Background: an optimization exercise with open tools, aiming at small area, a short achievable clock period and few clock cycles. Do not read the settings as production practice. In this exercise RTL edits were held to simulation tests only and were not proved equivalent to the original. Not every run is shown, and edits may drop behaviour that the tests do not exercise. Power figures rest on the tool's default switching activity, not on a simulated workload.

`design/flow/run.sh`:
```
#!/bin/bash
# synth_recipe.tcl (not shown) runs the flow's synth.tcl, then flattens the netlist and writes it again
# the make line also repeats each setting of config.mk as NAME=value (left out here)
make -C /OpenROAD-flow-scripts/flow DESIGN_CONFIG=/design/flow/config.mk WORK_HOME=/design/flow/orfs CLKGATE_MAP_FILE= SYNTH_SCRIPT=/design/flow/synth_recipe.tcl finish
```
`design/flow/config.mk`:
```
export PLATFORM = sky130hd
export DESIGN_NAME = gemm_accelerator_top
export DESIGN_NICKNAME = gemm_accelerator_top
export VERILOG_FILES = /design/flow/design.v
export SDC_FILE = /design/flow/constraint.sdc
export NUM_CORES = 4
export LEC_CHECK = 0
export CAP_MARGIN = 20
export CORE_MARGIN = 2
export CORE_UTILIZATION = 55
export CTS_CLUSTER_DIAMETER = 60
export CTS_CLUSTER_SIZE = 24
export SETUP_SLACK_MARGIN = 4.15
export SLEW_MARGIN = 20
```
`design/flow/constraint.sdc`:
```
create_clock -name core_clock -period 7.0 [get_ports {clk}]
set_input_delay 1.4000 -clock core_clock [delete_from_list [all_inputs] [get_ports {clk}]]
set_output_delay 1.4000 -clock core_clock [all_outputs]
set_load 0.01 [all_outputs]
```
`design/flow/design.v`:
```
`timescale 1ns / 1ps
module a_ring (
    input              clk,
    input      [63:0]  q,          
    input              we,
    input      [3:0]   waddr,
    input      [63:0]  din,
    output     [63:0]  row0,       
    output     [63:0]  row1,       
    output             wr0         
);
    reg [63:0] mem [0:15];
    reg [63:0] nxt [0:15];
    integer i;
    always @(*)
        for (i = 0; i < 16; i = i + 1)
            nxt[i] = (we && waddr == q[4*((i + 1) % 16) +: 4]) ? din : mem[(i + 1) % 16];
    always @(posedge clk)
        for (i = 0; i < 16; i = i + 1)
            mem[i] <= nxt[i];
    assign row0 = mem[0];
    assign row1 = mem[1];
    assign wr0  = we && waddr == q[7:4];
endmodule
module bram_buffer #(
    parameter WIDTH = 64,
    parameter DEPTH = 4
)(
    input                       clk,
    input                       we,
    input  [$clog2(DEPTH)-1:0]  waddr,
    input  [WIDTH-1:0]          din,
    output [WIDTH*DEPTH-1:0]    all       
);
    reg [WIDTH-1:0] mem [0:DEPTH-1];
    always @(posedge clk)
        if (we) mem[waddr] <= din;
    genvar r;
    generate
        for (r = 0; r < DEPTH; r = r + 1) begin : ALL
            assign all[WIDTH*r +: WIDTH] = mem[r];
        end
    endgenerate
endmodule
module c_ring #(
    parameter OFS = 0
)(
    input              clk,
    input      [63:0]  q,
    input              ins,        
    input      [63:0]  din,
    input      [3:0]   raddr,
    output reg [63:0]  dout
);
    reg [63:0] mem [0:15];
    wire [63:0] top_next = ins ? din : mem[0];
    reg [63:0] rd;
    integer i;
    always @(*) begin
        rd = 64'd0;
        for (i = 1; i < 16; i = i + 1)
            rd = rd | ({64{raddr == q[4*((i + 16 - OFS) % 16) +: 4]}} & mem[i]);
        rd = rd | ({64{raddr == q[4*((16 - OFS) % 16) +: 4]}} & top_next);
    end
    always @(posedge clk) begin
        for (i = 0; i < 15; i = i + 1)
            mem[i] <= mem[i + 1];
        mem[15] <= top_next;
        dout <= rd;
    end
endmodule
`timescale 1ns / 1ps
module pe (
    input             clk,
    input      [63:0] a_in,    
    input      [63:0] t_in,    
    input     [103:0] b_in,    
    output     [15:0] c_out
);
    wire [15:0] a0 = a_in[15:0];
    wire [15:0] t0 = t_in[15:0];
    wire [25:0] b0 = b_in[25:0];
    wire [15:0] a1 = a_in[31:16];
    wire [15:0] t1 = t_in[31:16];
    wire [25:0] b1 = b_in[51:26];
    wire [15:0] a2 = a_in[47:32];
    wire [15:0] t2 = t_in[47:32];
    wire [25:0] b2 = b_in[77:52];
    wire [15:0] a3 = a_in[63:48];
    wire [15:0] t3 = t_in[63:48];
    wire [25:0] b3 = b_in[103:78];
    reg  [15:0] p0_x;
    reg  [15:3] p0_y;
    reg  [15:12] p0_z;
    reg  [15:0] p1_x;
    reg  [15:3] p1_y;
    reg  [15:12] p1_z;
    reg  [15:0] p2_x;
    reg  [15:3] p2_y;
    reg  [15:12] p2_z;
    reg  [15:0] p3_x;
    reg  [15:3] p3_y;
    reg  [15:12] p3_z;
    reg  [15:0] n_q;
    reg  [15:0] s_x;
    reg  [15:0] s_y;
    reg  [15:12] s_z;
    wire pp1;
    wire pp2;
    wire pp3;
    wire pp4;
    wire pp5;
    wire pp6;
    wire pp7;
    wire pp8;
    wire pp9;
    wire pp10;
    wire pp11;
    wire pp12;
    wire pp13;
    wire pp14;
    wire pp15;
    wire pp16;
    wire pp17;
    wire pp18;
    wire pp19;
    wire pp20;
    wire pp21;
    wire pp22;
    wire pp23;
    wire pp24;
    wire pp25;
    wire pp26;
    wire pp27;
    wire pp28;
    wire pp29;
    wire pp30;
    wire pp31;
    wire pp32;
    wire pp33;
    wire pp34;
    wire pp35;
    wire pp36;
    wire pp37;
    wire pp38;
    wire pp39;
    wire pp40;
    wire pp41;
    wire pp42;
    wire pp43;
    wire pp44;
    wire pp45;
    wire pp46;
    wire pp47;
    wire pp48;
    wire pp49;
    wire pp50;
    wire pp51;
    wire s52;
    wire c53;
    wire s54;
    wire c55;
    wire s56;
    wire c57;
    wire s58;
    wire c59;
    wire s60;
    wire c61;
    wire s62;
    wire c63;
    wire s64;
    wire c65;
    wire s66;
    wire c67;
    wire s68;
    wire c69;
    wire s70;
    wire c71;
    wire s72;
    wire c73;
    wire s74;
    wire c75;
    wire s76;
    wire c77;
    wire s78;
    wire c79;
    wire s80;
    wire c81;
    wire s82;
    wire c83;
    wire s84;
    wire c85;
    wire s86;
    wire c87;
    wire s88;
    wire c89;
    wire s90;
    wire c91;
    wire s92;
    wire c93;
    wire s94;
    wire c95;
    wire pp96;
    wire pp97;
    wire pp98;
    wire pp99;
    wire pp100;
    wire pp101;
    wire pp102;
    wire pp103;
    wire pp104;
    wire pp105;
    wire pp106;
    wire pp107;
    wire pp108;
    wire pp109;
    wire pp110;
    wire pp111;
    wire pp112;
    wire pp113;
    wire pp114;
    wire pp115;
    wire pp116;
    wire pp117;
    wire pp118;
    wire pp119;
    wire pp120;
    wire pp121;
    wire pp122;
    wire pp123;
    wire pp124;
    wire pp125;
    wire pp126;
    wire pp127;
    wire pp128;
    wire pp129;
    wire pp130;
    wire pp131;
    wire pp132;
    wire pp133;
    wire pp134;
    wire pp135;
    wire pp136;
    wire pp137;
    wire pp138;
    wire pp139;
    wire pp140;
    wire pp141;
    wire pp142;
    wire pp143;
    wire pp144;
    wire pp145;
    wire pp146;
    wire s147;
    wire c148;
    wire s149;
    wire c150;
    wire s151;
    wire c152;
    wire s153;
    wire c154;
    wire s155;
    wire c156;
    wire s157;
    wire c158;
    wire s159;
    wire c160;
    wire s161;
    wire c162;
    wire s163;
    wire c164;
    wire s165;
    wire c166;
    wire s167;
    wire c168;
    wire s169;
    wire c170;
    wire s171;
    wire c172;
    wire s173;
    wire c174;
    wire s175;
    wire c176;
    wire s177;
    wire c178;
    wire s179;
    wire c180;
    wire s181;
    wire c182;
    wire s183;
    wire c184;
    wire s185;
    wire c186;
    wire s187;
    wire c188;
    wire s189;
    wire c190;
    wire pp191;
    wire pp192;
    wire pp193;
    wire pp194;
    wire pp195;
    wire pp196;
    wire pp197;
    wire pp198;
    wire pp199;
    wire pp200;
    wire pp201;
    wire pp202;
    wire pp203;
    wire pp204;
    wire pp205;
    wire pp206;
    wire pp207;
    wire pp208;
    wire pp209;
    wire pp210;
    wire pp211;
    wire pp212;
    wire pp213;
    wire pp214;
    wire pp215;
    wire pp216;
    wire pp217;
    wire pp218;
    wire pp219;
    wire pp220;
    wire pp221;
    wire pp222;
    wire pp223;
    wire pp224;
    wire pp225;
    wire pp226;
    wire pp227;
    wire pp228;
    wire pp229;
    wire pp230;
    wire pp231;
    wire pp232;
    wire pp233;
    wire pp234;
    wire pp235;
    wire pp236;
    wire pp237;
    wire pp238;
    wire pp239;
    wire pp240;
    wire pp241;
    wire s242;
    wire c243;
    wire s244;
    wire c245;
    wire s246;
    wire c247;
    wire s248;
    wire c249;
    wire s250;
    wire c251;
    wire s252;
    wire c253;
    wire s254;
    wire c255;
    wire s256;
    wire c257;
    wire s258;
    wire c259;
    wire s260;
    wire c261;
    wire s262;
    wire c263;
    wire s264;
    wire c265;
    wire s266;
    wire c267;
    wire s268;
    wire c269;
    wire s270;
    wire c271;
    wire s272;
    wire c273;
    wire s274;
    wire c275;
    wire s276;
    wire c277;
    wire s278;
    wire c279;
    wire s280;
    wire c281;
    wire s282;
    wire c283;
    wire s284;
    wire c285;
    wire pp286;
    wire pp287;
    wire pp288;
    wire pp289;
    wire pp290;
    wire pp291;
    wire pp292;
    wire pp293;
    wire pp294;
    wire pp295;
    wire pp296;
    wire pp297;
    wire pp298;
    wire pp299;
    wire pp300;
    wire pp301;
    wire pp302;
    wire pp303;
    wire pp304;
    wire pp305;
    wire pp306;
    wire pp307;
    wire pp308;
    wire pp309;
    wire pp310;
    wire pp311;
    wire pp312;
    wire pp313;
    wire pp314;
    wire pp315;
    wire pp316;
    wire pp317;
    wire pp318;
    wire pp319;
    wire pp320;
    wire pp321;
    wire pp322;
    wire pp323;
    wire pp324;
    wire pp325;
    wire pp326;
    wire pp327;
    wire pp328;
    wire pp329;
    wire pp330;
    wire pp331;
    wire pp332;
    wire pp333;
    wire pp334;
    wire pp335;
    wire pp336;
    wire s337;
    wire c338;
    wire s339;
    wire c340;
    wire s341;
    wire c342;
    wire s343;
    wire c344;
    wire s345;
    wire c346;
    wire s347;
    wire c348;
    wire s349;
    wire c350;
    wire s351;
    wire c352;
    wire s353;
    wire c354;
    wire s355;
    wire c356;
    wire s357;
    wire c358;
    wire s359;
    wire c360;
    wire s361;
    wire c362;
    wire s363;
    wire c364;
    wire s365;
    wire c366;
    wire s367;
    wire c368;
    wire s369;
    wire c370;
    wire s371;
    wire c372;
    wire s373;
    wire c374;
    wire s375;
    wire c376;
    wire s377;
    wire c378;
    wire s379;
    wire c380;
    wire s381;
    wire c382;
    wire s383;
    wire c384;
    wire s385;
    wire c386;
    wire s387;
    wire c388;
    wire s389;
    wire c390;
    wire s391;
    wire c392;
    wire s393;
    wire c394;
    wire s395;
    wire c396;
    wire s397;
    wire c398;
    wire s399;
    wire c400;
    wire s401;
    wire c402;
    wire s403;
    wire c404;
    wire s405;
    wire c406;
    wire s407;
    wire c408;
    wire s409;
    wire c410;
    wire s411;
    wire c412;
    wire s413;
    wire c414;
    wire s415;
    wire c416;
    wire s417;
    wire c418;
    wire s419;
    wire c420;
    wire s421;
    wire c422;
    wire s423;
    wire c424;
    wire s425;
    wire c426;
    wire s427;
    wire c428;
    wire s429;
    wire c430;
    wire s431;
    wire c432;
    wire s433;
    wire c434;
    wire s435;
    wire c436;
    wire s437;
    wire c438;
    wire s439;
    wire c440;
    wire s441;
    wire c442;
    wire s443;
    wire c444;
    wire s445;
    wire c446;
    wire s447;
    wire c448;
    wire s449;
    wire c450;
    wire s451;
    wire c452;
    wire s453;
    wire c454;
    wire s455;
    wire c456;
    wire s457;
    wire c458;
    wire s459;
    wire c460;
    wire s461;
    wire c462;
    wire s463;
    wire c464;
    wire s465;
    wire c466;
    wire s467;
    wire c468;
    wire s469;
    wire c470;
    wire s471;
    wire c472;
    wire s473;
    wire c474;
    wire s475;
    wire c476;
    wire s477;
    wire c478;
    wire s479;
    wire c480;
    wire s481;
    wire c482;
    wire s483;
    wire c484;
    wire s485;
    wire c486;
    wire s487;
    wire c488;
    wire s489;
    wire c490;
    wire s491;
    wire c492;
    wire s493;
    wire c494;
    wire s495;
    wire c496;
    wire s497;
    wire c498;
    wire s499;
    wire c500;
    wire s501;
    wire c502;
    wire s503;
    wire c504;
    wire s505;
    wire c506;
    wire s507;
    wire c508;
    wire s509;
    wire c510;
    wire s511;
    wire c512;
    wire s513;
    wire c514;
    wire s515;
    wire c516;
    wire s517;
    wire c518;
    wire s519;
    wire c520;
    wire s521;
    wire c522;
    wire s523;
    wire c524;
    wire s525;
    wire c526;
    wire s527;
    wire c528;
    wire s529;
    wire c530;
    wire s531;
    wire c532;
    wire s533;
    wire c534;
    wire s535;
    wire c536;
    wire s537;
    wire c538;
    wire s539;
    wire c540;
    wire s541;
    wire c542;
    wire s543;
    wire c544;
    wire s545;
    wire c546;
    wire s547;
    wire c548;
    wire s549;
    wire c550;
    wire s551;
    wire c552;
    wire s553;
    wire c554;
    wire s555;
    wire c556;
    wire s557;
    wire c558;
    wire s559;
    wire c560;
    wire s561;
    wire c562;
    wire s563;
    wire c564;
    wire s565;
    wire c566;
    wire s567;
    wire c568;
    wire s569;
    wire c570;
    wire s571;
    wire c572;
    wire s573;
    wire c574;
    wire s575;
    wire c576;
    wire s577;
    wire c578;
    wire s579;
    wire c580;
    wire s581;
    wire c582;
    wire s583;
    wire c584;
    wire s585;
    wire c586;
    wire s587;
    wire c588;
    wire s589;
    wire c590;
    wire s591;
    wire c592;
    wire s593;
    wire c594;
    wire s595;
    wire c596;
    wire s597;
    wire c598;
    wire s599;
    wire c600;
    wire s601;
    wire c602;
    wire s603;
    wire c604;
    wire s605;
    wire c606;
    wire s607;
    wire c608;
    wire s609;
    wire c610;
    wire s611;
    wire c612;
    assign pp1 = ((b0[0] & a0[0]) | (b0[2] & t0[0])) ^ b0[4];
    assign pp2 = ((b0[0] & a0[1]) | (b0[2] & t0[1]) | (b0[1] & a0[0])) ^ b0[4];
    assign pp3 = ((b0[0] & a0[2]) | (b0[2] & t0[2]) | (b0[1] & a0[1]) | (b0[3] & a0[0])) ^ b0[4];
    assign pp4 = ((b0[0] & a0[3]) | (b0[2] & t0[3]) | (b0[1] & a0[2]) | (b0[3] & a0[1])) ^ b0[4];
    assign pp5 = ((b0[0] & a0[4]) | (b0[2] & t0[4]) | (b0[1] & a0[3]) | (b0[3] & a0[2])) ^ b0[4];
    assign pp6 = ((b0[0] & a0[5]) | (b0[2] & t0[5]) | (b0[1] & a0[4]) | (b0[3] & a0[3])) ^ b0[4];
    assign pp7 = ((b0[0] & a0[6]) | (b0[2] & t0[6]) | (b0[1] & a0[5]) | (b0[3] & a0[4])) ^ b0[4];
    assign pp8 = ((b0[0] & a0[7]) | (b0[2] & t0[7]) | (b0[1] & a0[6]) | (b0[3] & a0[5])) ^ b0[4];
    assign pp9 = ((b0[0] & a0[8]) | (b0[2] & t0[8]) | (b0[1] & a0[7]) | (b0[3] & a0[6])) ^ b0[4];
    assign pp10 = ((b0[0] & a0[9]) | (b0[2] & t0[9]) | (b0[1] & a0[8]) | (b0[3] & a0[7])) ^ b0[4];
    assign pp11 = ((b0[0] & a0[10]) | (b0[2] & t0[10]) | (b0[1] & a0[9]) | (b0[3] & a0[8])) ^ b0[4];
    assign pp12 = ((b0[0] & a0[11]) | (b0[2] & t0[11]) | (b0[1] & a0[10]) | (b0[3] & a0[9])) ^ b0[4];
    assign pp13 = ((b0[0] & a0[12]) | (b0[2] & t0[12]) | (b0[1] & a0[11]) | (b0[3] & a0[10])) ^ b0[4];
    assign pp14 = ((b0[0] & a0[13]) | (b0[2] & t0[13]) | (b0[1] & a0[12]) | (b0[3] & a0[11])) ^ b0[4];
    assign pp15 = ((b0[0] & a0[14]) | (b0[2] & t0[14]) | (b0[1] & a0[13]) | (b0[3] & a0[12])) ^ b0[4];
    assign pp16 = ((b0[0] & a0[15]) | (b0[2] & t0[15]) | (b0[1] & a0[14]) | (b0[3] & a0[13])) ^ b0[4];
    assign pp17 = ((b0[5] & a0[0]) | (b0[7] & t0[0])) ^ b0[9];
    assign pp18 = ((b0[5] & a0[1]) | (b0[7] & t0[1]) | (b0[6] & a0[0])) ^ b0[9];
    assign pp19 = ((b0[5] & a0[2]) | (b0[7] & t0[2]) | (b0[6] & a0[1]) | (b0[8] & a0[0])) ^ b0[9];
    assign pp20 = ((b0[5] & a0[3]) | (b0[7] & t0[3]) | (b0[6] & a0[2]) | (b0[8] & a0[1])) ^ b0[9];
    assign pp21 = ((b0[5] & a0[4]) | (b0[7] & t0[4]) | (b0[6] & a0[3]) | (b0[8] & a0[2])) ^ b0[9];
    assign pp22 = ((b0[5] & a0[5]) | (b0[7] & t0[5]) | (b0[6] & a0[4]) | (b0[8] & a0[3])) ^ b0[9];
    assign pp23 = ((b0[5] & a0[6]) | (b0[7] & t0[6]) | (b0[6] & a0[5]) | (b0[8] & a0[4])) ^ b0[9];
    assign pp24 = ((b0[5] & a0[7]) | (b0[7] & t0[7]) | (b0[6] & a0[6]) | (b0[8] & a0[5])) ^ b0[9];
    assign pp25 = ((b0[5] & a0[8]) | (b0[7] & t0[8]) | (b0[6] & a0[7]) | (b0[8] & a0[6])) ^ b0[9];
    assign pp26 = ((b0[5] & a0[9]) | (b0[7] & t0[9]) | (b0[6] & a0[8]) | (b0[8] & a0[7])) ^ b0[9];
    assign pp27 = ((b0[5] & a0[10]) | (b0[7] & t0[10]) | (b0[6] & a0[9]) | (b0[8] & a0[8])) ^ b0[9];
    assign pp28 = ((b0[5] & a0[11]) | (b0[7] & t0[11]) | (b0[6] & a0[10]) | (b0[8] & a0[9])) ^ b0[9];
    assign pp29 = ((b0[5] & a0[12]) | (b0[7] & t0[12]) | (b0[6] & a0[11]) | (b0[8] & a0[10])) ^ b0[9];
    assign pp30 = ((b0[10] & a0[0]) | (b0[12] & t0[0])) ^ b0[14];
    assign pp31 = ((b0[10] & a0[1]) | (b0[12] & t0[1]) | (b0[11] & a0[0])) ^ b0[14];
    assign pp32 = ((b0[10] & a0[2]) | (b0[12] & t0[2]) | (b0[11] & a0[1]) | (b0[13] & a0[0])) ^ b0[14];
    assign pp33 = ((b0[10] & a0[3]) | (b0[12] & t0[3]) | (b0[11] & a0[2]) | (b0[13] & a0[1])) ^ b0[14];
    assign pp34 = ((b0[10] & a0[4]) | (b0[12] & t0[4]) | (b0[11] & a0[3]) | (b0[13] & a0[2])) ^ b0[14];
    assign pp35 = ((b0[10] & a0[5]) | (b0[12] & t0[5]) | (b0[11] & a0[4]) | (b0[13] & a0[3])) ^ b0[14];
    assign pp36 = ((b0[10] & a0[6]) | (b0[12] & t0[6]) | (b0[11] & a0[5]) | (b0[13] & a0[4])) ^ b0[14];
    assign pp37 = ((b0[10] & a0[7]) | (b0[12] & t0[7]) | (b0[11] & a0[6]) | (b0[13] & a0[5])) ^ b0[14];
    assign pp38 = ((b0[10] & a0[8]) | (b0[12] & t0[8]) | (b0[11] & a0[7]) | (b0[13] & a0[6])) ^ b0[14];
    assign pp39 = ((b0[10] & a0[9]) | (b0[12] & t0[9]) | (b0[11] & a0[8]) | (b0[13] & a0[7])) ^ b0[14];
    assign pp40 = ((b0[15] & a0[0]) | (b0[17] & t0[0])) ^ b0[19];
    assign pp41 = ((b0[15] & a0[1]) | (b0[17] & t0[1]) | (b0[16] & a0[0])) ^ b0[19];
    assign pp42 = ((b0[15] & a0[2]) | (b0[17] & t0[2]) | (b0[16] & a0[1]) | (b0[18] & a0[0])) ^ b0[19];
    assign pp43 = ((b0[15] & a0[3]) | (b0[17] & t0[3]) | (b0[16] & a0[2]) | (b0[18] & a0[1])) ^ b0[19];
    assign pp44 = ((b0[15] & a0[4]) | (b0[17] & t0[4]) | (b0[16] & a0[3]) | (b0[18] & a0[2])) ^ b0[19];
    assign pp45 = ((b0[15] & a0[5]) | (b0[17] & t0[5]) | (b0[16] & a0[4]) | (b0[18] & a0[3])) ^ b0[19];
    assign pp46 = ((b0[15] & a0[6]) | (b0[17] & t0[6]) | (b0[16] & a0[5]) | (b0[18] & a0[4])) ^ b0[19];
    assign pp47 = ((b0[20] & a0[0]) | (b0[22] & t0[0])) ^ b0[24];
    assign pp48 = ((b0[20] & a0[1]) | (b0[22] & t0[1]) | (b0[21] & a0[0])) ^ b0[24];
    assign pp49 = ((b0[20] & a0[2]) | (b0[22] & t0[2]) | (b0[21] & a0[1]) | (b0[23] & a0[0])) ^ b0[24];
    assign pp50 = ((b0[20] & a0[3]) | (b0[22] & t0[3]) | (b0[21] & a0[2]) | (b0[23] & a0[1])) ^ b0[24];
    assign pp51 = b0[25] & a0[0];
    assign s52 = pp13 ^ pp26;
    assign c53 = pp13 & pp26;
    assign s54 = pp14 ^ pp27 ^ pp37;
    assign c55 = (pp14 & pp27) | (pp14 & pp37) | (pp27 & pp37);
    assign s56 = pp15 ^ pp28 ^ pp38;
    assign c57 = (pp15 & pp28) | (pp15 & pp38) | (pp28 & pp38);
    assign s58 = pp16 ^ pp29 ^ pp39;
    assign c59 = (pp16 & pp29) | (pp16 & pp39) | (pp29 & pp39);
    assign s60 = pp46 ^ pp50;
    assign c61 = pp46 & pp50;
    assign s62 = pp10 ^ pp23;
    assign c63 = pp10 & pp23;
    assign s64 = pp11 ^ pp24 ^ pp34;
    assign c65 = (pp11 & pp24) | (pp11 & pp34) | (pp24 & pp34);
    assign s66 = pp12 ^ pp25 ^ pp35;
    assign c67 = (pp12 & pp25) | (pp12 & pp35) | (pp25 & pp35);
    assign s68 = s52 ^ pp36 ^ pp43;
    assign c69 = (s52 & pp36) | (s52 & pp43) | (pp36 & pp43);
    assign s70 = s54 ^ pp44 ^ pp48;
    assign c71 = (s54 & pp44) | (s54 & pp48) | (pp44 & pp48);
    assign s72 = s56 ^ pp45 ^ pp49;
    assign c73 = (s56 & pp45) | (s56 & pp49) | (pp45 & pp49);
    assign s74 = s58 ^ s60 ^ pp51;
    assign c75 = (s58 & s60) | (s58 & pp51) | (s60 & pp51);
    assign s76 = pp7 ^ pp20;
    assign c77 = pp7 & pp20;
    assign s78 = pp8 ^ pp21 ^ pp31;
    assign c79 = (pp8 & pp21) | (pp8 & pp31) | (pp21 & pp31);
    assign s80 = pp9 ^ pp22 ^ pp32;
    assign c81 = (pp9 & pp22) | (pp9 & pp32) | (pp22 & pp32);
    assign s82 = s62 ^ pp33 ^ pp40;
    assign c83 = (s62 & pp33) | (s62 & pp40) | (pp33 & pp40);
    assign s84 = s64 ^ pp41 ^ c63;
    assign c85 = (s64 & pp41) | (s64 & c63) | (pp41 & c63);
    assign s86 = s66 ^ pp42 ^ c65;
    assign c87 = (s66 & pp42) | (s66 & c65) | (pp42 & c65);
    assign s88 = s68 ^ pp47;
    assign c89 = s68 & pp47;
    assign s90 = s70 ^ c53;
    assign c91 = s70 & c53;
    assign s92 = s72 ^ c55;
    assign c93 = s72 & c55;
    assign s94 = s74 ^ c57;
    assign c95 = s74 & c57;
    assign pp96 = ((b1[0] & a1[0]) | (b1[2] & t1[0])) ^ b1[4];
    assign pp97 = ((b1[0] & a1[1]) | (b1[2] & t1[1]) | (b1[1] & a1[0])) ^ b1[4];
    assign pp98 = ((b1[0] & a1[2]) | (b1[2] & t1[2]) | (b1[1] & a1[1]) | (b1[3] & a1[0])) ^ b1[4];
    assign pp99 = ((b1[0] & a1[3]) | (b1[2] & t1[3]) | (b1[1] & a1[2]) | (b1[3] & a1[1])) ^ b1[4];
    assign pp100 = ((b1[0] & a1[4]) | (b1[2] & t1[4]) | (b1[1] & a1[3]) | (b1[3] & a1[2])) ^ b1[4];
    assign pp101 = ((b1[0] & a1[5]) | (b1[2] & t1[5]) | (b1[1] & a1[4]) | (b1[3] & a1[3])) ^ b1[4];
    assign pp102 = ((b1[0] & a1[6]) | (b1[2] & t1[6]) | (b1[1] & a1[5]) | (b1[3] & a1[4])) ^ b1[4];
    assign pp103 = ((b1[0] & a1[7]) | (b1[2] & t1[7]) | (b1[1] & a1[6]) | (b1[3] & a1[5])) ^ b1[4];
    assign pp104 = ((b1[0] & a1[8]) | (b1[2] & t1[8]) | (b1[1] & a1[7]) | (b1[3] & a1[6])) ^ b1[4];
    assign pp105 = ((b1[0] & a1[9]) | (b1[2] & t1[9]) | (b1[1] & a1[8]) | (b1[3] & a1[7])) ^ b1[4];
    assign pp106 = ((b1[0] & a1[10]) | (b1[2] & t1[10]) | (b1[1] & a1[9]) | (b1[3] & a1[8])) ^ b1[4];
    assign pp107 = ((b1[0] & a1[11]) | (b1[2] & t1[11]) | (b1[1] & a1[10]) | (b1[3] & a1[9])) ^ b1[4];
    assign pp108 = ((b1[0] & a1[12]) | (b1[2] & t1[12]) | (b1[1] & a1[11]) | (b1[3] & a1[10])) ^ b1[4];
    assign pp109 = ((b1[0] & a1[13]) | (b1[2] & t1[13]) | (b1[1] & a1[12]) | (b1[3] & a1[11])) ^ b1[4];
    assign pp110 = ((b1[0] & a1[14]) | (b1[2] & t1[14]) | (b1[1] & a1[13]) | (b1[3] & a1[12])) ^ b1[4];
    assign pp111 = ((b1[0] & a1[15]) | (b1[2] & t1[15]) | (b1[1] & a1[14]) | (b1[3] & a1[13])) ^ b1[4];
    assign pp112 = ((b1[5] & a1[0]) | (b1[7] & t1[0])) ^ b1[9];
    assign pp113 = ((b1[5] & a1[1]) | (b1[7] & t1[1]) | (b1[6] & a1[0])) ^ b1[9];
    assign pp114 = ((b1[5] & a1[2]) | (b1[7] & t1[2]) | (b1[6] & a1[1]) | (b1[8] & a1[0])) ^ b1[9];
    assign pp115 = ((b1[5] & a1[3]) | (b1[7] & t1[3]) | (b1[6] & a1[2]) | (b1[8] & a1[1])) ^ b1[9];
    assign pp116 = ((b1[5] & a1[4]) | (b1[7] & t1[4]) | (b1[6] & a1[3]) | (b1[8] & a1[2])) ^ b1[9];
    assign pp117 = ((b1[5] & a1[5]) | (b1[7] & t1[5]) | (b1[6] & a1[4]) | (b1[8] & a1[3])) ^ b1[9];
    assign pp118 = ((b1[5] & a1[6]) | (b1[7] & t1[6]) | (b1[6] & a1[5]) | (b1[8] & a1[4])) ^ b1[9];
    assign pp119 = ((b1[5] & a1[7]) | (b1[7] & t1[7]) | (b1[6] & a1[6]) | (b1[8] & a1[5])) ^ b1[9];
    assign pp120 = ((b1[5] & a1[8]) | (b1[7] & t1[8]) | (b1[6] & a1[7]) | (b1[8] & a1[6])) ^ b1[9];
    assign pp121 = ((b1[5] & a1[9]) | (b1[7] & t1[9]) | (b1[6] & a1[8]) | (b1[8] & a1[7])) ^ b1[9];
    assign pp122 = ((b1[5] & a1[10]) | (b1[7] & t1[10]) | (b1[6] & a1[9]) | (b1[8] & a1[8])) ^ b1[9];
    assign pp123 = ((b1[5] & a1[11]) | (b1[7] & t1[11]) | (b1[6] & a1[10]) | (b1[8] & a1[9])) ^ b1[9];
    assign pp124 = ((b1[5] & a1[12]) | (b1[7] & t1[12]) | (b1[6] & a1[11]) | (b1[8] & a1[10])) ^ b1[9];
    assign pp125 = ((b1[10] & a1[0]) | (b1[12] & t1[0])) ^ b1[14];
    assign pp126 = ((b1[10] & a1[1]) | (b1[12] & t1[1]) | (b1[11] & a1[0])) ^ b1[14];
    assign pp127 = ((b1[10] & a1[2]) | (b1[12] & t1[2]) | (b1[11] & a1[1]) | (b1[13] & a1[0])) ^ b1[14];
    assign pp128 = ((b1[10] & a1[3]) | (b1[12] & t1[3]) | (b1[11] & a1[2]) | (b1[13] & a1[1])) ^ b1[14];
    assign pp129 = ((b1[10] & a1[4]) | (b1[12] & t1[4]) | (b1[11] & a1[3]) | (b1[13] & a1[2])) ^ b1[14];
    assign pp130 = ((b1[10] & a1[5]) | (b1[12] & t1[5]) | (b1[11] & a1[4]) | (b1[13] & a1[3])) ^ b1[14];
    assign pp131 = ((b1[10] & a1[6]) | (b1[12] & t1[6]) | (b1[11] & a1[5]) | (b1[13] & a1[4])) ^ b1[14];
    assign pp132 = ((b1[10] & a1[7]) | (b1[12] & t1[7]) | (b1[11] & a1[6]) | (b1[13] & a1[5])) ^ b1[14];
    assign pp133 = ((b1[10] & a1[8]) | (b1[12] & t1[8]) | (b1[11] & a1[7]) | (b1[13] & a1[6])) ^ b1[14];
    assign pp134 = ((b1[10] & a1[9]) | (b1[12] & t1[9]) | (b1[11] & a1[8]) | (b1[13] & a1[7])) ^ b1[14];
    assign pp135 = ((b1[15] & a1[0]) | (b1[17] & t1[0])) ^ b1[19];
    assign pp136 = ((b1[15] & a1[1]) | (b1[17] & t1[1]) | (b1[16] & a1[0])) ^ b1[19];
    assign pp137 = ((b1[15] & a1[2]) | (b1[17] & t1[2]) | (b1[16] & a1[1]) | (b1[18] & a1[0])) ^ b1[19];
    assign pp138 = ((b1[15] & a1[3]) | (b1[17] & t1[3]) | (b1[16] & a1[2]) | (b1[18] & a1[1])) ^ b1[19];
    assign pp139 = ((b1[15] & a1[4]) | (b1[17] & t1[4]) | (b1[16] & a1[3]) | (b1[18] & a1[2])) ^ b1[19];
    assign pp140 = ((b1[15] & a1[5]) | (b1[17] & t1[5]) | (b1[16] & a1[4]) | (b1[18] & a1[3])) ^ b1[19];
    assign pp141 = ((b1[15] & a1[6]) | (b1[17] & t1[6]) | (b1[16] & a1[5]) | (b1[18] & a1[4])) ^ b1[19];
    assign pp142 = ((b1[20] & a1[0]) | (b1[22] & t1[0])) ^ b1[24];
    assign pp143 = ((b1[20] & a1[1]) | (b1[22] & t1[1]) | (b1[21] & a1[0])) ^ b1[24];
    assign pp144 = ((b1[20] & a1[2]) | (b1[22] & t1[2]) | (b1[21] & a1[1]) | (b1[23] & a1[0])) ^ b1[24];
    assign pp145 = ((b1[20] & a1[3]) | (b1[22] & t1[3]) | (b1[21] & a1[2]) | (b1[23] & a1[1])) ^ b1[24];
    assign pp146 = b1[25] & a1[0];
    assign s147 = pp108 ^ pp121;
    assign c148 = pp108 & pp121;
    assign s149 = pp109 ^ pp122 ^ pp132;
    assign c150 = (pp109 & pp122) | (pp109 & pp132) | (pp122 & pp132);
    assign s151 = pp110 ^ pp123 ^ pp133;
    assign c152 = (pp110 & pp123) | (pp110 & pp133) | (pp123 & pp133);
    assign s153 = pp111 ^ pp124 ^ pp134;
    assign c154 = (pp111 & pp124) | (pp111 & pp134) | (pp124 & pp134);
    assign s155 = pp141 ^ pp145;
    assign c156 = pp141 & pp145;
    assign s157 = pp105 ^ pp118;
    assign c158 = pp105 & pp118;
    assign s159 = pp106 ^ pp119 ^ pp129;
    assign c160 = (pp106 & pp119) | (pp106 & pp129) | (pp119 & pp129);
    assign s161 = pp107 ^ pp120 ^ pp130;
    assign c162 = (pp107 & pp120) | (pp107 & pp130) | (pp120 & pp130);
    assign s163 = s147 ^ pp131 ^ pp138;
    assign c164 = (s147 & pp131) | (s147 & pp138) | (pp131 & pp138);
    assign s165 = s149 ^ pp139 ^ pp143;
    assign c166 = (s149 & pp139) | (s149 & pp143) | (pp139 & pp143);
    assign s167 = s151 ^ pp140 ^ pp144;
    assign c168 = (s151 & pp140) | (s151 & pp144) | (pp140 & pp144);
    assign s169 = s153 ^ s155 ^ pp146;
    assign c170 = (s153 & s155) | (s153 & pp146) | (s155 & pp146);
    assign s171 = pp102 ^ pp115;
    assign c172 = pp102 & pp115;
    assign s173 = pp103 ^ pp116 ^ pp126;
    assign c174 = (pp103 & pp116) | (pp103 & pp126) | (pp116 & pp126);
    assign s175 = pp104 ^ pp117 ^ pp127;
    assign c176 = (pp104 & pp117) | (pp104 & pp127) | (pp117 & pp127);
    assign s177 = s157 ^ pp128 ^ pp135;
    assign c178 = (s157 & pp128) | (s157 & pp135) | (pp128 & pp135);
    assign s179 = s159 ^ pp136 ^ c158;
    assign c180 = (s159 & pp136) | (s159 & c158) | (pp136 & c158);
    assign s181 = s161 ^ pp137 ^ c160;
    assign c182 = (s161 & pp137) | (s161 & c160) | (pp137 & c160);
    assign s183 = s163 ^ pp142;
    assign c184 = s163 & pp142;
    assign s185 = s165 ^ c148;
    assign c186 = s165 & c148;
    assign s187 = s167 ^ c150;
    assign c188 = s167 & c150;
    assign s189 = s169 ^ c152;
    assign c190 = s169 & c152;
    assign pp191 = ((b2[0] & a2[0]) | (b2[2] & t2[0])) ^ b2[4];
    assign pp192 = ((b2[0] & a2[1]) | (b2[2] & t2[1]) | (b2[1] & a2[0])) ^ b2[4];
    assign pp193 = ((b2[0] & a2[2]) | (b2[2] & t2[2]) | (b2[1] & a2[1]) | (b2[3] & a2[0])) ^ b2[4];
    assign pp194 = ((b2[0] & a2[3]) | (b2[2] & t2[3]) | (b2[1] & a2[2]) | (b2[3] & a2[1])) ^ b2[4];
    assign pp195 = ((b2[0] & a2[4]) | (b2[2] & t2[4]) | (b2[1] & a2[3]) | (b2[3] & a2[2])) ^ b2[4];
    assign pp196 = ((b2[0] & a2[5]) | (b2[2] & t2[5]) | (b2[1] & a2[4]) | (b2[3] & a2[3])) ^ b2[4];
    assign pp197 = ((b2[0] & a2[6]) | (b2[2] & t2[6]) | (b2[1] & a2[5]) | (b2[3] & a2[4])) ^ b2[4];
    assign pp198 = ((b2[0] & a2[7]) | (b2[2] & t2[7]) | (b2[1] & a2[6]) | (b2[3] & a2[5])) ^ b2[4];
    assign pp199 = ((b2[0] & a2[8]) | (b2[2] & t2[8]) | (b2[1] & a2[7]) | (b2[3] & a2[6])) ^ b2[4];
    assign pp200 = ((b2[0] & a2[9]) | (b2[2] & t2[9]) | (b2[1] & a2[8]) | (b2[3] & a2[7])) ^ b2[4];
    assign pp201 = ((b2[0] & a2[10]) | (b2[2] & t2[10]) | (b2[1] & a2[9]) | (b2[3] & a2[8])) ^ b2[4];
    assign pp202 = ((b2[0] & a2[11]) | (b2[2] & t2[11]) | (b2[1] & a2[10]) | (b2[3] & a2[9])) ^ b2[4];
    assign pp203 = ((b2[0] & a2[12]) | (b2[2] & t2[12]) | (b2[1] & a2[11]) | (b2[3] & a2[10])) ^ b2[4];
    assign pp204 = ((b2[0] & a2[13]) | (b2[2] & t2[13]) | (b2[1] & a2[12]) | (b2[3] & a2[11])) ^ b2[4];
    assign pp205 = ((b2[0] & a2[14]) | (b2[2] & t2[14]) | (b2[1] & a2[13]) | (b2[3] & a2[12])) ^ b2[4];
    assign pp206 = ((b2[0] & a2[15]) | (b2[2] & t2[15]) | (b2[1] & a2[14]) | (b2[3] & a2[13])) ^ b2[4];
    assign pp207 = ((b2[5] & a2[0]) | (b2[7] & t2[0])) ^ b2[9];
    assign pp208 = ((b2[5] & a2[1]) | (b2[7] & t2[1]) | (b2[6] & a2[0])) ^ b2[9];
    assign pp209 = ((b2[5] & a2[2]) | (b2[7] & t2[2]) | (b2[6] & a2[1]) | (b2[8] & a2[0])) ^ b2[9];
    assign pp210 = ((b2[5] & a2[3]) | (b2[7] & t2[3]) | (b2[6] & a2[2]) | (b2[8] & a2[1])) ^ b2[9];
    assign pp211 = ((b2[5] & a2[4]) | (b2[7] & t2[4]) | (b2[6] & a2[3]) | (b2[8] & a2[2])) ^ b2[9];
    assign pp212 = ((b2[5] & a2[5]) | (b2[7] & t2[5]) | (b2[6] & a2[4]) | (b2[8] & a2[3])) ^ b2[9];
    assign pp213 = ((b2[5] & a2[6]) | (b2[7] & t2[6]) | (b2[6] & a2[5]) | (b2[8] & a2[4])) ^ b2[9];
    assign pp214 = ((b2[5] & a2[7]) | (b2[7] & t2[7]) | (b2[6] & a2[6]) | (b2[8] & a2[5])) ^ b2[9];
    assign pp215 = ((b2[5] & a2[8]) | (b2[7] & t2[8]) | (b2[6] & a2[7]) | (b2[8] & a2[6])) ^ b2[9];
    assign pp216 = ((b2[5] & a2[9]) | (b2[7] & t2[9]) | (b2[6] & a2[8]) | (b2[8] & a2[7])) ^ b2[9];
    assign pp217 = ((b2[5] & a2[10]) | (b2[7] & t2[10]) | (b2[6] & a2[9]) | (b2[8] & a2[8])) ^ b2[9];
    assign pp218 = ((b2[5] & a2[11]) | (b2[7] & t2[11]) | (b2[6] & a2[10]) | (b2[8] & a2[9])) ^ b2[9];
    assign pp219 = ((b2[5] & a2[12]) | (b2[7] & t2[12]) | (b2[6] & a2[11]) | (b2[8] & a2[10])) ^ b2[9];
    assign pp220 = ((b2[10] & a2[0]) | (b2[12] & t2[0])) ^ b2[14];
    assign pp221 = ((b2[10] & a2[1]) | (b2[12] & t2[1]) | (b2[11] & a2[0])) ^ b2[14];
    assign pp222 = ((b2[10] & a2[2]) | (b2[12] & t2[2]) | (b2[11] & a2[1]) | (b2[13] & a2[0])) ^ b2[14];
    assign pp223 = ((b2[10] & a2[3]) | (b2[12] & t2[3]) | (b2[11] & a2[2]) | (b2[13] & a2[1])) ^ b2[14];
    assign pp224 = ((b2[10] & a2[4]) | (b2[12] & t2[4]) | (b2[11] & a2[3]) | (b2[13] & a2[2])) ^ b2[14];
    assign pp225 = ((b2[10] & a2[5]) | (b2[12] & t2[5]) | (b2[11] & a2[4]) | (b2[13] & a2[3])) ^ b2[14];
    assign pp226 = ((b2[10] & a2[6]) | (b2[12] & t2[6]) | (b2[11] & a2[5]) | (b2[13] & a2[4])) ^ b2[14];
    assign pp227 = ((b2[10] & a2[7]) | (b2[12] & t2[7]) | (b2[11] & a2[6]) | (b2[13] & a2[5])) ^ b2[14];
    assign pp228 = ((b2[10] & a2[8]) | (b2[12] & t2[8]) | (b2[11] & a2[7]) | (b2[13] & a2[6])) ^ b2[14];
    assign pp229 = ((b2[10] & a2[9]) | (b2[12] & t2[9]) | (b2[11] & a2[8]) | (b2[13] & a2[7])) ^ b2[14];
    assign pp230 = ((b2[15] & a2[0]) | (b2[17] & t2[0])) ^ b2[19];
    assign pp231 = ((b2[15] & a2[1]) | (b2[17] & t2[1]) | (b2[16] & a2[0])) ^ b2[19];
    assign pp232 = ((b2[15] & a2[2]) | (b2[17] & t2[2]) | (b2[16] & a2[1]) | (b2[18] & a2[0])) ^ b2[19];
    assign pp233 = ((b2[15] & a2[3]) | (b2[17] & t2[3]) | (b2[16] & a2[2]) | (b2[18] & a2[1])) ^ b2[19];
    assign pp234 = ((b2[15] & a2[4]) | (b2[17] & t2[4]) | (b2[16] & a2[3]) | (b2[18] & a2[2])) ^ b2[19];
    assign pp235 = ((b2[15] & a2[5]) | (b2[17] & t2[5]) | (b2[16] & a2[4]) | (b2[18] & a2[3])) ^ b2[19];
    assign pp236 = ((b2[15] & a2[6]) | (b2[17] & t2[6]) | (b2[16] & a2[5]) | (b2[18] & a2[4])) ^ b2[19];
    assign pp237 = ((b2[20] & a2[0]) | (b2[22] & t2[0])) ^ b2[24];
    assign pp238 = ((b2[20] & a2[1]) | (b2[22] & t2[1]) | (b2[21] & a2[0])) ^ b2[24];
    assign pp239 = ((b2[20] & a2[2]) | (b2[22] & t2[2]) | (b2[21] & a2[1]) | (b2[23] & a2[0])) ^ b2[24];
    assign pp240 = ((b2[20] & a2[3]) | (b2[22] & t2[3]) | (b2[21] & a2[2]) | (b2[23] & a2[1])) ^ b2[24];
    assign pp241 = b2[25] & a2[0];
    assign s242 = pp203 ^ pp216;
    assign c243 = pp203 & pp216;
    assign s244 = pp204 ^ pp217 ^ pp227;
    assign c245 = (pp204 & pp217) | (pp204 & pp227) | (pp217 & pp227);
    assign s246 = pp205 ^ pp218 ^ pp228;
    assign c247 = (pp205 & pp218) | (pp205 & pp228) | (pp218 & pp228);
    assign s248 = pp206 ^ pp219 ^ pp229;
    assign c249 = (pp206 & pp219) | (pp206 & pp229) | (pp219 & pp229);
    assign s250 = pp236 ^ pp240;
    assign c251 = pp236 & pp240;
    assign s252 = pp200 ^ pp213;
    assign c253 = pp200 & pp213;
    assign s254 = pp201 ^ pp214 ^ pp224;
    assign c255 = (pp201 & pp214) | (pp201 & pp224) | (pp214 & pp224);
    assign s256 = pp202 ^ pp215 ^ pp225;
    assign c257 = (pp202 & pp215) | (pp202 & pp225) | (pp215 & pp225);
    assign s258 = s242 ^ pp226 ^ pp233;
    assign c259 = (s242 & pp226) | (s242 & pp233) | (pp226 & pp233);
    assign s260 = s244 ^ pp234 ^ pp238;
    assign c261 = (s244 & pp234) | (s244 & pp238) | (pp234 & pp238);
    assign s262 = s246 ^ pp235 ^ pp239;
    assign c263 = (s246 & pp235) | (s246 & pp239) | (pp235 & pp239);
    assign s264 = s248 ^ s250 ^ pp241;
    assign c265 = (s248 & s250) | (s248 & pp241) | (s250 & pp241);
    assign s266 = pp197 ^ pp210;
    assign c267 = pp197 & pp210;
    assign s268 = pp198 ^ pp211 ^ pp221;
    assign c269 = (pp198 & pp211) | (pp198 & pp221) | (pp211 & pp221);
    assign s270 = pp199 ^ pp212 ^ pp222;
    assign c271 = (pp199 & pp212) | (pp199 & pp222) | (pp212 & pp222);
    assign s272 = s252 ^ pp223 ^ pp230;
    assign c273 = (s252 & pp223) | (s252 & pp230) | (pp223 & pp230);
    assign s274 = s254 ^ pp231 ^ c253;
    assign c275 = (s254 & pp231) | (s254 & c253) | (pp231 & c253);
    assign s276 = s256 ^ pp232 ^ c255;
    assign c277 = (s256 & pp232) | (s256 & c255) | (pp232 & c255);
    assign s278 = s258 ^ pp237;
    assign c279 = s258 & pp237;
    assign s280 = s260 ^ c243;
    assign c281 = s260 & c243;
    assign s282 = s262 ^ c245;
    assign c283 = s262 & c245;
    assign s284 = s264 ^ c247;
    assign c285 = s264 & c247;
    assign pp286 = ((b3[0] & a3[0]) | (b3[2] & t3[0])) ^ b3[4];
    assign pp287 = ((b3[0] & a3[1]) | (b3[2] & t3[1]) | (b3[1] & a3[0])) ^ b3[4];
    assign pp288 = ((b3[0] & a3[2]) | (b3[2] & t3[2]) | (b3[1] & a3[1]) | (b3[3] & a3[0])) ^ b3[4];
    assign pp289 = ((b3[0] & a3[3]) | (b3[2] & t3[3]) | (b3[1] & a3[2]) | (b3[3] & a3[1])) ^ b3[4];
    assign pp290 = ((b3[0] & a3[4]) | (b3[2] & t3[4]) | (b3[1] & a3[3]) | (b3[3] & a3[2])) ^ b3[4];
    assign pp291 = ((b3[0] & a3[5]) | (b3[2] & t3[5]) | (b3[1] & a3[4]) | (b3[3] & a3[3])) ^ b3[4];
    assign pp292 = ((b3[0] & a3[6]) | (b3[2] & t3[6]) | (b3[1] & a3[5]) | (b3[3] & a3[4])) ^ b3[4];
    assign pp293 = ((b3[0] & a3[7]) | (b3[2] & t3[7]) | (b3[1] & a3[6]) | (b3[3] & a3[5])) ^ b3[4];
    assign pp294 = ((b3[0] & a3[8]) | (b3[2] & t3[8]) | (b3[1] & a3[7]) | (b3[3] & a3[6])) ^ b3[4];
    assign pp295 = ((b3[0] & a3[9]) | (b3[2] & t3[9]) | (b3[1] & a3[8]) | (b3[3] & a3[7])) ^ b3[4];
    assign pp296 = ((b3[0] & a3[10]) | (b3[2] & t3[10]) | (b3[1] & a3[9]) | (b3[3] & a3[8])) ^ b3[4];
    assign pp297 = ((b3[0] & a3[11]) | (b3[2] & t3[11]) | (b3[1] & a3[10]) | (b3[3] & a3[9])) ^ b3[4];
    assign pp298 = ((b3[0] & a3[12]) | (b3[2] & t3[12]) | (b3[1] & a3[11]) | (b3[3] & a3[10])) ^ b3[4];
    assign pp299 = ((b3[0] & a3[13]) | (b3[2] & t3[13]) | (b3[1] & a3[12]) | (b3[3] & a3[11])) ^ b3[4];
    assign pp300 = ((b3[0] & a3[14]) | (b3[2] & t3[14]) | (b3[1] & a3[13]) | (b3[3] & a3[12])) ^ b3[4];
    assign pp301 = ((b3[0] & a3[15]) | (b3[2] & t3[15]) | (b3[1] & a3[14]) | (b3[3] & a3[13])) ^ b3[4];
    assign pp302 = ((b3[5] & a3[0]) | (b3[7] & t3[0])) ^ b3[9];
    assign pp303 = ((b3[5] & a3[1]) | (b3[7] & t3[1]) | (b3[6] & a3[0])) ^ b3[9];
    assign pp304 = ((b3[5] & a3[2]) | (b3[7] & t3[2]) | (b3[6] & a3[1]) | (b3[8] & a3[0])) ^ b3[9];
    assign pp305 = ((b3[5] & a3[3]) | (b3[7] & t3[3]) | (b3[6] & a3[2]) | (b3[8] & a3[1])) ^ b3[9];
    assign pp306 = ((b3[5] & a3[4]) | (b3[7] & t3[4]) | (b3[6] & a3[3]) | (b3[8] & a3[2])) ^ b3[9];
    assign pp307 = ((b3[5] & a3[5]) | (b3[7] & t3[5]) | (b3[6] & a3[4]) | (b3[8] & a3[3])) ^ b3[9];
    assign pp308 = ((b3[5] & a3[6]) | (b3[7] & t3[6]) | (b3[6] & a3[5]) | (b3[8] & a3[4])) ^ b3[9];
    assign pp309 = ((b3[5] & a3[7]) | (b3[7] & t3[7]) | (b3[6] & a3[6]) | (b3[8] & a3[5])) ^ b3[9];
    assign pp310 = ((b3[5] & a3[8]) | (b3[7] & t3[8]) | (b3[6] & a3[7]) | (b3[8] & a3[6])) ^ b3[9];
    assign pp311 = ((b3[5] & a3[9]) | (b3[7] & t3[9]) | (b3[6] & a3[8]) | (b3[8] & a3[7])) ^ b3[9];
    assign pp312 = ((b3[5] & a3[10]) | (b3[7] & t3[10]) | (b3[6] & a3[9]) | (b3[8] & a3[8])) ^ b3[9];
    assign pp313 = ((b3[5] & a3[11]) | (b3[7] & t3[11]) | (b3[6] & a3[10]) | (b3[8] & a3[9])) ^ b3[9];
    assign pp314 = ((b3[5] & a3[12]) | (b3[7] & t3[12]) | (b3[6] & a3[11]) | (b3[8] & a3[10])) ^ b3[9];
    assign pp315 = ((b3[10] & a3[0]) | (b3[12] & t3[0])) ^ b3[14];
    assign pp316 = ((b3[10] & a3[1]) | (b3[12] & t3[1]) | (b3[11] & a3[0])) ^ b3[14];
    assign pp317 = ((b3[10] & a3[2]) | (b3[12] & t3[2]) | (b3[11] & a3[1]) | (b3[13] & a3[0])) ^ b3[14];
    assign pp318 = ((b3[10] & a3[3]) | (b3[12] & t3[3]) | (b3[11] & a3[2]) | (b3[13] & a3[1])) ^ b3[14];
    assign pp319 = ((b3[10] & a3[4]) | (b3[12] & t3[4]) | (b3[11] & a3[3]) | (b3[13] & a3[2])) ^ b3[14];
    assign pp320 = ((b3[10] & a3[5]) | (b3[12] & t3[5]) | (b3[11] & a3[4]) | (b3[13] & a3[3])) ^ b3[14];
    assign pp321 = ((b3[10] & a3[6]) | (b3[12] & t3[6]) | (b3[11] & a3[5]) | (b3[13] & a3[4])) ^ b3[14];
    assign pp322 = ((b3[10] & a3[7]) | (b3[12] & t3[7]) | (b3[11] & a3[6]) | (b3[13] & a3[5])) ^ b3[14];
    assign pp323 = ((b3[10] & a3[8]) | (b3[12] & t3[8]) | (b3[11] & a3[7]) | (b3[13] & a3[6])) ^ b3[14];
    assign pp324 = ((b3[10] & a3[9]) | (b3[12] & t3[9]) | (b3[11] & a3[8]) | (b3[13] & a3[7])) ^ b3[14];
    assign pp325 = ((b3[15] & a3[0]) | (b3[17] & t3[0])) ^ b3[19];
    assign pp326 = ((b3[15] & a3[1]) | (b3[17] & t3[1]) | (b3[16] & a3[0])) ^ b3[19];
    assign pp327 = ((b3[15] & a3[2]) | (b3[17] & t3[2]) | (b3[16] & a3[1]) | (b3[18] & a3[0])) ^ b3[19];
    assign pp328 = ((b3[15] & a3[3]) | (b3[17] & t3[3]) | (b3[16] & a3[2]) | (b3[18] & a3[1])) ^ b3[19];
    assign pp329 = ((b3[15] & a3[4]) | (b3[17] & t3[4]) | (b3[16] & a3[3]) | (b3[18] & a3[2])) ^ b3[19];
    assign pp330 = ((b3[15] & a3[5]) | (b3[17] & t3[5]) | (b3[16] & a3[4]) | (b3[18] & a3[3])) ^ b3[19];
    assign pp331 = ((b3[15] & a3[6]) | (b3[17] & t3[6]) | (b3[16] & a3[5]) | (b3[18] & a3[4])) ^ b3[19];
    assign pp332 = ((b3[20] & a3[0]) | (b3[22] & t3[0])) ^ b3[24];
    assign pp333 = ((b3[20] & a3[1]) | (b3[22] & t3[1]) | (b3[21] & a3[0])) ^ b3[24];
    assign pp334 = ((b3[20] & a3[2]) | (b3[22] & t3[2]) | (b3[21] & a3[1]) | (b3[23] & a3[0])) ^ b3[24];
    assign pp335 = ((b3[20] & a3[3]) | (b3[22] & t3[3]) | (b3[21] & a3[2]) | (b3[23] & a3[1])) ^ b3[24];
    assign pp336 = b3[25] & a3[0];
    assign s337 = pp298 ^ pp311;
    assign c338 = pp298 & pp311;
    assign s339 = pp299 ^ pp312 ^ pp322;
    assign c340 = (pp299 & pp312) | (pp299 & pp322) | (pp312 & pp322);
    assign s341 = pp300 ^ pp313 ^ pp323;
    assign c342 = (pp300 & pp313) | (pp300 & pp323) | (pp313 & pp323);
    assign s343 = pp301 ^ pp314 ^ pp324;
    assign c344 = (pp301 & pp314) | (pp301 & pp324) | (pp314 & pp324);
    assign s345 = pp331 ^ pp335;
    assign c346 = pp331 & pp335;
    assign s347 = pp295 ^ pp308;
    assign c348 = pp295 & pp308;
    assign s349 = pp296 ^ pp309 ^ pp319;
    assign c350 = (pp296 & pp309) | (pp296 & pp319) | (pp309 & pp319);
    assign s351 = pp297 ^ pp310 ^ pp320;
    assign c352 = (pp297 & pp310) | (pp297 & pp320) | (pp310 & pp320);
    assign s353 = s337 ^ pp321 ^ pp328;
    assign c354 = (s337 & pp321) | (s337 & pp328) | (pp321 & pp328);
    assign s355 = s339 ^ pp329 ^ pp333;
    assign c356 = (s339 & pp329) | (s339 & pp333) | (pp329 & pp333);
    assign s357 = s341 ^ pp330 ^ pp334;
    assign c358 = (s341 & pp330) | (s341 & pp334) | (pp330 & pp334);
    assign s359 = s343 ^ s345 ^ pp336;
    assign c360 = (s343 & s345) | (s343 & pp336) | (s345 & pp336);
    assign s361 = pp292 ^ pp305;
    assign c362 = pp292 & pp305;
    assign s363 = pp293 ^ pp306 ^ pp316;
    assign c364 = (pp293 & pp306) | (pp293 & pp316) | (pp306 & pp316);
    assign s365 = pp294 ^ pp307 ^ pp317;
    assign c366 = (pp294 & pp307) | (pp294 & pp317) | (pp307 & pp317);
    assign s367 = s347 ^ pp318 ^ pp325;
    assign c368 = (s347 & pp318) | (s347 & pp325) | (pp318 & pp325);
    assign s369 = s349 ^ pp326 ^ c348;
    assign c370 = (s349 & pp326) | (s349 & c348) | (pp326 & c348);
    assign s371 = s351 ^ pp327 ^ c350;
    assign c372 = (s351 & pp327) | (s351 & c350) | (pp327 & c350);
    assign s373 = s353 ^ pp332;
    assign c374 = s353 & pp332;
    assign s375 = s355 ^ c338;
    assign c376 = s355 & c338;
    assign s377 = s357 ^ c340;
    assign c378 = s357 & c340;
    assign s379 = s359 ^ c342;
    assign c380 = s359 & c342;
    assign s381 = p0_x[12] ^ p0_y[12] ^ p0_z[12];
    assign c382 = (p0_x[12] & p0_y[12]) | (p0_x[12] & p0_z[12]) | (p0_y[12] & p0_z[12]);
    assign s383 = p1_x[12] ^ p1_y[12] ^ p1_z[12];
    assign c384 = (p1_x[12] & p1_y[12]) | (p1_x[12] & p1_z[12]) | (p1_y[12] & p1_z[12]);
    assign s385 = p0_x[13] ^ p0_y[13] ^ p0_z[13];
    assign c386 = (p0_x[13] & p0_y[13]) | (p0_x[13] & p0_z[13]) | (p0_y[13] & p0_z[13]);
    assign s387 = p1_x[13] ^ p1_y[13] ^ p1_z[13];
    assign c388 = (p1_x[13] & p1_y[13]) | (p1_x[13] & p1_z[13]) | (p1_y[13] & p1_z[13]);
    assign s389 = p2_x[13] ^ p2_y[13] ^ p2_z[13];
    assign c390 = (p2_x[13] & p2_y[13]) | (p2_x[13] & p2_z[13]) | (p2_y[13] & p2_z[13]);
    assign s391 = p0_x[14] ^ p0_y[14] ^ p0_z[14];
    assign c392 = (p0_x[14] & p0_y[14]) | (p0_x[14] & p0_z[14]) | (p0_y[14] & p0_z[14]);
    assign s393 = p1_x[14] ^ p1_y[14] ^ p1_z[14];
    assign c394 = (p1_x[14] & p1_y[14]) | (p1_x[14] & p1_z[14]) | (p1_y[14] & p1_z[14]);
    assign s395 = p2_x[14] ^ p2_y[14] ^ p2_z[14];
    assign c396 = (p2_x[14] & p2_y[14]) | (p2_x[14] & p2_z[14]) | (p2_y[14] & p2_z[14]);
    assign s397 = p3_x[14] ^ p3_y[14];
    assign c398 = p3_x[14] & p3_y[14];
    assign s399 = p0_x[15] ^ p0_y[15] ^ p0_z[15];
    assign c400 = (p0_x[15] & p0_y[15]) | (p0_x[15] & p0_z[15]) | (p0_y[15] & p0_z[15]);
    assign s401 = p1_x[15] ^ p1_y[15] ^ p1_z[15];
    assign c402 = (p1_x[15] & p1_y[15]) | (p1_x[15] & p1_z[15]) | (p1_y[15] & p1_z[15]);
    assign s403 = p2_x[15] ^ p2_y[15] ^ p2_z[15];
    assign c404 = (p2_x[15] & p2_y[15]) | (p2_x[15] & p2_z[15]) | (p2_y[15] & p2_z[15]);
    assign s405 = p3_x[15] ^ p3_y[15] ^ p3_z[15];
    assign c406 = (p3_x[15] & p3_y[15]) | (p3_x[15] & p3_z[15]) | (p3_y[15] & p3_z[15]);
    assign s407 = p0_x[3] ^ p0_y[3] ^ p1_x[3];
    assign c408 = (p0_x[3] & p0_y[3]) | (p0_x[3] & p1_x[3]) | (p0_y[3] & p1_x[3]);
    assign s409 = p1_y[3] ^ p2_x[3];
    assign c410 = p1_y[3] & p2_x[3];
    assign s411 = p0_x[4] ^ p0_y[4] ^ p1_x[4];
    assign c412 = (p0_x[4] & p0_y[4]) | (p0_x[4] & p1_x[4]) | (p0_y[4] & p1_x[4]);
    assign s413 = p1_y[4] ^ p2_x[4] ^ p2_y[4];
    assign c414 = (p1_y[4] & p2_x[4]) | (p1_y[4] & p2_y[4]) | (p2_x[4] & p2_y[4]);
    assign s415 = p3_x[4] ^ p3_y[4];
    assign c416 = p3_x[4] & p3_y[4];
    assign s417 = p0_x[5] ^ p0_y[5] ^ p1_x[5];
    assign c418 = (p0_x[5] & p0_y[5]) | (p0_x[5] & p1_x[5]) | (p0_y[5] & p1_x[5]);
    assign s419 = p1_y[5] ^ p2_x[5] ^ p2_y[5];
    assign c420 = (p1_y[5] & p2_x[5]) | (p1_y[5] & p2_y[5]) | (p2_x[5] & p2_y[5]);
    assign s421 = p3_x[5] ^ p3_y[5] ^ n_q[5];
    assign c422 = (p3_x[5] & p3_y[5]) | (p3_x[5] & n_q[5]) | (p3_y[5] & n_q[5]);
    assign s423 = p0_x[6] ^ p0_y[6] ^ p1_x[6];
    assign c424 = (p0_x[6] & p0_y[6]) | (p0_x[6] & p1_x[6]) | (p0_y[6] & p1_x[6]);
    assign s425 = p1_y[6] ^ p2_x[6] ^ p2_y[6];
    assign c426 = (p1_y[6] & p2_x[6]) | (p1_y[6] & p2_y[6]) | (p2_x[6] & p2_y[6]);
    assign s427 = p3_x[6] ^ p3_y[6] ^ n_q[6];
    assign c428 = (p3_x[6] & p3_y[6]) | (p3_x[6] & n_q[6]) | (p3_y[6] & n_q[6]);
    assign s429 = p0_x[7] ^ p0_y[7] ^ p1_x[7];
    assign c430 = (p0_x[7] & p0_y[7]) | (p0_x[7] & p1_x[7]) | (p0_y[7] & p1_x[7]);
    assign s431 = p1_y[7] ^ p2_x[7] ^ p2_y[7];
    assign c432 = (p1_y[7] & p2_x[7]) | (p1_y[7] & p2_y[7]) | (p2_x[7] & p2_y[7]);
    assign s433 = p3_x[7] ^ p3_y[7] ^ n_q[7];
    assign c434 = (p3_x[7] & p3_y[7]) | (p3_x[7] & n_q[7]) | (p3_y[7] & n_q[7]);
    assign s435 = p0_x[8] ^ p0_y[8] ^ p1_x[8];
    assign c436 = (p0_x[8] & p0_y[8]) | (p0_x[8] & p1_x[8]) | (p0_y[8] & p1_x[8]);
    assign s437 = p1_y[8] ^ p2_x[8] ^ p2_y[8];
    assign c438 = (p1_y[8] & p2_x[8]) | (p1_y[8] & p2_y[8]) | (p2_x[8] & p2_y[8]);
    assign s439 = p3_x[8] ^ p3_y[8] ^ n_q[8];
    assign c440 = (p3_x[8] & p3_y[8]) | (p3_x[8] & n_q[8]) | (p3_y[8] & n_q[8]);
    assign s441 = p0_x[9] ^ p0_y[9] ^ p1_x[9];
    assign c442 = (p0_x[9] & p0_y[9]) | (p0_x[9] & p1_x[9]) | (p0_y[9] & p1_x[9]);
    assign s443 = p1_y[9] ^ p2_x[9] ^ p2_y[9];
    assign c444 = (p1_y[9] & p2_x[9]) | (p1_y[9] & p2_y[9]) | (p2_x[9] & p2_y[9]);
    assign s445 = p3_x[9] ^ p3_y[9] ^ n_q[9];
    assign c446 = (p3_x[9] & p3_y[9]) | (p3_x[9] & n_q[9]) | (p3_y[9] & n_q[9]);
    assign s447 = p0_x[10] ^ p0_y[10] ^ p1_x[10];
    assign c448 = (p0_x[10] & p0_y[10]) | (p0_x[10] & p1_x[10]) | (p0_y[10] & p1_x[10]);
    assign s449 = p1_y[10] ^ p2_x[10] ^ p2_y[10];
    assign c450 = (p1_y[10] & p2_x[10]) | (p1_y[10] & p2_y[10]) | (p2_x[10] & p2_y[10]);
    assign s451 = p3_x[10] ^ p3_y[10] ^ n_q[10];
    assign c452 = (p3_x[10] & p3_y[10]) | (p3_x[10] & n_q[10]) | (p3_y[10] & n_q[10]);
    assign s453 = p0_x[11] ^ p0_y[11] ^ p1_x[11];
    assign c454 = (p0_x[11] & p0_y[11]) | (p0_x[11] & p1_x[11]) | (p0_y[11] & p1_x[11]);
    assign s455 = p1_y[11] ^ p2_x[11] ^ p2_y[11];
    assign c456 = (p1_y[11] & p2_x[11]) | (p1_y[11] & p2_y[11]) | (p2_x[11] & p2_y[11]);
    assign s457 = p3_x[11] ^ p3_y[11] ^ n_q[11];
    assign c458 = (p3_x[11] & p3_y[11]) | (p3_x[11] & n_q[11]) | (p3_y[11] & n_q[11]);
    assign s459 = s381 ^ s383 ^ p2_x[12];
    assign c460 = (s381 & s383) | (s381 & p2_x[12]) | (s383 & p2_x[12]);
    assign s461 = p2_y[12] ^ p2_z[12] ^ p3_x[12];
    assign c462 = (p2_y[12] & p2_z[12]) | (p2_y[12] & p3_x[12]) | (p2_z[12] & p3_x[12]);
    assign s463 = p3_y[12] ^ p3_z[12] ^ n_q[12];
    assign c464 = (p3_y[12] & p3_z[12]) | (p3_y[12] & n_q[12]) | (p3_z[12] & n_q[12]);
    assign s465 = s385 ^ s387 ^ s389;
    assign c466 = (s385 & s387) | (s385 & s389) | (s387 & s389);
    assign s467 = p3_x[13] ^ p3_y[13] ^ p3_z[13];
    assign c468 = (p3_x[13] & p3_y[13]) | (p3_x[13] & p3_z[13]) | (p3_y[13] & p3_z[13]);
    assign s469 = n_q[13] ^ c382 ^ c384;
    assign c470 = (n_q[13] & c382) | (n_q[13] & c384) | (c382 & c384);
    assign s471 = s391 ^ s393 ^ s395;
    assign c472 = (s391 & s393) | (s391 & s395) | (s393 & s395);
    assign s473 = s397 ^ p3_z[14] ^ n_q[14];
    assign c474 = (s397 & p3_z[14]) | (s397 & n_q[14]) | (p3_z[14] & n_q[14]);
    assign s475 = c386 ^ c388 ^ c390;
    assign c476 = (c386 & c388) | (c386 & c390) | (c388 & c390);
    assign s477 = s399 ^ s401 ^ s403;
    assign c478 = (s399 & s401) | (s399 & s403) | (s401 & s403);
    assign s479 = s405 ^ n_q[15] ^ c392;
    assign c480 = (s405 & n_q[15]) | (s405 & c392) | (n_q[15] & c392);
    assign s481 = c394 ^ c396 ^ c398;
    assign c482 = (c394 & c396) | (c394 & c398) | (c396 & c398);
    assign s483 = p0_x[0] ^ p1_x[0];
    assign c484 = p0_x[0] & p1_x[0];
    assign s485 = p0_x[1] ^ p1_x[1] ^ p2_x[1];
    assign c486 = (p0_x[1] & p1_x[1]) | (p0_x[1] & p2_x[1]) | (p1_x[1] & p2_x[1]);
    assign s487 = p0_x[2] ^ p1_x[2] ^ p2_x[2];
    assign c488 = (p0_x[2] & p1_x[2]) | (p0_x[2] & p2_x[2]) | (p1_x[2] & p2_x[2]);
    assign s489 = s407 ^ s409 ^ p2_y[3];
    assign c490 = (s407 & s409) | (s407 & p2_y[3]) | (s409 & p2_y[3]);
    assign s491 = p3_x[3] ^ p3_y[3];
    assign c492 = p3_x[3] & p3_y[3];
    assign s493 = s411 ^ s413 ^ s415;
    assign c494 = (s411 & s413) | (s411 & s415) | (s413 & s415);
    assign s495 = n_q[4] ^ c408 ^ c410;
    assign c496 = (n_q[4] & c408) | (n_q[4] & c410) | (c408 & c410);
    assign s497 = s417 ^ s419 ^ s421;
    assign c498 = (s417 & s419) | (s417 & s421) | (s419 & s421);
    assign s499 = c412 ^ c414 ^ c416;
    assign c500 = (c412 & c414) | (c412 & c416) | (c414 & c416);
    assign s501 = s423 ^ s425 ^ s427;
    assign c502 = (s423 & s425) | (s423 & s427) | (s425 & s427);
    assign s503 = c418 ^ c420 ^ c422;
    assign c504 = (c418 & c420) | (c418 & c422) | (c420 & c422);
    assign s505 = s429 ^ s431 ^ s433;
    assign c506 = (s429 & s431) | (s429 & s433) | (s431 & s433);
    assign s507 = c424 ^ c426 ^ c428;
    assign c508 = (c424 & c426) | (c424 & c428) | (c426 & c428);
    assign s509 = s435 ^ s437 ^ s439;
    assign c510 = (s435 & s437) | (s435 & s439) | (s437 & s439);
    assign s511 = c430 ^ c432 ^ c434;
    assign c512 = (c430 & c432) | (c430 & c434) | (c432 & c434);
    assign s513 = s441 ^ s443 ^ s445;
    assign c514 = (s441 & s443) | (s441 & s445) | (s443 & s445);
    assign s515 = c436 ^ c438 ^ c440;
    assign c516 = (c436 & c438) | (c436 & c440) | (c438 & c440);
    assign s517 = s447 ^ s449 ^ s451;
    assign c518 = (s447 & s449) | (s447 & s451) | (s449 & s451);
    assign s519 = c442 ^ c444 ^ c446;
    assign c520 = (c442 & c444) | (c442 & c446) | (c444 & c446);
    assign s521 = s453 ^ s455 ^ s457;
    assign c522 = (s453 & s455) | (s453 & s457) | (s455 & s457);
    assign s523 = c448 ^ c450 ^ c452;
    assign c524 = (c448 & c450) | (c448 & c452) | (c450 & c452);
    assign s525 = s459 ^ s461 ^ s463;
    assign c526 = (s459 & s461) | (s459 & s463) | (s461 & s463);
    assign s527 = c454 ^ c456 ^ c458;
    assign c528 = (c454 & c456) | (c454 & c458) | (c456 & c458);
    assign s529 = s465 ^ s467 ^ s469;
    assign c530 = (s465 & s467) | (s465 & s469) | (s467 & s469);
    assign s531 = c460 ^ c462 ^ c464;
    assign c532 = (c460 & c462) | (c460 & c464) | (c462 & c464);
    assign s533 = s471 ^ s473 ^ s475;
    assign c534 = (s471 & s473) | (s471 & s475) | (s473 & s475);
    assign s535 = c466 ^ c468 ^ c470;
    assign c536 = (c466 & c468) | (c466 & c470) | (c468 & c470);
    assign s537 = s477 ^ s479 ^ s481;
    assign c538 = (s477 & s479) | (s477 & s481) | (s479 & s481);
    assign s539 = c472 ^ c474 ^ c476;
    assign c540 = (c472 & c474) | (c472 & c476) | (c474 & c476);
    assign s541 = s483 ^ p2_x[0];
    assign c542 = s483 & p2_x[0];
    assign s543 = s485 ^ p3_x[1] ^ n_q[1];
    assign c544 = (s485 & p3_x[1]) | (s485 & n_q[1]) | (p3_x[1] & n_q[1]);
    assign s545 = s487 ^ p3_x[2] ^ n_q[2];
    assign c546 = (s487 & p3_x[2]) | (s487 & n_q[2]) | (p3_x[2] & n_q[2]);
    assign s547 = s489 ^ s491 ^ n_q[3];
    assign c548 = (s489 & s491) | (s489 & n_q[3]) | (s491 & n_q[3]);
    assign s549 = s493 ^ s495 ^ c490;
    assign c550 = (s493 & s495) | (s493 & c490) | (s495 & c490);
    assign s551 = s497 ^ s499 ^ c494;
    assign c552 = (s497 & s499) | (s497 & c494) | (s499 & c494);
    assign s553 = s501 ^ s503 ^ c498;
    assign c554 = (s501 & s503) | (s501 & c498) | (s503 & c498);
    assign s555 = s505 ^ s507 ^ c502;
    assign c556 = (s505 & s507) | (s505 & c502) | (s507 & c502);
    assign s557 = s509 ^ s511 ^ c506;
    assign c558 = (s509 & s511) | (s509 & c506) | (s511 & c506);
    assign s559 = s513 ^ s515 ^ c510;
    assign c560 = (s513 & s515) | (s513 & c510) | (s515 & c510);
    assign s561 = s517 ^ s519 ^ c514;
    assign c562 = (s517 & s519) | (s517 & c514) | (s519 & c514);
    assign s563 = s521 ^ s523 ^ c518;
    assign c564 = (s521 & s523) | (s521 & c518) | (s523 & c518);
    assign s565 = s525 ^ s527 ^ c522;
    assign c566 = (s525 & s527) | (s525 & c522) | (s527 & c522);
    assign s567 = s529 ^ s531 ^ c526;
    assign c568 = (s529 & s531) | (s529 & c526) | (s531 & c526);
    assign s569 = s533 ^ s535 ^ c530;
    assign c570 = (s533 & s535) | (s533 & c530) | (s535 & c530);
    assign s571 = s537 ^ s539 ^ c534;
    assign c572 = (s537 & s539) | (s537 & c534) | (s539 & c534);
    assign s573 = s541 ^ p3_x[0];
    assign c574 = s541 & p3_x[0];
    assign s575 = s543 ^ c484 ^ c542;
    assign c576 = (s543 & c484) | (s543 & c542) | (c484 & c542);
    assign s577 = s545 ^ c486 ^ c544;
    assign c578 = (s545 & c486) | (s545 & c544) | (c486 & c544);
    assign s579 = s547 ^ c488 ^ c546;
    assign c580 = (s547 & c488) | (s547 & c546) | (c488 & c546);
    assign s581 = s549 ^ c492 ^ c548;
    assign c582 = (s549 & c492) | (s549 & c548) | (c492 & c548);
    assign s583 = s551 ^ c496 ^ c550;
    assign c584 = (s551 & c496) | (s551 & c550) | (c496 & c550);
    assign s585 = s553 ^ c500 ^ c552;
    assign c586 = (s553 & c500) | (s553 & c552) | (c500 & c552);
    assign s587 = s555 ^ c504 ^ c554;
    assign c588 = (s555 & c504) | (s555 & c554) | (c504 & c554);
    assign s589 = s557 ^ c508 ^ c556;
    assign c590 = (s557 & c508) | (s557 & c556) | (c508 & c556);
    assign s591 = s559 ^ c512 ^ c558;
    assign c592 = (s559 & c512) | (s559 & c558) | (c512 & c558);
    assign s593 = s561 ^ c516 ^ c560;
    assign c594 = (s561 & c516) | (s561 & c560) | (c516 & c560);
    assign s595 = s563 ^ c520 ^ c562;
    assign c596 = (s563 & c520) | (s563 & c562) | (c520 & c562);
    assign s597 = s565 ^ c524;
    assign c598 = s565 & c524;
    assign s599 = s567 ^ c528;
    assign c600 = s567 & c528;
    assign s601 = s569 ^ c532;
    assign c602 = s569 & c532;
    assign s603 = s571 ^ c536;
    assign c604 = s571 & c536;
    assign s605 = s_x[12] ^ s_y[12];
    assign c606 = s_x[12] & s_y[12];
    assign s607 = s_x[13] ^ s_y[13] ^ s_z[13];
    assign c608 = (s_x[13] & s_y[13]) | (s_x[13] & s_z[13]) | (s_y[13] & s_z[13]);
    assign s609 = s_x[14] ^ s_y[14] ^ s_z[14];
    assign c610 = (s_x[14] & s_y[14]) | (s_x[14] & s_z[14]) | (s_y[14] & s_z[14]);
    assign s611 = s_x[15] ^ s_y[15] ^ s_z[15];
    assign c612 = (s_x[15] & s_y[15]) | (s_x[15] & s_z[15]) | (s_y[15] & s_z[15]);
    assign c_out = {s611, s609, s607, s605, s_x[11], s_x[10], s_x[9], s_x[8], s_x[7], s_x[6], s_x[5], s_x[4], s_x[3], s_x[2], s_x[1], s_x[0]} + {c610, c608, c606, s_z[12], s_y[11], s_y[10], s_y[9], s_y[8], s_y[7], s_y[6], s_y[5], s_y[4], s_y[3], s_y[2], s_y[1], s_y[0]};
    always @(posedge clk) begin
        p0_x <= {s94, s92, s90, s88, s86, s84, s82, s80, s78, s76, pp6, pp5, pp4, pp3, pp2, pp1};
        p0_y <= {c73, c71, c69, c67, c85, c83, c81, c79, c77, pp30, pp19, pp18, pp17};
        p0_z <= {c93, c91, c89, c87};
        p1_x <= {s189, s187, s185, s183, s181, s179, s177, s175, s173, s171, pp101, pp100, pp99, pp98, pp97, pp96};
        p1_y <= {c168, c166, c164, c162, c180, c178, c176, c174, c172, pp125, pp114, pp113, pp112};
        p1_z <= {c188, c186, c184, c182};
        p2_x <= {s284, s282, s280, s278, s276, s274, s272, s270, s268, s266, pp196, pp195, pp194, pp193, pp192, pp191};
        p2_y <= {c263, c261, c259, c257, c275, c273, c271, c269, c267, pp220, pp209, pp208, pp207};
        p2_z <= {c283, c281, c279, c277};
        p3_x <= {s379, s377, s375, s373, s371, s369, s367, s365, s363, s361, pp291, pp290, pp289, pp288, pp287, pp286};
        p3_y <= {c358, c356, c354, c352, c370, c368, c366, c364, c362, pp315, pp304, pp303, pp302};
        p3_z <= {c378, c376, c374, c372};
        n_q <= (16'd1 & {16{b0[4]}}) + (16'd8 & {16{b0[9]}}) + (16'd64 & {16{b0[14]}}) + (16'd512 & {16{b0[19]}}) + (16'd4096 & {16{b0[24]}}) + (16'd1 & {16{b1[4]}}) + (16'd8 & {16{b1[9]}}) + (16'd64 & {16{b1[14]}}) + (16'd512 & {16{b1[19]}}) + (16'd4096 & {16{b1[24]}}) + (16'd1 & {16{b2[4]}}) + (16'd8 & {16{b2[9]}}) + (16'd64 & {16{b2[14]}}) + (16'd512 & {16{b2[19]}}) + (16'd4096 & {16{b2[24]}}) + (16'd1 & {16{b3[4]}}) + (16'd8 & {16{b3[9]}}) + (16'd64 & {16{b3[14]}}) + (16'd512 & {16{b3[19]}}) + (16'd4096 & {16{b3[24]}});
        s_x <= {s603, s601, s599, s597, s595, s593, s591, s589, s587, s585, s583, s581, s579, s577, s575, s573};
        s_y <= {c570, c568, c566, c564, c594, c592, c590, c588, c586, c584, c582, c580, c578, c576, c574, n_q[0]};
        s_z <= {c602, c600, c598, c596};
    end
endmodule
module booth8_enc (
    input  [15:0] b,
    output [25:0] r
);
    wire [16:0] be = {b, 1'b0};           
    genvar m;
    generate
        for (m = 0; m < 5; m = m + 1) begin : D
            wire neg = be[3*m + 3];
            wire x1  = be[3*m + 2] ^ neg;
            wire x0  = be[3*m + 1] ^ neg;
            wire xm  = be[3*m]     ^ neg;
            assign r[5*m +: 5] = {neg,
                                  x1 & x0 & xm,
                                  x1 & (x0 ^ xm),
                                  (x1 & ~x0 & ~xm) | (~x1 & x0 & xm),
                                  ~x1 & (x0 ^ xm)};
        end
    endgenerate
    assign r[25] = b[15] ^ b[14];
endmodule
`timescale 1ns / 1ps
module systolic_array (
    input          clk,
    input  [63:0]  a_row,         
    input  [63:0]  a_row1,        
    input  [415:0] b_all,         
    output [63:0]  c_row
);
    reg [63:0] t_q;
    integer k;
    always @(posedge clk)
        for (k = 0; k < 4; k = k + 1)
            t_q[16*k +: 16] <= a_row1[16*k +: 16] + {a_row1[16*k +: 15], 1'b0};
    genvar j;
    generate
        for (j = 0; j < 4; j = j + 1) begin : COL
            pe col (
                .clk  (clk),
                .a_in (a_row),
                .t_in (t_q),
                .b_in ({b_all[312 + 26*j +: 26], b_all[208 + 26*j +: 26],
                        b_all[104 + 26*j +: 26], b_all[      26*j +: 26]}),
                .c_out(c_row[16*j +: 16])
            );
        end
    endgenerate
endmodule
`timescale 1ns / 1ps
module gemm_controller #(
    parameter LAT = 2               
)(
    input            clk,
    input            rst_n,
    input            start,
    input            a_wr0,         
    output reg       done,
    output    [63:0] q,
    output           c_ins          
);
    reg           busy;
    reg [4:0]     left;             
    reg           wr0_q;
    reg [LAT-1:0] vld;              
    reg [LAT-1:0] lst;              
    reg [3:0]     tag [0:15];
    integer       p;
    wire go        = !busy && start;
    wire issue_go  = go && !wr0_q;
    wire issue_run = busy && left != 5'd0;
    wire issue     = issue_go || issue_run;
    wire last      = issue_run && left == 5'd1;
    assign c_ins = vld[LAT-1];
    genvar g;
    generate
        for (g = 0; g < 16; g = g + 1) begin : Q
            assign q[4*g +: 4] = tag[g];
        end
    endgenerate
    always @(posedge clk or negedge rst_n) begin
        if (!rst_n) begin
            for (p = 0; p < 16; p = p + 1)
                tag[p] <= p[3:0];
        end else begin
            for (p = 0; p < 16; p = p + 1)
                tag[p] <= tag[(p + 1) % 16];
        end
    end
    always @(posedge clk or negedge rst_n) begin
        if (!rst_n) begin
            busy <= 1'b0;
            done <= 1'b0;
            left <= 5'd0;
            wr0_q <= 1'b0;
            vld  <= {LAT{1'b0}};
            lst  <= {LAT{1'b0}};
        end else begin
            wr0_q <= a_wr0;
            if (go)
                left <= issue_go ? 5'd15 : 5'd16;
            else if (issue_run)
                left <= left - 5'd1;
            if (go)
                busy <= 1'b1;
            else if (lst[LAT-2])
                busy <= 1'b0;
            done <= lst[LAT-2];
            vld  <= {vld[LAT-2:0], issue};
            lst  <= {lst[LAT-2:0], last};
        end
    end
endmodule
`timescale 1ns / 1ps
module gemm_accelerator_top #(
    parameter N  = 4,
    parameter DW = 16,
    parameter DEPTH = 16,
    parameter LAT = 2      
)(
    input         clk,
    input         rst_n,
    input         start_accel,
    output        done_accel,
    input         host_we_a,
    input  [7:0]  host_addr_a,
    input  [N*DW-1:0] host_wdata_a,
    input         host_we_b,
    input  [7:0]  host_addr_b,
    input  [N*DW-1:0] host_wdata_b,
    input  [7:0]  host_addr_c,
    output [N*DW-1:0] host_rdata_c
);
    wire [63:0]  q;
    wire         c_ins;
    wire [63:0]  a_row, a_row1, c_row;
    wire         a_wr0;
    wire [415:0] b_all;         
    wire [103:0] b_enc;
    a_ring buff_A (
        .clk(clk), .q(q), .we(host_we_a), .waddr(host_addr_a[3:0]),
        .din(host_wdata_a), .row0(a_row), .row1(a_row1), .wr0(a_wr0)
    );
    genvar e;
    generate
        for (e = 0; e < 4; e = e + 1) begin : BENC
            booth8_enc enc (.b(host_wdata_b[16*e +: 16]), .r(b_enc[26*e +: 26]));
        end
    endgenerate
    bram_buffer #(.WIDTH(104), .DEPTH(4)) buff_B (
        .clk(clk), .we(host_we_b), .waddr(host_addr_b[1:0]), .din(b_enc),
        .all(b_all)
    );
    c_ring #(.OFS(LAT)) buff_C (
        .clk(clk), .q(q), .ins(c_ins), .din(c_row),
        .raddr(host_addr_c[3:0]), .dout(host_rdata_c)
    );
    systolic_array array_core (
        .clk(clk), .a_row(a_row), .a_row1(a_row1), .b_all(b_all), .c_row(c_row)
    );
    gemm_controller #(.LAT(LAT)) ctrl_unit (
        .clk(clk), .rst_n(rst_n), .start(start_accel), .a_wr0(a_wr0),
        .done(done_accel), .q(q), .c_ins(c_ins)
    );
endmodule
```
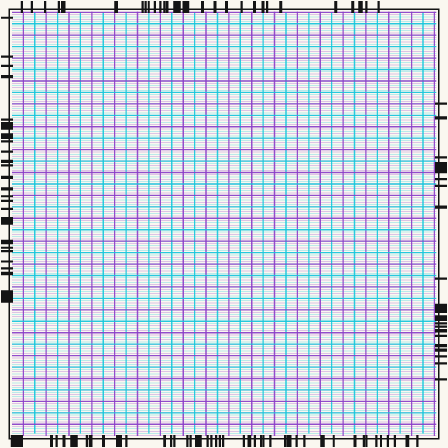
*PDN straps and rails, run 1*
Pins as bars on the die edge.
legend:
  purple:
    net: VSS
  cyan:
    net: VDD
met4 straps: 37
met5 straps: 37

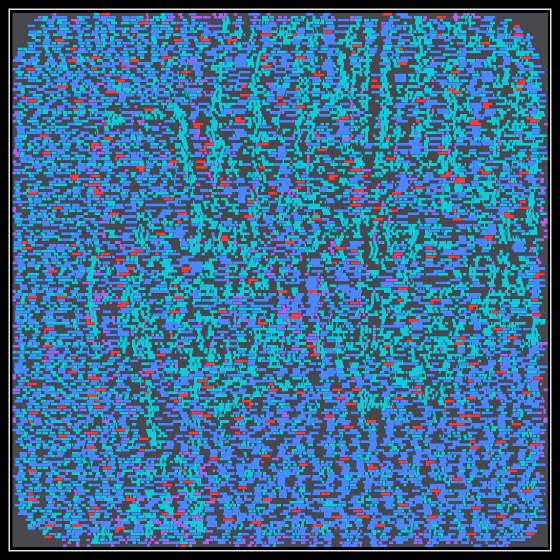
*Placed cells, one color a class, run 1*
Fill, decap, tap and diode cells in gray.
legend:
  cyan:
    class: all other logic
    cells: 6802
    share_of_their_area: 43%
  red:
    class: clock drivers and dummy loads
    cells: 379
    share_of_their_area: 4.9%
  blue:
    class: flip-flops
    cells: 3399
    share_of_their_area: 48%
  purple:
    class: other buffers and delay cells
    cells: 716
    share_of_their_area: 4.6%

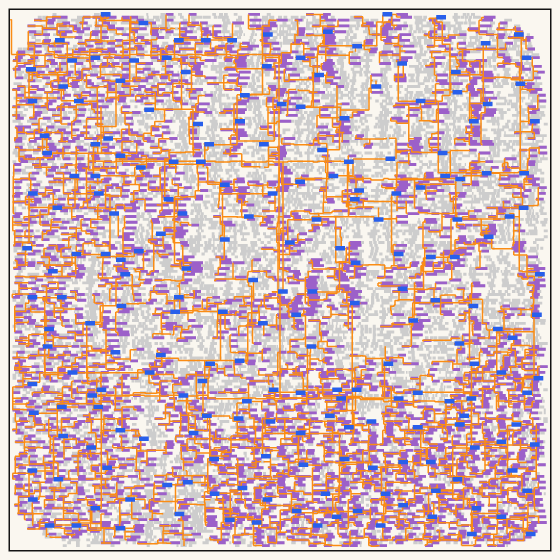
*Routed clock nets over the placement, run 1*
legend:
  purple:
    item: flip-flops
    count: 3399
  orange:
    item: clock wires
    length: 35.7 mm
  blue:
    item: cells driving clock nets
    count: 214
routed clock nets: 215

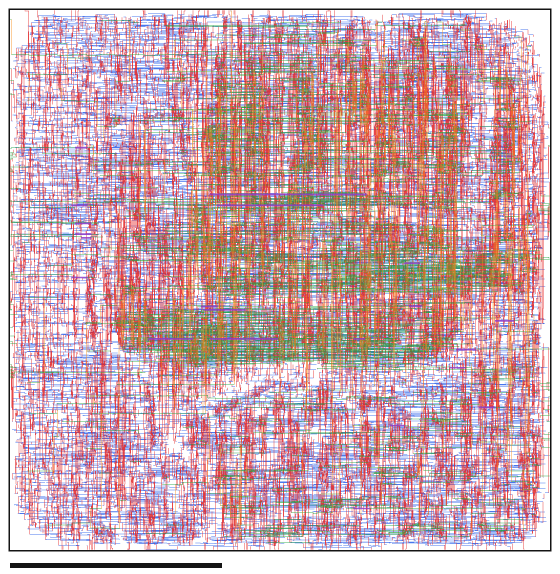
*Wiring by layer, run 1*
The bar under the picture is 200 um long.
legend:
  orange:
    layer: met4
    wire_length: 28.4 mm
  green:
    layer: met3
    wire_length: 51.9 mm
  red:
    layer: met2
    wire_length: 197 mm
  blue:
    layer: met1
    wire_length: 180 mm
  purple:
    layer: met5
    wire_length: 594 um

==> impl_summary.log, run 1 <==
[metrics] critical path class: flop to primary output
[metrics] Period Utilization, post-route: 0.419
[metrics] result of the run: no timing/DRC/antenna violations
[metrics] Worst setup endpoint: host_rdata_c[62]
[metrics] P_seq: 32.4 mW
[metrics] unique cell type count in the Yosys netlist: 79
[metrics] number of multi-input combinational cells in the layout: 6174
[metrics] 1st-pass router iterations: 9
[metrics] max incr delay on CP: 0.47 ns
[metrics] class of the most critical hold timing path: flop to flop
[metrics] end-of-flow core utilization: 0.620
[metrics] number of cell rows: 185
[metrics] Placed Instance Area: 0.146 mm^2
[metrics] tap cells: 3366
[metrics] GR Util All Layers: 0.342
[metrics] clock-pin slew reported for the worst setup and hold paths after clock tree synthesis: 0.09 ns
[metrics] sw frac: 0.411
[metrics] share of the synthesized area in the top cell type: 0.416
[metrics] worst slack after detailed placement: 2.05 ns
[metrics] area growth from synthesis to layout: 12.4%
[metrics] commonest cells after routing, fill and taps aside: sky130_fd_sc_hd__dfxtp_1 (2775), sky130_fd_sc_hd__xnor2_1 (1014), sky130_fd_sc_hd__a22o_1 (728), sky130_fd_sc_hd__a221oi_1 (671), sky130_fd_sc_hd__mux2_2 (620)
[metrics] type of destination of the critical path: primary output
[metrics] number of maximum-capacitance constraint violations: 0
[metrics] Comb. pwr: 41.6 mW
[metrics] total net switching power: 36.1 mW
[metrics] count of buffers inserted at the top-level ports: 207
[metrics] Crit path arrival time: 1.54 ns
[metrics] number of hold buffers added after cts: 0
[metrics] clock tree from TritonCTS: built
[metrics] number of fill cells in the layout: 19971
[metrics] Die Ht: 509 um
[metrics] most frequent cells after synthesis: sky130_fd_sc_hd__dfxtp_1 (2908), sky130_fd_sc_hd__xnor2_1 (1052), sky130_fd_sc_hd__mux2_2 (907), sky130_fd_sc_hd__a221oi_1 (729), sky130_fd_sc_hd__a22o_1 (728)
[metrics] metal1 wirelength: 180 mm
[metrics] Non-clk invs: 628
[metrics] Post-Synthesis Cell Area: 0.140 mm^2
[metrics] launching element of the worst setup path: buff_C.dout[62]
[metrics] Post-synth EDFFs: 416
[metrics] DRC violation total after the first TritonRoute iteration: 11049
[metrics] static leakage power: 62.5 nW
[metrics] total clock buffers created by CTS: 214
[metrics] routed wire length: 458 mm
[metrics] sequential standard cell area: 0.0729 mm^2
[metrics] clk cell area share: 0.0475
[metrics] GR peak layer: met2
[metrics] syn avg cell area: 12.5 um^2
[metrics] transition time of the tightest slew-check pin: 1.24 ns
[metrics] I/O Pins: 222
[metrics] largest cell class by area: sequential cells
[metrics] areal power density over the cells: 558 mW/mm^2
[metrics] clock period minus worst slack: 2.94 ns
[metrics] power dissipated in the clock network: 13.9 mW
[metrics] timing-limited maximum frequency: 341 MHz
[metrics] ANT nets after route: 0
[metrics] tightest hold margin: 0.308 ns
[metrics] crit-path cells: buf_6
[metrics] total of clock buffers placed in the layout: 244
[metrics] TritonCTS Sinks: 3399
[metrics] Antenna Cells: 30
[metrics] slowest cell on the critical path: sky130_fd_sc_hd__dfxtp_4
[metrics] die boundary width: 509 um
[metrics] number of antenna violations at the first check in global routing: 53
[metrics] met3 WL: 51.9 mm
[metrics] part of the power in combinational logic: 0.473
[metrics] number of global-route vias before repair: 90599
[metrics] type of origin of the critical path: flop
[metrics] share of the synthesized area in compound gates (AO/OA/AOI/OAI): 0.137
[metrics] Detail Route met2 WL: 197 mm
Testbench counts for the RTL of run 1, summed over its fixed seeds: cycles 6,286.
--- run 2 (diff from run 1) ---
--- a/design/flow/design.v
+++ b/design/flow/design.v
@@ -56,11 +56,12 @@
     wire [63:0] top_next = ins ? din : mem[0];
     reg [63:0] rd;
     integer i;
+    wire hit0 = raddr == q[4*((16 - OFS) % 16) +: 4];
     always @(*) begin
         rd = 64'd0;
         for (i = 1; i < 16; i = i + 1)
             rd = rd | ({64{raddr == q[4*((i + 16 - OFS) % 16) +: 4]}} & mem[i]);
-        rd = rd | ({64{raddr == q[4*((16 - OFS) % 16) +: 4]}} & top_next);
+        rd = rd | ({64{hit0 && !ins}} & mem[0]) | ({64{hit0 && ins}} & din);
     end
     always @(posedge clk) begin
         for (i = 0; i < 15; i = i + 1)
--- a/design/flow/config.mk
+++ b/design/flow/config.mk
@@ -7,7 +7,7 @@
 export LEC_CHECK = 0
 export CAP_MARGIN = 20
 export CORE_MARGIN = 2
-export CORE_UTILIZATION = 55
+export CORE_UTILIZATION = 68
 export CTS_CLUSTER_DIAMETER = 60
 export CTS_CLUSTER_SIZE = 24
 export SETUP_SLACK_MARGIN = 4.15
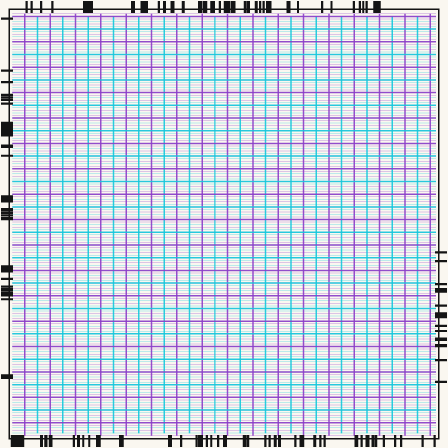
*PDN straps and rails, run 2*
Pins as bars on the die edge.
legend:
  cyan:
    net: VDD
  purple:
    net: VSS
met1 rails: 167
met5 straps: 33
rows: 166
CORE AREA: 0.205 mm^2
die boundary width: 458 um
VDD IR-drop max: 0.000866 V
Die Ht: 458 um

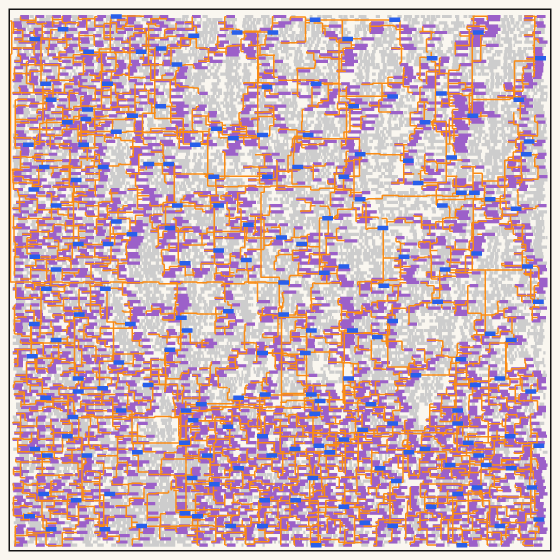
*Routed clock nets over the placement, run 2*
legend:
  purple:
    item: flip-flops
    count: 3399
  blue:
    item: cells driving clock nets
    count: 190
  orange:
    item: clock wires
    length: 32.4 mm
flops lie: all over the die
power dissipated in the clock network: 12.3 mW
setup skew after layout: 0.0778 ns
part of the power in the clock network: 0.142
clock latency on the worst-skew pair: 0.92 ns

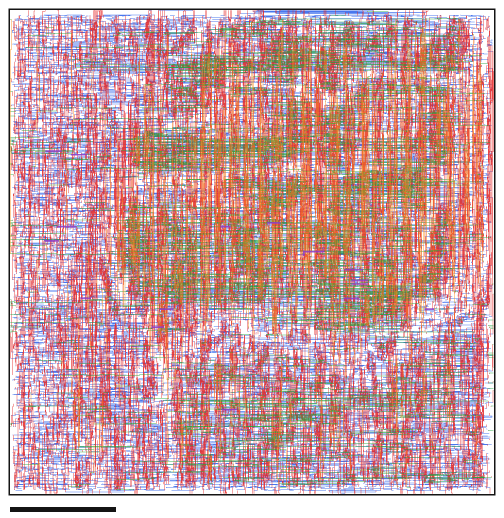
*Wiring by layer, run 2*
The bar under the picture is 100 um long.
legend:
  purple:
    layer: met5
    wire_length: 204 um
  green:
    layer: met3
    wire_length: 47.5 mm
  orange:
    layer: met4
    wire_length: 37.4 mm
  blue:
    layer: met1
    wire_length: 156 mm
  red:
    layer: met2
    wire_length: 189 mm
GR Util All Layers: 0.396
routed wire length: 431 mm
total number of vias: 92621
wire per inst: 31.0 um

==> run 2 against run 1 <==
Clock-buffer cell count decreased by 31. Sequential cell count unchanged. Still clean. Die area decreased by 19%. Via count increased by 0.51%. Routed wire length decreased by 6.0%. Largest cell class unchanged.
==> impl_summary.log, run 2 <==
[metrics] Worst setup endpoint: array_core.COL[3].col.s_x[12]
[metrics] unique cell type count in the Yosys netlist: 85
[metrics] number of global-route vias before repair: 91389
[metrics] tightest hold margin: 0.295 ns
[metrics] CTS H-Tree Depth: 4
[metrics] worst reg2reg endpoint: array_core.COL[3].col.s_x[12]
[metrics] setup TNS: 0 ns
[metrics] max incr delay on CP: 0.65 ns
[metrics] largest cell class by area: sequential cells
[metrics] Seq/Total Area, Yosys: 0.517
[metrics] worst endpoint required time: 7.78 ns
[metrics] Placed Instance Area: 0.145 mm^2
[metrics] DRC violation total after the first TritonRoute iteration: 11420
[metrics] most common library cell in the layout ignoring fill and taps: sky130_fd_sc_hd__dfxtp_1
[metrics] end-of-flow core utilization: 0.753
[metrics] metal1 wirelength: 156 mm
[metrics] share of the synthesized area in compound gates (AO/OA/AOI/OAI): 0.136
[metrics] Largest regs: buff_A.mem: 1024 flops, buff_C.mem: 1024 flops, buff_B.mem: 416 flops
[metrics] tap cells: 2688
[metrics] syn avg cell area: 12.5 um^2
[metrics] TritonCTS Sinks: 3399
[metrics] initial cell density of the core: 0.685
[metrics] commonest cells after routing, fill and taps aside: sky130_fd_sc_hd__dfxtp_1 (2785), sky130_fd_sc_hd__xnor2_1 (1030), sky130_fd_sc_hd__a22o_1 (734), sky130_fd_sc_hd__a221oi_1 (674), sky130_fd_sc_hd__inv_1 (613)
[metrics] Gate Count Post-Synth: 11200
[metrics] hold path cells: 0
[metrics] final non-filler cell total: 13894
[metrics] # Post-CTS Setup Buffers: 71
[metrics] number of fill cells in the layout: 13291
[metrics] share of the synthesized area in the top cell type: 0.415
[metrics] number of maximum-capacitance constraint violations: 0
[metrics] number of cell rows: 166
[metrics] post-synthesis adder-cell area fraction: 0.111
[metrics] worst reg2reg setup slack: 3.93 ns
[metrics] most frequent cells after synthesis: sky130_fd_sc_hd__dfxtp_1 (2908), sky130_fd_sc_hd__xnor2_1 (1054), sky130_fd_sc_hd__mux2_2 (899), sky130_fd_sc_hd__a221oi_1 (734), sky130_fd_sc_hd__a22o_1 (734)
[metrics] Clock Root Buffer: sky130_fd_sc_hd__clkbuf_16
[metrics] critical path class: flop to flop
[metrics] Antenna Cells: 19
[metrics] clk cell area share: 0.0400
[metrics] sw frac: 0.412
[metrics] largest net degree at the start of global routing: 105
[metrics] timing-limited maximum frequency: 326 MHz
[metrics] Post-synth EDFFs: 416
[metrics] total clock buffers created by CTS: 190
[metrics] main combinational cell family by area after synthesis: compound AO/OA/AOI/OAI gates
[metrics] launching element of the worst setup path: array_core.COL[3].col.p0_y[12]
[metrics] class of the most critical hold timing path: flop to flop
[metrics] crit-path cells: fa_2 > fa_1 > inv_2 > fa_2 > inv_2 > fa_2 > ha_4
[metrics] number of hold buffers added after cts: 0
[metrics] number of multi-input combinational cells in the layout: 6205
[metrics] xor and xnor area share after synthesis: 0.0777
[metrics] unrepaired setup endpoints after global routing: yes
[metrics] Reg2Reg Depth: 7
[metrics] transition time of the tightest slew-check pin: 1.26 ns
[metrics] met2 usage: 0.605
[metrics] worst slack after detailed placement: 2.34 ns
[metrics] proportion of synthesized area in mux cells: 0.0794
[metrics] post-route DRC violation count: 0
[metrics] clock tree from TritonCTS: built
[metrics] met3 WL: 47.5 mm
[metrics] Comb. pwr: 42.3 mW
[metrics] number of antenna violations at the first check in global routing: 42
[metrics] Top Metal Used: met5
[metrics] data-path buffer share of cell area in the final layout: 0.0394
[metrics] post-synth top area cell: sky130_fd_sc_hd__dfxtp_1
[metrics] Slew headroom: 0.154
[metrics] dominant cell by count in the synthesized netlist: sky130_fd_sc_hd__dfxtp_1
[metrics] Post-Synthesis Cell Area: 0.140 mm^2
[metrics] 1st-pass router iterations: 9
[metrics] placed cell count: 13303
[metrics] count of buffers inserted at the top-level ports: 207
[metrics] Max Buffers Root-to-Sink: 3
[metrics] top area cells in the synthesized netlist: sky130_fd_sc_hd__dfxtp_1 (41%), sky130_fd_sc_hd__edfxtp_1 (8.9%), sky130_fd_sc_hd__fa_1 (8.4%), sky130_fd_sc_hd__mux2_2 (7.2%), sky130_fd_sc_hd__xnor2_1 (6.6%)
[metrics] cell repeated most along the worst path: sky130_fd_sc_hd__fa_2
[metrics] ANT nets after route: 0
[metrics] slowest cell on the critical path: sky130_fd_sc_hd__fa_2
[metrics] post-synthesis net count: 12248
[metrics] area growth from synthesis to layout: 10.0%
[metrics] total of clock buffers placed in the layout: 213
[metrics] P_seq: 32.4 mW
[metrics] PostCTS Resize Cnt: 509
[metrics] type of origin of the critical path: flop
[metrics] sequential standard cell area: 0.0728 mm^2
[metrics] Seq cells: 3399
[metrics] DIE AREA: 0.210 mm^2
[metrics] Detail Route met2 WL: 189 mm
[metrics] Non-clk invs: 631
[metrics] Period Utilization, post-route: 0.439
[metrics] GR peak layer: met2
[metrics] result of the run: no timing/DRC/antenna violations
[metrics] met1 Usage GRT: 0.497
[metrics] type of destination of the critical path: flop
[metrics] pins over their slew limit: 0
[metrics] leftover overflow at the end of global routing: 0
[metrics] I/O Pins: 222
[metrics] clock-pin slew reported for the worst setup and hold paths after clock tree synthesis: 0.09 ns
[metrics] static leakage power: 61.4 nW
[metrics] Crit path arrival time: 3.85 ns
[metrics] part of the power in combinational logic: 0.486
[metrics] CP bufs+invs: 2
[metrics] areal power density over the cells: 564 mW/mm^2
[metrics] clock period minus worst slack: 3.07 ns
[metrics] total net switching power: 35.9 mW
[metrics] per-cell via count in the routed design: 6.67
Testbench counts for the RTL of run 2, summed over its fixed seeds: cycles 6,286.
### Placed cells, one color a class, run 2

Fill, decap, tap and diode cells in gray.
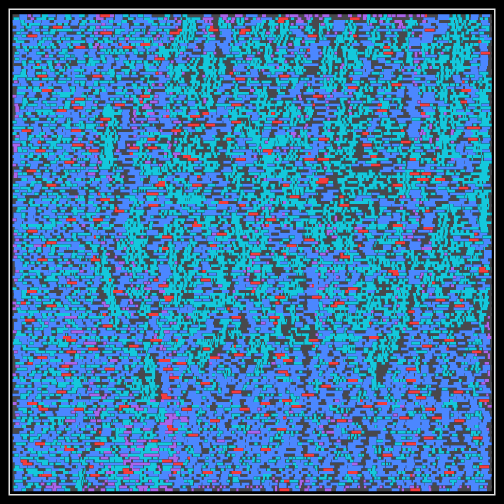

--- run 3: outline of the changes from run 2 ---
design/flow/design.v: 1516 -> 1448 lines; modules unchanged: 7
  pe: edited, 1279 -> 1211 lines
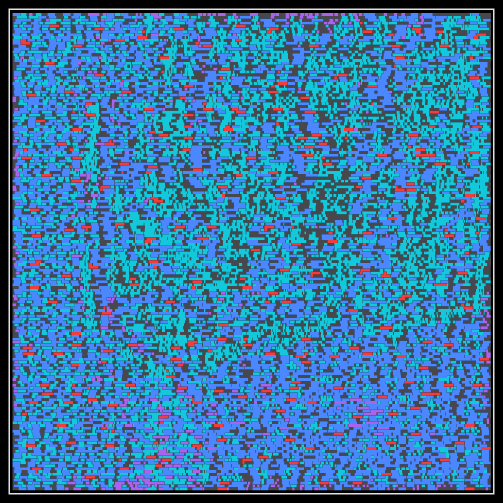
*Placed cells, one color a class, run 3*
Fill, decap, tap and diode cells in gray.
sequential share of cell area: 0.479
final cell area excluding filler cells: 0.152 mm^2

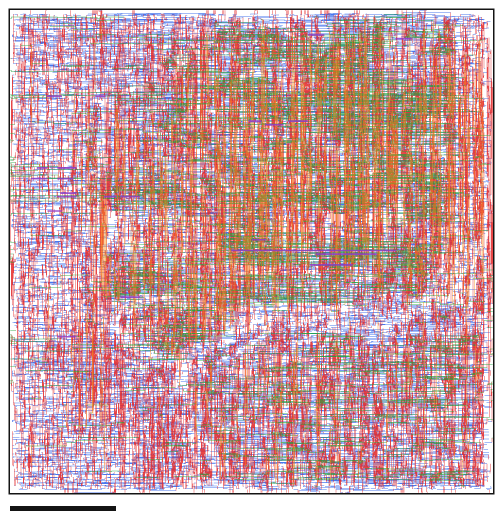
*Wiring by layer, run 3*
The bar under the picture is 100 um long.
legend:
  blue:
    layer: met1
    wire_length: 155 mm
  red:
    layer: met2
    wire_length: 189 mm
  orange:
    layer: met4
    wire_length: 35.9 mm
  purple:
    layer: met5
    wire_length: 507 um
  green:
    layer: met3
    wire_length: 49.8 mm
total number of vias: 92239
GR Util All Layers: 0.402
wire per inst: 31.5 um
routed wire length: 430 mm

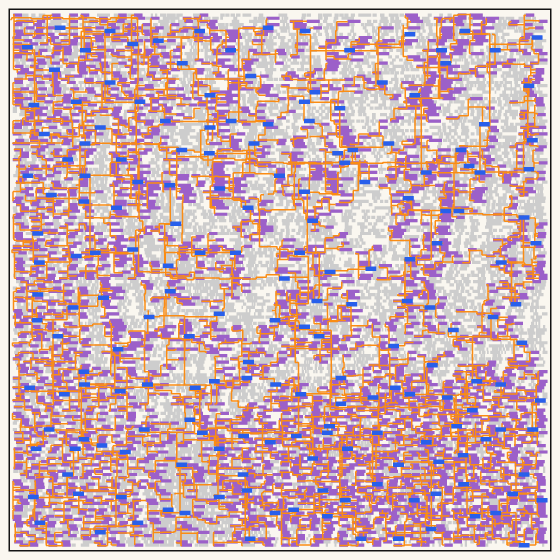
*Routed clock nets over the placement, run 3*
legend:
  purple:
    item: flip-flops
    count: 3399
  blue:
    item: cells driving clock nets
    count: 192
  orange:
    item: clock wires
    length: 33.0 mm
flops lie: all over the die
setup skew after layout: 0.0945 ns
clock latency on the worst-skew pair: 0.96 ns

==> run 3 against run 2 <==
Register-to-register slack improved by 0.08 ns. Maximum frequency increased by 2.8%. Combinational power decreased by 4%.
==> impl_summary.log, run 3 <==
[metrics] CORE AREA: 0.204 mm^2
[metrics] end-of-flow core utilization: 0.744
[metrics] Slew headroom: 0.0943
[metrics] metal1 wirelength: 155 mm
[metrics] post-synthesis net count: 12132
[metrics] share of the synthesized area in compound gates (AO/OA/AOI/OAI): 0.138
[metrics] power dissipated in the clock network: 12.5 mW
[metrics] slowest cell on the critical path: sky130_fd_sc_hd__fa_2
[metrics] post-route DRC violation count: 0
[metrics] Detail Route met2 WL: 189 mm
[metrics] largest cell class by area: sequential cells
[metrics] die boundary width: 457 um
[metrics] clk cell area share: 0.0408
[metrics] post-synthesis adder-cell area fraction: 0.108
[metrics] crit-path cells: fa_2 > inv_2 > fa_1 > inv_1 > fa_2 > xnor2_2 > xnor2_1 > xnor2_1 > xnor2_1 > xnor2_1
[metrics] worst endpoint required time: 7.84 ns
[metrics] result of the run: no timing/DRC/antenna violations
[metrics] P_seq: 32.7 mW
[metrics] data-path buffer share of cell area in the final layout: 0.0299
[metrics] setup TNS: 0 ns
[metrics] number of global-route vias before repair: 91747
[metrics] type of destination of the critical path: flop
[metrics] sequential standard cell area: 0.0728 mm^2
[metrics] VDD IR-drop max: 0.000920 V
[metrics] met1 Usage GRT: 0.498
[metrics] Top Metal Used: met5
[metrics] worst reg2reg endpoint: array_core.COL[1].col.s_x[15]
[metrics] number of multi-input combinational cells in the layout: 6157
[metrics] areal power density over the cells: 565 mW/mm^2
[metrics] most common library cell in the layout ignoring fill and taps: sky130_fd_sc_hd__dfxtp_1
[metrics] count of buffers inserted at the top-level ports: 207
[metrics] clock-pin slew reported for the worst setup and hold paths after clock tree synthesis: 0.09 ns
[metrics] unique cell type count in the Yosys netlist: 89
[metrics] commonest cells after routing, fill and taps aside: sky130_fd_sc_hd__dfxtp_1 (2811), sky130_fd_sc_hd__xnor2_1 (1033), sky130_fd_sc_hd__a22o_1 (746), sky130_fd_sc_hd__a221oi_1 (744), sky130_fd_sc_hd__inv_1 (599)
[metrics] pins over their slew limit: 0
[metrics] number of hold buffers added after cts: 0
[metrics] class of the most critical hold timing path: flop to flop
[metrics] I/O Pins: 222
[metrics] Antenna Cells: 25
[metrics] Comb. pwr: 40.6 mW
[metrics] tap cells: 2688
[metrics] max incr delay on CP: 0.66 ns
[metrics] timing-limited maximum frequency: 335 MHz
[metrics] met3 WL: 49.8 mm
[metrics] Seq/Total Area, Yosys: 0.520
[metrics] sw frac: 0.412
[metrics] hold path cells: 0
[metrics] Reg2Reg Depth: 10
[metrics] top area cells in the synthesized netlist: sky130_fd_sc_hd__dfxtp_1 (42%), sky130_fd_sc_hd__edfxtp_1 (8.9%), sky130_fd_sc_hd__fa_1 (8.8%), sky130_fd_sc_hd__mux2_2 (6.8%), sky130_fd_sc_hd__xnor2_1 (6.5%)
[metrics] ANT nets after route: 0
[metrics] Die Ht: 457 um
[metrics] Post-synth EDFFs: 416
[metrics] Max Buffers Root-to-Sink: 3
[metrics] final non-filler cell total: 13625
[metrics] DIE AREA: 0.209 mm^2
[metrics] number of cell rows: 166
[metrics] Largest regs: buff_A.mem: 1024 flops, buff_C.mem: 1024 flops, buff_B.mem: 416 flops
[metrics] Crit path arrival time: 3.83 ns
[metrics] clock period minus worst slack: 2.99 ns
[metrics] number of antenna violations at the first check in global routing: 36
[metrics] Worst setup endpoint: array_core.COL[1].col.s_x[15]
[metrics] initial cell density of the core: 0.683
[metrics] Period Utilization, post-route: 0.427
[metrics] most frequent cells after synthesis: sky130_fd_sc_hd__dfxtp_1 (2908), sky130_fd_sc_hd__xnor2_1 (1044), sky130_fd_sc_hd__mux2_2 (837), sky130_fd_sc_hd__a221oi_1 (749), sky130_fd_sc_hd__a22o_1 (746)
[metrics] 1st-pass router iterations: 20
[metrics] cell repeated most along the worst path: sky130_fd_sc_hd__xnor2_1
[metrics] total net switching power: 35.3 mW
[metrics] TritonCTS Sinks: 3399
[metrics] GR peak layer: met2
[metrics] CP bufs+invs: 2
[metrics] worst slack after detailed placement: 2.15 ns
[metrics] total clock buffers created by CTS: 192
[metrics] unrepaired setup endpoints after global routing: yes
[metrics] # Post-CTS Setup Buffers: 36
[metrics] post-synth top area cell: sky130_fd_sc_hd__dfxtp_1
[metrics] largest net degree at the start of global routing: 105
[metrics] Post-Synthesis Cell Area: 0.140 mm^2
[metrics] DRC violation total after the first TritonRoute iteration: 12129
[metrics] CTS H-Tree Depth: 4
[metrics] part of the power in the clock network: 0.146
[metrics] part of the power in combinational logic: 0.473
Testbench counts for the RTL of run 3, summed over its fixed seeds: cycles 6,286.
### PDN straps and rails, run 3

Pins as bars on the die edge.
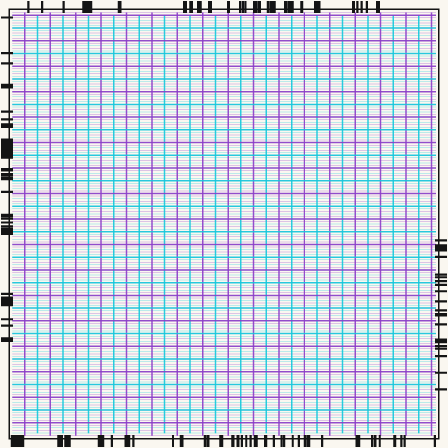

--- run 4 (diff from run 3) ---
--- a/design/flow/config.mk
+++ b/design/flow/config.mk
@@ -7,7 +7,7 @@
 export LEC_CHECK = 0
 export CAP_MARGIN = 20
 export CORE_MARGIN = 2
-export CORE_UTILIZATION = 68
+export CORE_UTILIZATION = 55
 export CTS_CLUSTER_DIAMETER = 60
 export CTS_CLUSTER_SIZE = 24
 export SETUP_SLACK_MARGIN = 4.15
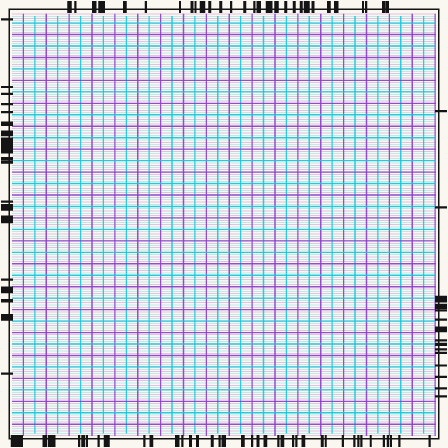
*PDN straps and rails, run 4*
Pins as bars on the die edge.
legend:
  purple:
    net: VSS
  cyan:
    net: VDD
met5 straps: 36
met4 straps: 37
met1 rails: 185
Die Ht: 508 um
CORE AREA: 0.252 mm^2
die boundary width: 508 um
VDD IR-drop max: 0.000859 V

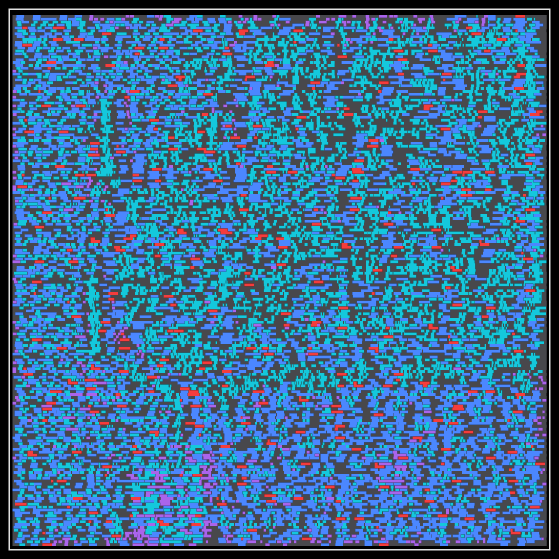
*Placed cells, one color a class, run 4*
Fill, decap, tap and diode cells in gray.
legend:
  blue:
    class: flip-flops
    cells: 3399
    share_of_their_area: 48%
  red:
    class: clock drivers and dummy loads
    cells: 373
    share_of_their_area: 4.9%
  cyan:
    class: all other logic
    cells: 6762
    share_of_their_area: 43%
  purple:
    class: other buffers and delay cells
    cells: 527
    share_of_their_area: 3.9%
number of cell rows: 184
end-of-flow core utilization: 0.617

==> run 4 against run 3 <==
Non-clock buffer count is 87 higher. Clock power is 11% higher. First-iteration DRC count is 11% lower. Design area is 2.3% higher. Sequential share of layout area is 1.1 points lower. Global-route usage is 5.8 points lower. Critical endpoint is now array_core.COL[0].col.s_x[15]. Largest power group unchanged.
==> impl_summary.log, run 4 <==
[metrics] result of the run: no timing/DRC/antenna violations
[metrics] clock-pin slew reported for the worst setup and hold paths after clock tree synthesis: 0.09 ns
[metrics] total clock buffers created by CTS: 209
[metrics] Non-clk invs: 607
[metrics] worst slack after detailed placement: 2.28 ns
[metrics] class of the most critical hold timing path: flop to flop
[metrics] P_seq: 32.5 mW
[metrics] number of antenna violations at the first check in global routing: 45
[metrics] post-synthesis net count: 12132
[metrics] syn avg cell area: 12.5 um^2
[metrics] number of hold buffers added after cts: 0
[metrics] crit-path cells: fa_2 > inv_2 > fa_1 > inv_1 > fa_2 > xnor2_2 > xnor2_1 > xnor2_1 > xnor2_2 > xnor2_1
[metrics] Period Utilization, post-route: 0.426
[metrics] unrepaired setup endpoints after global routing: yes
[metrics] Comb. pwr: 42.8 mW
[metrics] metal1 wirelength: 180 mm
[metrics] Top Metal Used: met5
[metrics] largest net degree at the start of global routing: 105
[metrics] Detail Route met2 WL: 205 mm
[metrics] Reg2Reg Depth: 10
[metrics] CP bufs+invs: 2
[metrics] total number of vias: 91336
[metrics] launching element of the worst setup path: array_core.COL[0].col.p1_z[14]
[metrics] 1st-pass router iterations: 8
[metrics] largest cell class by area: sequential cells
[metrics] tightest hold margin: 0.308 ns
[metrics] static leakage power: 61.1 nW
[metrics] met2 usage: 0.531
[metrics] share of the synthesized area in the top cell type: 0.417
[metrics] PostCTS Resize Cnt: 532
[metrics] main combinational cell family by area after synthesis: compound AO/OA/AOI/OAI gates
[metrics] areal power density over the cells: 573 mW/mm^2
[metrics] Seq/Total Area, Yosys: 0.520
[metrics] Largest regs: buff_A.mem: 1024 flops, buff_C.mem: 1024 flops, buff_B.mem: 416 flops
[metrics] commonest cells after routing, fill and taps aside: sky130_fd_sc_hd__dfxtp_1 (2798), sky130_fd_sc_hd__xnor2_1 (1032), sky130_fd_sc_hd__a22o_1 (746), sky130_fd_sc_hd__a221oi_1 (742), sky130_fd_sc_hd__inv_1 (590)
[metrics] total of clock buffers placed in the layout: 246
[metrics] setup skew after layout: 0.0869 ns
[metrics] I/O Pins: 222
[metrics] number of maximum-capacitance constraint violations: 0
[metrics] type of origin of the critical path: flop
[metrics] power dissipated in the clock network: 13.9 mW
[metrics] data-path buffer share of cell area in the final layout: 0.0379
[metrics] timing-limited maximum frequency: 335 MHz
[metrics] Seq cells: 3399
[metrics] leftover overflow at the end of global routing: 0
[metrics] pins over their slew limit: 0
[metrics] type of destination of the critical path: flop
[metrics] GR peak layer: met2
[metrics] total net switching power: 37.1 mW
[metrics] Placed Instance Area: 0.145 mm^2
[metrics] clock tree from TritonCTS: built
[metrics] met1 Usage GRT: 0.445
[metrics] number of global-route vias before repair: 90509
[metrics] DRC violation total after the first TritonRoute iteration: 10766
[metrics] max incr delay on CP: 0.58 ns
[metrics] count of buffers inserted at the top-level ports: 207
[metrics] GR Util All Layers: 0.343
[metrics] Gate Count Post-Synth: 11132
[metrics] worst reg2reg endpoint: array_core.COL[0].col.s_x[15]
[metrics] clock latency on the worst-skew pair: 0.94 ns
[metrics] TritonCTS Sinks: 3399
[metrics] share of the synthesized area in compound gates (AO/OA/AOI/OAI): 0.138
[metrics] wire per inst: 31.8 um
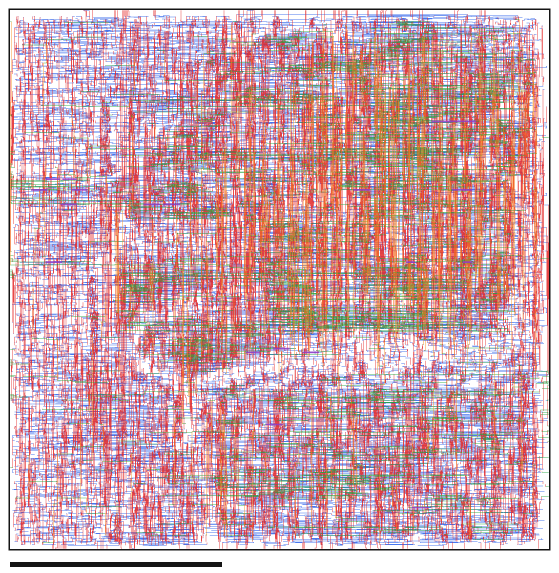
*Wiring by layer, run 4*
The bar under the picture is 200 um long.
legend:
  red:
    layer: met2
    wire_length: 205 mm
  green:
    layer: met3
    wire_length: 41.8 mm
  purple:
    layer: met5
    wire_length: 261 um
  blue:
    layer: met1
    wire_length: 180 mm
  orange:
    layer: met4
    wire_length: 31.8 mm

### Routed clock nets over the placement, run 4

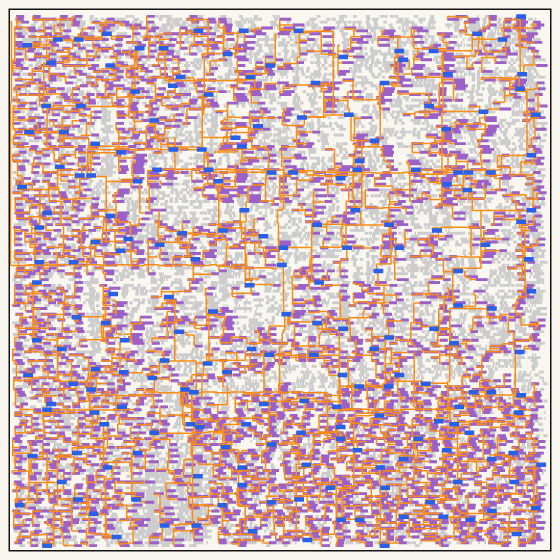

--- run 5 (diff from run 4) ---
--- a/design/flow/config.mk
+++ b/design/flow/config.mk
@@ -10,5 +10,5 @@
 export CORE_UTILIZATION = 55
 export CTS_CLUSTER_DIAMETER = 60
 export CTS_CLUSTER_SIZE = 24
-export SETUP_SLACK_MARGIN = 4.15
+export SETUP_SLACK_MARGIN = 4.3
 export SLEW_MARGIN = 20
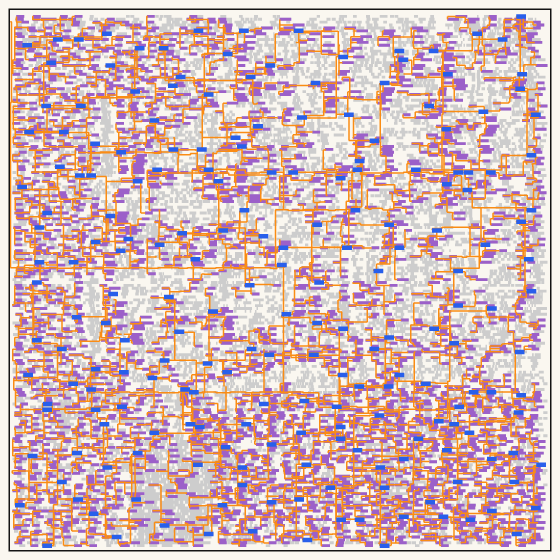
*Routed clock nets over the placement, run 5*
legend:
  orange:
    item: clock wires
    length: 35.7 mm
  blue:
    item: cells driving clock nets
    count: 209
  purple:
    item: flip-flops
    count: 3399
flops lie: all over the die
routed clock nets: 210

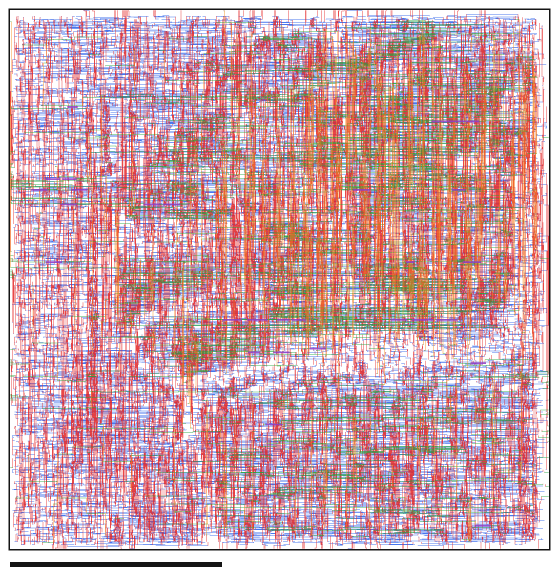
*Wiring by layer, run 5*
The bar under the picture is 200 um long.
total number of vias: 91924
routed wire length: 468 mm

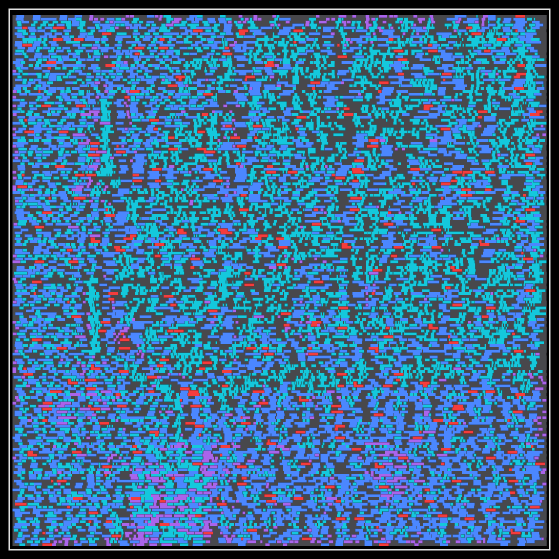
*Placed cells, one color a class, run 5*
Fill, decap, tap and diode cells in gray.
legend:
  blue:
    class: flip-flops
    cells: 3399
    share_of_their_area: 47%
  cyan:
    class: all other logic
    cells: 6764
    share_of_their_area: 43%
  purple:
    class: other buffers and delay cells
    cells: 618
    share_of_their_area: 5.0%
  red:
    class: clock drivers and dummy loads
    cells: 373
    share_of_their_area: 4.8%

==> run 5 against run 4 <==
Design area is 1.6% higher. Sequential cell count stayed put. Core utilization increased by 0.96 points. First-iteration DRC count is 1.2% higher. Cell count rose by 0.63%. Routed wire length rose by 2.0%. Largest cell class unchanged.
==> impl_summary.log, run 5 <==
[metrics] per-cell via count in the routed design: 6.33
[metrics] number of fill cells in the layout: 19520
[metrics] Gate Count Post-Synth: 11132
[metrics] type of destination of the critical path: flop
[metrics] result of the run: no timing/DRC/antenna violations
[metrics] top area cells in the synthesized netlist: sky130_fd_sc_hd__dfxtp_1 (42%), sky130_fd_sc_hd__edfxtp_1 (8.9%), sky130_fd_sc_hd__fa_1 (8.8%), sky130_fd_sc_hd__mux2_2 (6.8%), sky130_fd_sc_hd__xnor2_1 (6.5%)
[metrics] worst reg2reg endpoint: array_core.COL[0].col.s_x[15]
[metrics] part of the power in the clock network: 0.154
[metrics] clock period minus worst slack: 2.99 ns
[metrics] final non-filler cell total: 14525
[metrics] launching element of the worst setup path: array_core.COL[0].col.p2_z[14]
[metrics] clk cell area share: 0.0468
[metrics] GR peak layer: met2
[metrics] Top Metal Used: met5
[metrics] unrepaired setup endpoints after global routing: yes
[metrics] data-path buffer share of cell area in the final layout: 0.0485
[metrics] 1st-pass router iterations: 10
[metrics] metal1 wirelength: 182 mm
[metrics] setup TNS: 0 ns
[metrics] count of buffers inserted at the top-level ports: 207
[metrics] sequential standard cell area: 0.0730 mm^2
[metrics] Die Ht: 508 um
[metrics] crit-path cells: fa_1 > inv_2 > fa_1 > inv_2 > fa_2 > xnor2_2 > xnor2_1 > xnor2_1 > xnor2_2 > xnor2_1
[metrics] dominant cell by count in the synthesized netlist: sky130_fd_sc_hd__dfxtp_1
[metrics] placed cell count: 13919
[metrics] clock-pin slew reported for the worst setup and hold paths after clock tree synthesis: 0.09 ns
[metrics] initial cell density of the core: 0.554
[metrics] most frequent cells after synthesis: sky130_fd_sc_hd__dfxtp_1 (2908), sky130_fd_sc_hd__xnor2_1 (1044), sky130_fd_sc_hd__mux2_2 (837), sky130_fd_sc_hd__a221oi_1 (749), sky130_fd_sc_hd__a22o_1 (746)
[metrics] sw frac: 0.415
[metrics] Period Utilization, post-route: 0.427
[metrics] post-synthesis net count: 12132
[metrics] xor and xnor area share after synthesis: 0.0765
[metrics] Antenna Cells: 23
[metrics] tap cells: 3348
[metrics] Seq/Total Area, Yosys: 0.520
[metrics] GR Util All Layers: 0.355
[metrics] Placed Instance Area: 0.145 mm^2
[metrics] share of the synthesized area in compound gates (AO/OA/AOI/OAI): 0.138
[metrics] power dissipated in the clock network: 13.9 mW
[metrics] critical path class: flop to flop
[metrics] total net switching power: 37.3 mW
[metrics] Largest regs: buff_A.mem: 1024 flops, buff_C.mem: 1024 flops, buff_B.mem: 416 flops
[metrics] worst endpoint required time: 7.77 ns
[metrics] die boundary width: 508 um
[metrics] Non-clk invs: 608
[metrics] number of hold buffers added after cts: 0
[metrics] largest cell class by area: sequential cells
[metrics] Comb. pwr: 43.4 mW
[metrics] Clock Root Buffer: sky130_fd_sc_hd__clkbuf_16
[metrics] DIE AREA: 0.258 mm^2
[metrics] Detail Route met2 WL: 211 mm
[metrics] met1 Usage GRT: 0.457
[metrics] commonest cells after routing, fill and taps aside: sky130_fd_sc_hd__dfxtp_1 (2739), sky130_fd_sc_hd__xnor2_1 (1026), sky130_fd_sc_hd__a22o_1 (746), sky130_fd_sc_hd__a221oi_1 (724), sky130_fd_sc_hd__inv_1 (564)
[metrics] number of cell rows: 184
[metrics] I/O Pins: 222
[metrics] CORE AREA: 0.252 mm^2
[metrics] end-of-flow core utilization: 0.627
[metrics] ANT nets after route: 0
[metrics] VDD IR-drop max: 0.000882 V
[metrics] post-synth top area cell: sky130_fd_sc_hd__dfxtp_1
[metrics] static leakage power: 62.0 nW
[metrics] tightest hold margin: 0.303 ns
[metrics] Post-synth EDFFs: 416
[metrics] worst reg2reg setup slack: 4.01 ns
[metrics] worst slack after detailed placement: 2.28 ns
[metrics] areal power density over the cells: 569 mW/mm^2
[metrics] DRC violation total after the first TritonRoute iteration: 10893
[metrics] # Post-CTS Setup Buffers: 112
[metrics] CP bufs+invs: 2
[metrics] hold path cells: 0
[metrics] number of global-route vias before repair: 91144
[metrics] timing-limited maximum frequency: 334 MHz
[metrics] Worst setup endpoint: array_core.COL[0].col.s_x[15]
[metrics] wire per inst: 32.2 um
[metrics] proportion of synthesized area in mux cells: 0.0803
[metrics] Seq cells: 3399
[metrics] cell repeated most along the worst path: sky130_fd_sc_hd__xnor2_1
[metrics] setup skew after layout: 0.0895 ns
[metrics] pins over their slew limit: 0
[metrics] Post-Synthesis Cell Area: 0.140 mm^2
[metrics] area growth from synthesis to layout: 13.1%
[metrics] max incr delay on CP: 0.62 ns
[metrics] unique cell type count in the Yosys netlist: 89
[metrics] Crit path arrival time: 3.76 ns
[metrics] clock tree from TritonCTS: built
[metrics] number of antenna violations at the first check in global routing: 54
[metrics] clock latency on the worst-skew pair: 0.94 ns
[metrics] total of clock buffers placed in the layout: 246
[metrics] TritonCTS Sinks: 3399
[metrics] slowest cell on the critical path: sky130_fd_sc_hd__fa_1
[metrics] Max Buffers Root-to-Sink: 3
[metrics] total clock buffers created by CTS: 209
[metrics] main combinational cell family by area after synthesis: compound AO/OA/AOI/OAI gates

==> what the ideal ports hide <==
How much do the figures lean on ideal ports? The routed layouts below were timed once more, with nothing changed but the port constraints.
Step 1: set_driving_cell puts a clkbuf_16 on clk and a buf_2 on each other input, an assumption about the parent block.
Step 2 times the ports against the registers' clock, not the clock port: input delays grow and output delays shrink by t, the midpoint of the rising clock arrivals with the driver on.
Slacks: ideal / step 1 / step 2; pairs: ideal / step 1.
run | shift t [ns] | setup slack, ns | hold WS [ns]
run 1 | 1.003 | 4.065 / 3.951 / 3.159 | 0.308 / 0.279 / 0.308
run 2 | 0.969 | 3.930 / 3.930 / 3.129 | 0.295 / 0.295 / 0.295
run 3 | 1.006 | 4.014 / 4.014 / 3.121 | 0.329 / 0.329 / 0.329
run 4 | 0.996 | 4.016 / 4.016 / 3.132 | 0.308 / 0.308 / 0.308
run 5 | 0.997 | 4.008 / 4.008 / 3.292 | 0.303 / 0.303 / 0.303
After both steps every run listed still meets setup and hold. The setup slack of run 1, which loses most, moves by -0.114 ns with the drivers and by -0.906 ns with both steps.
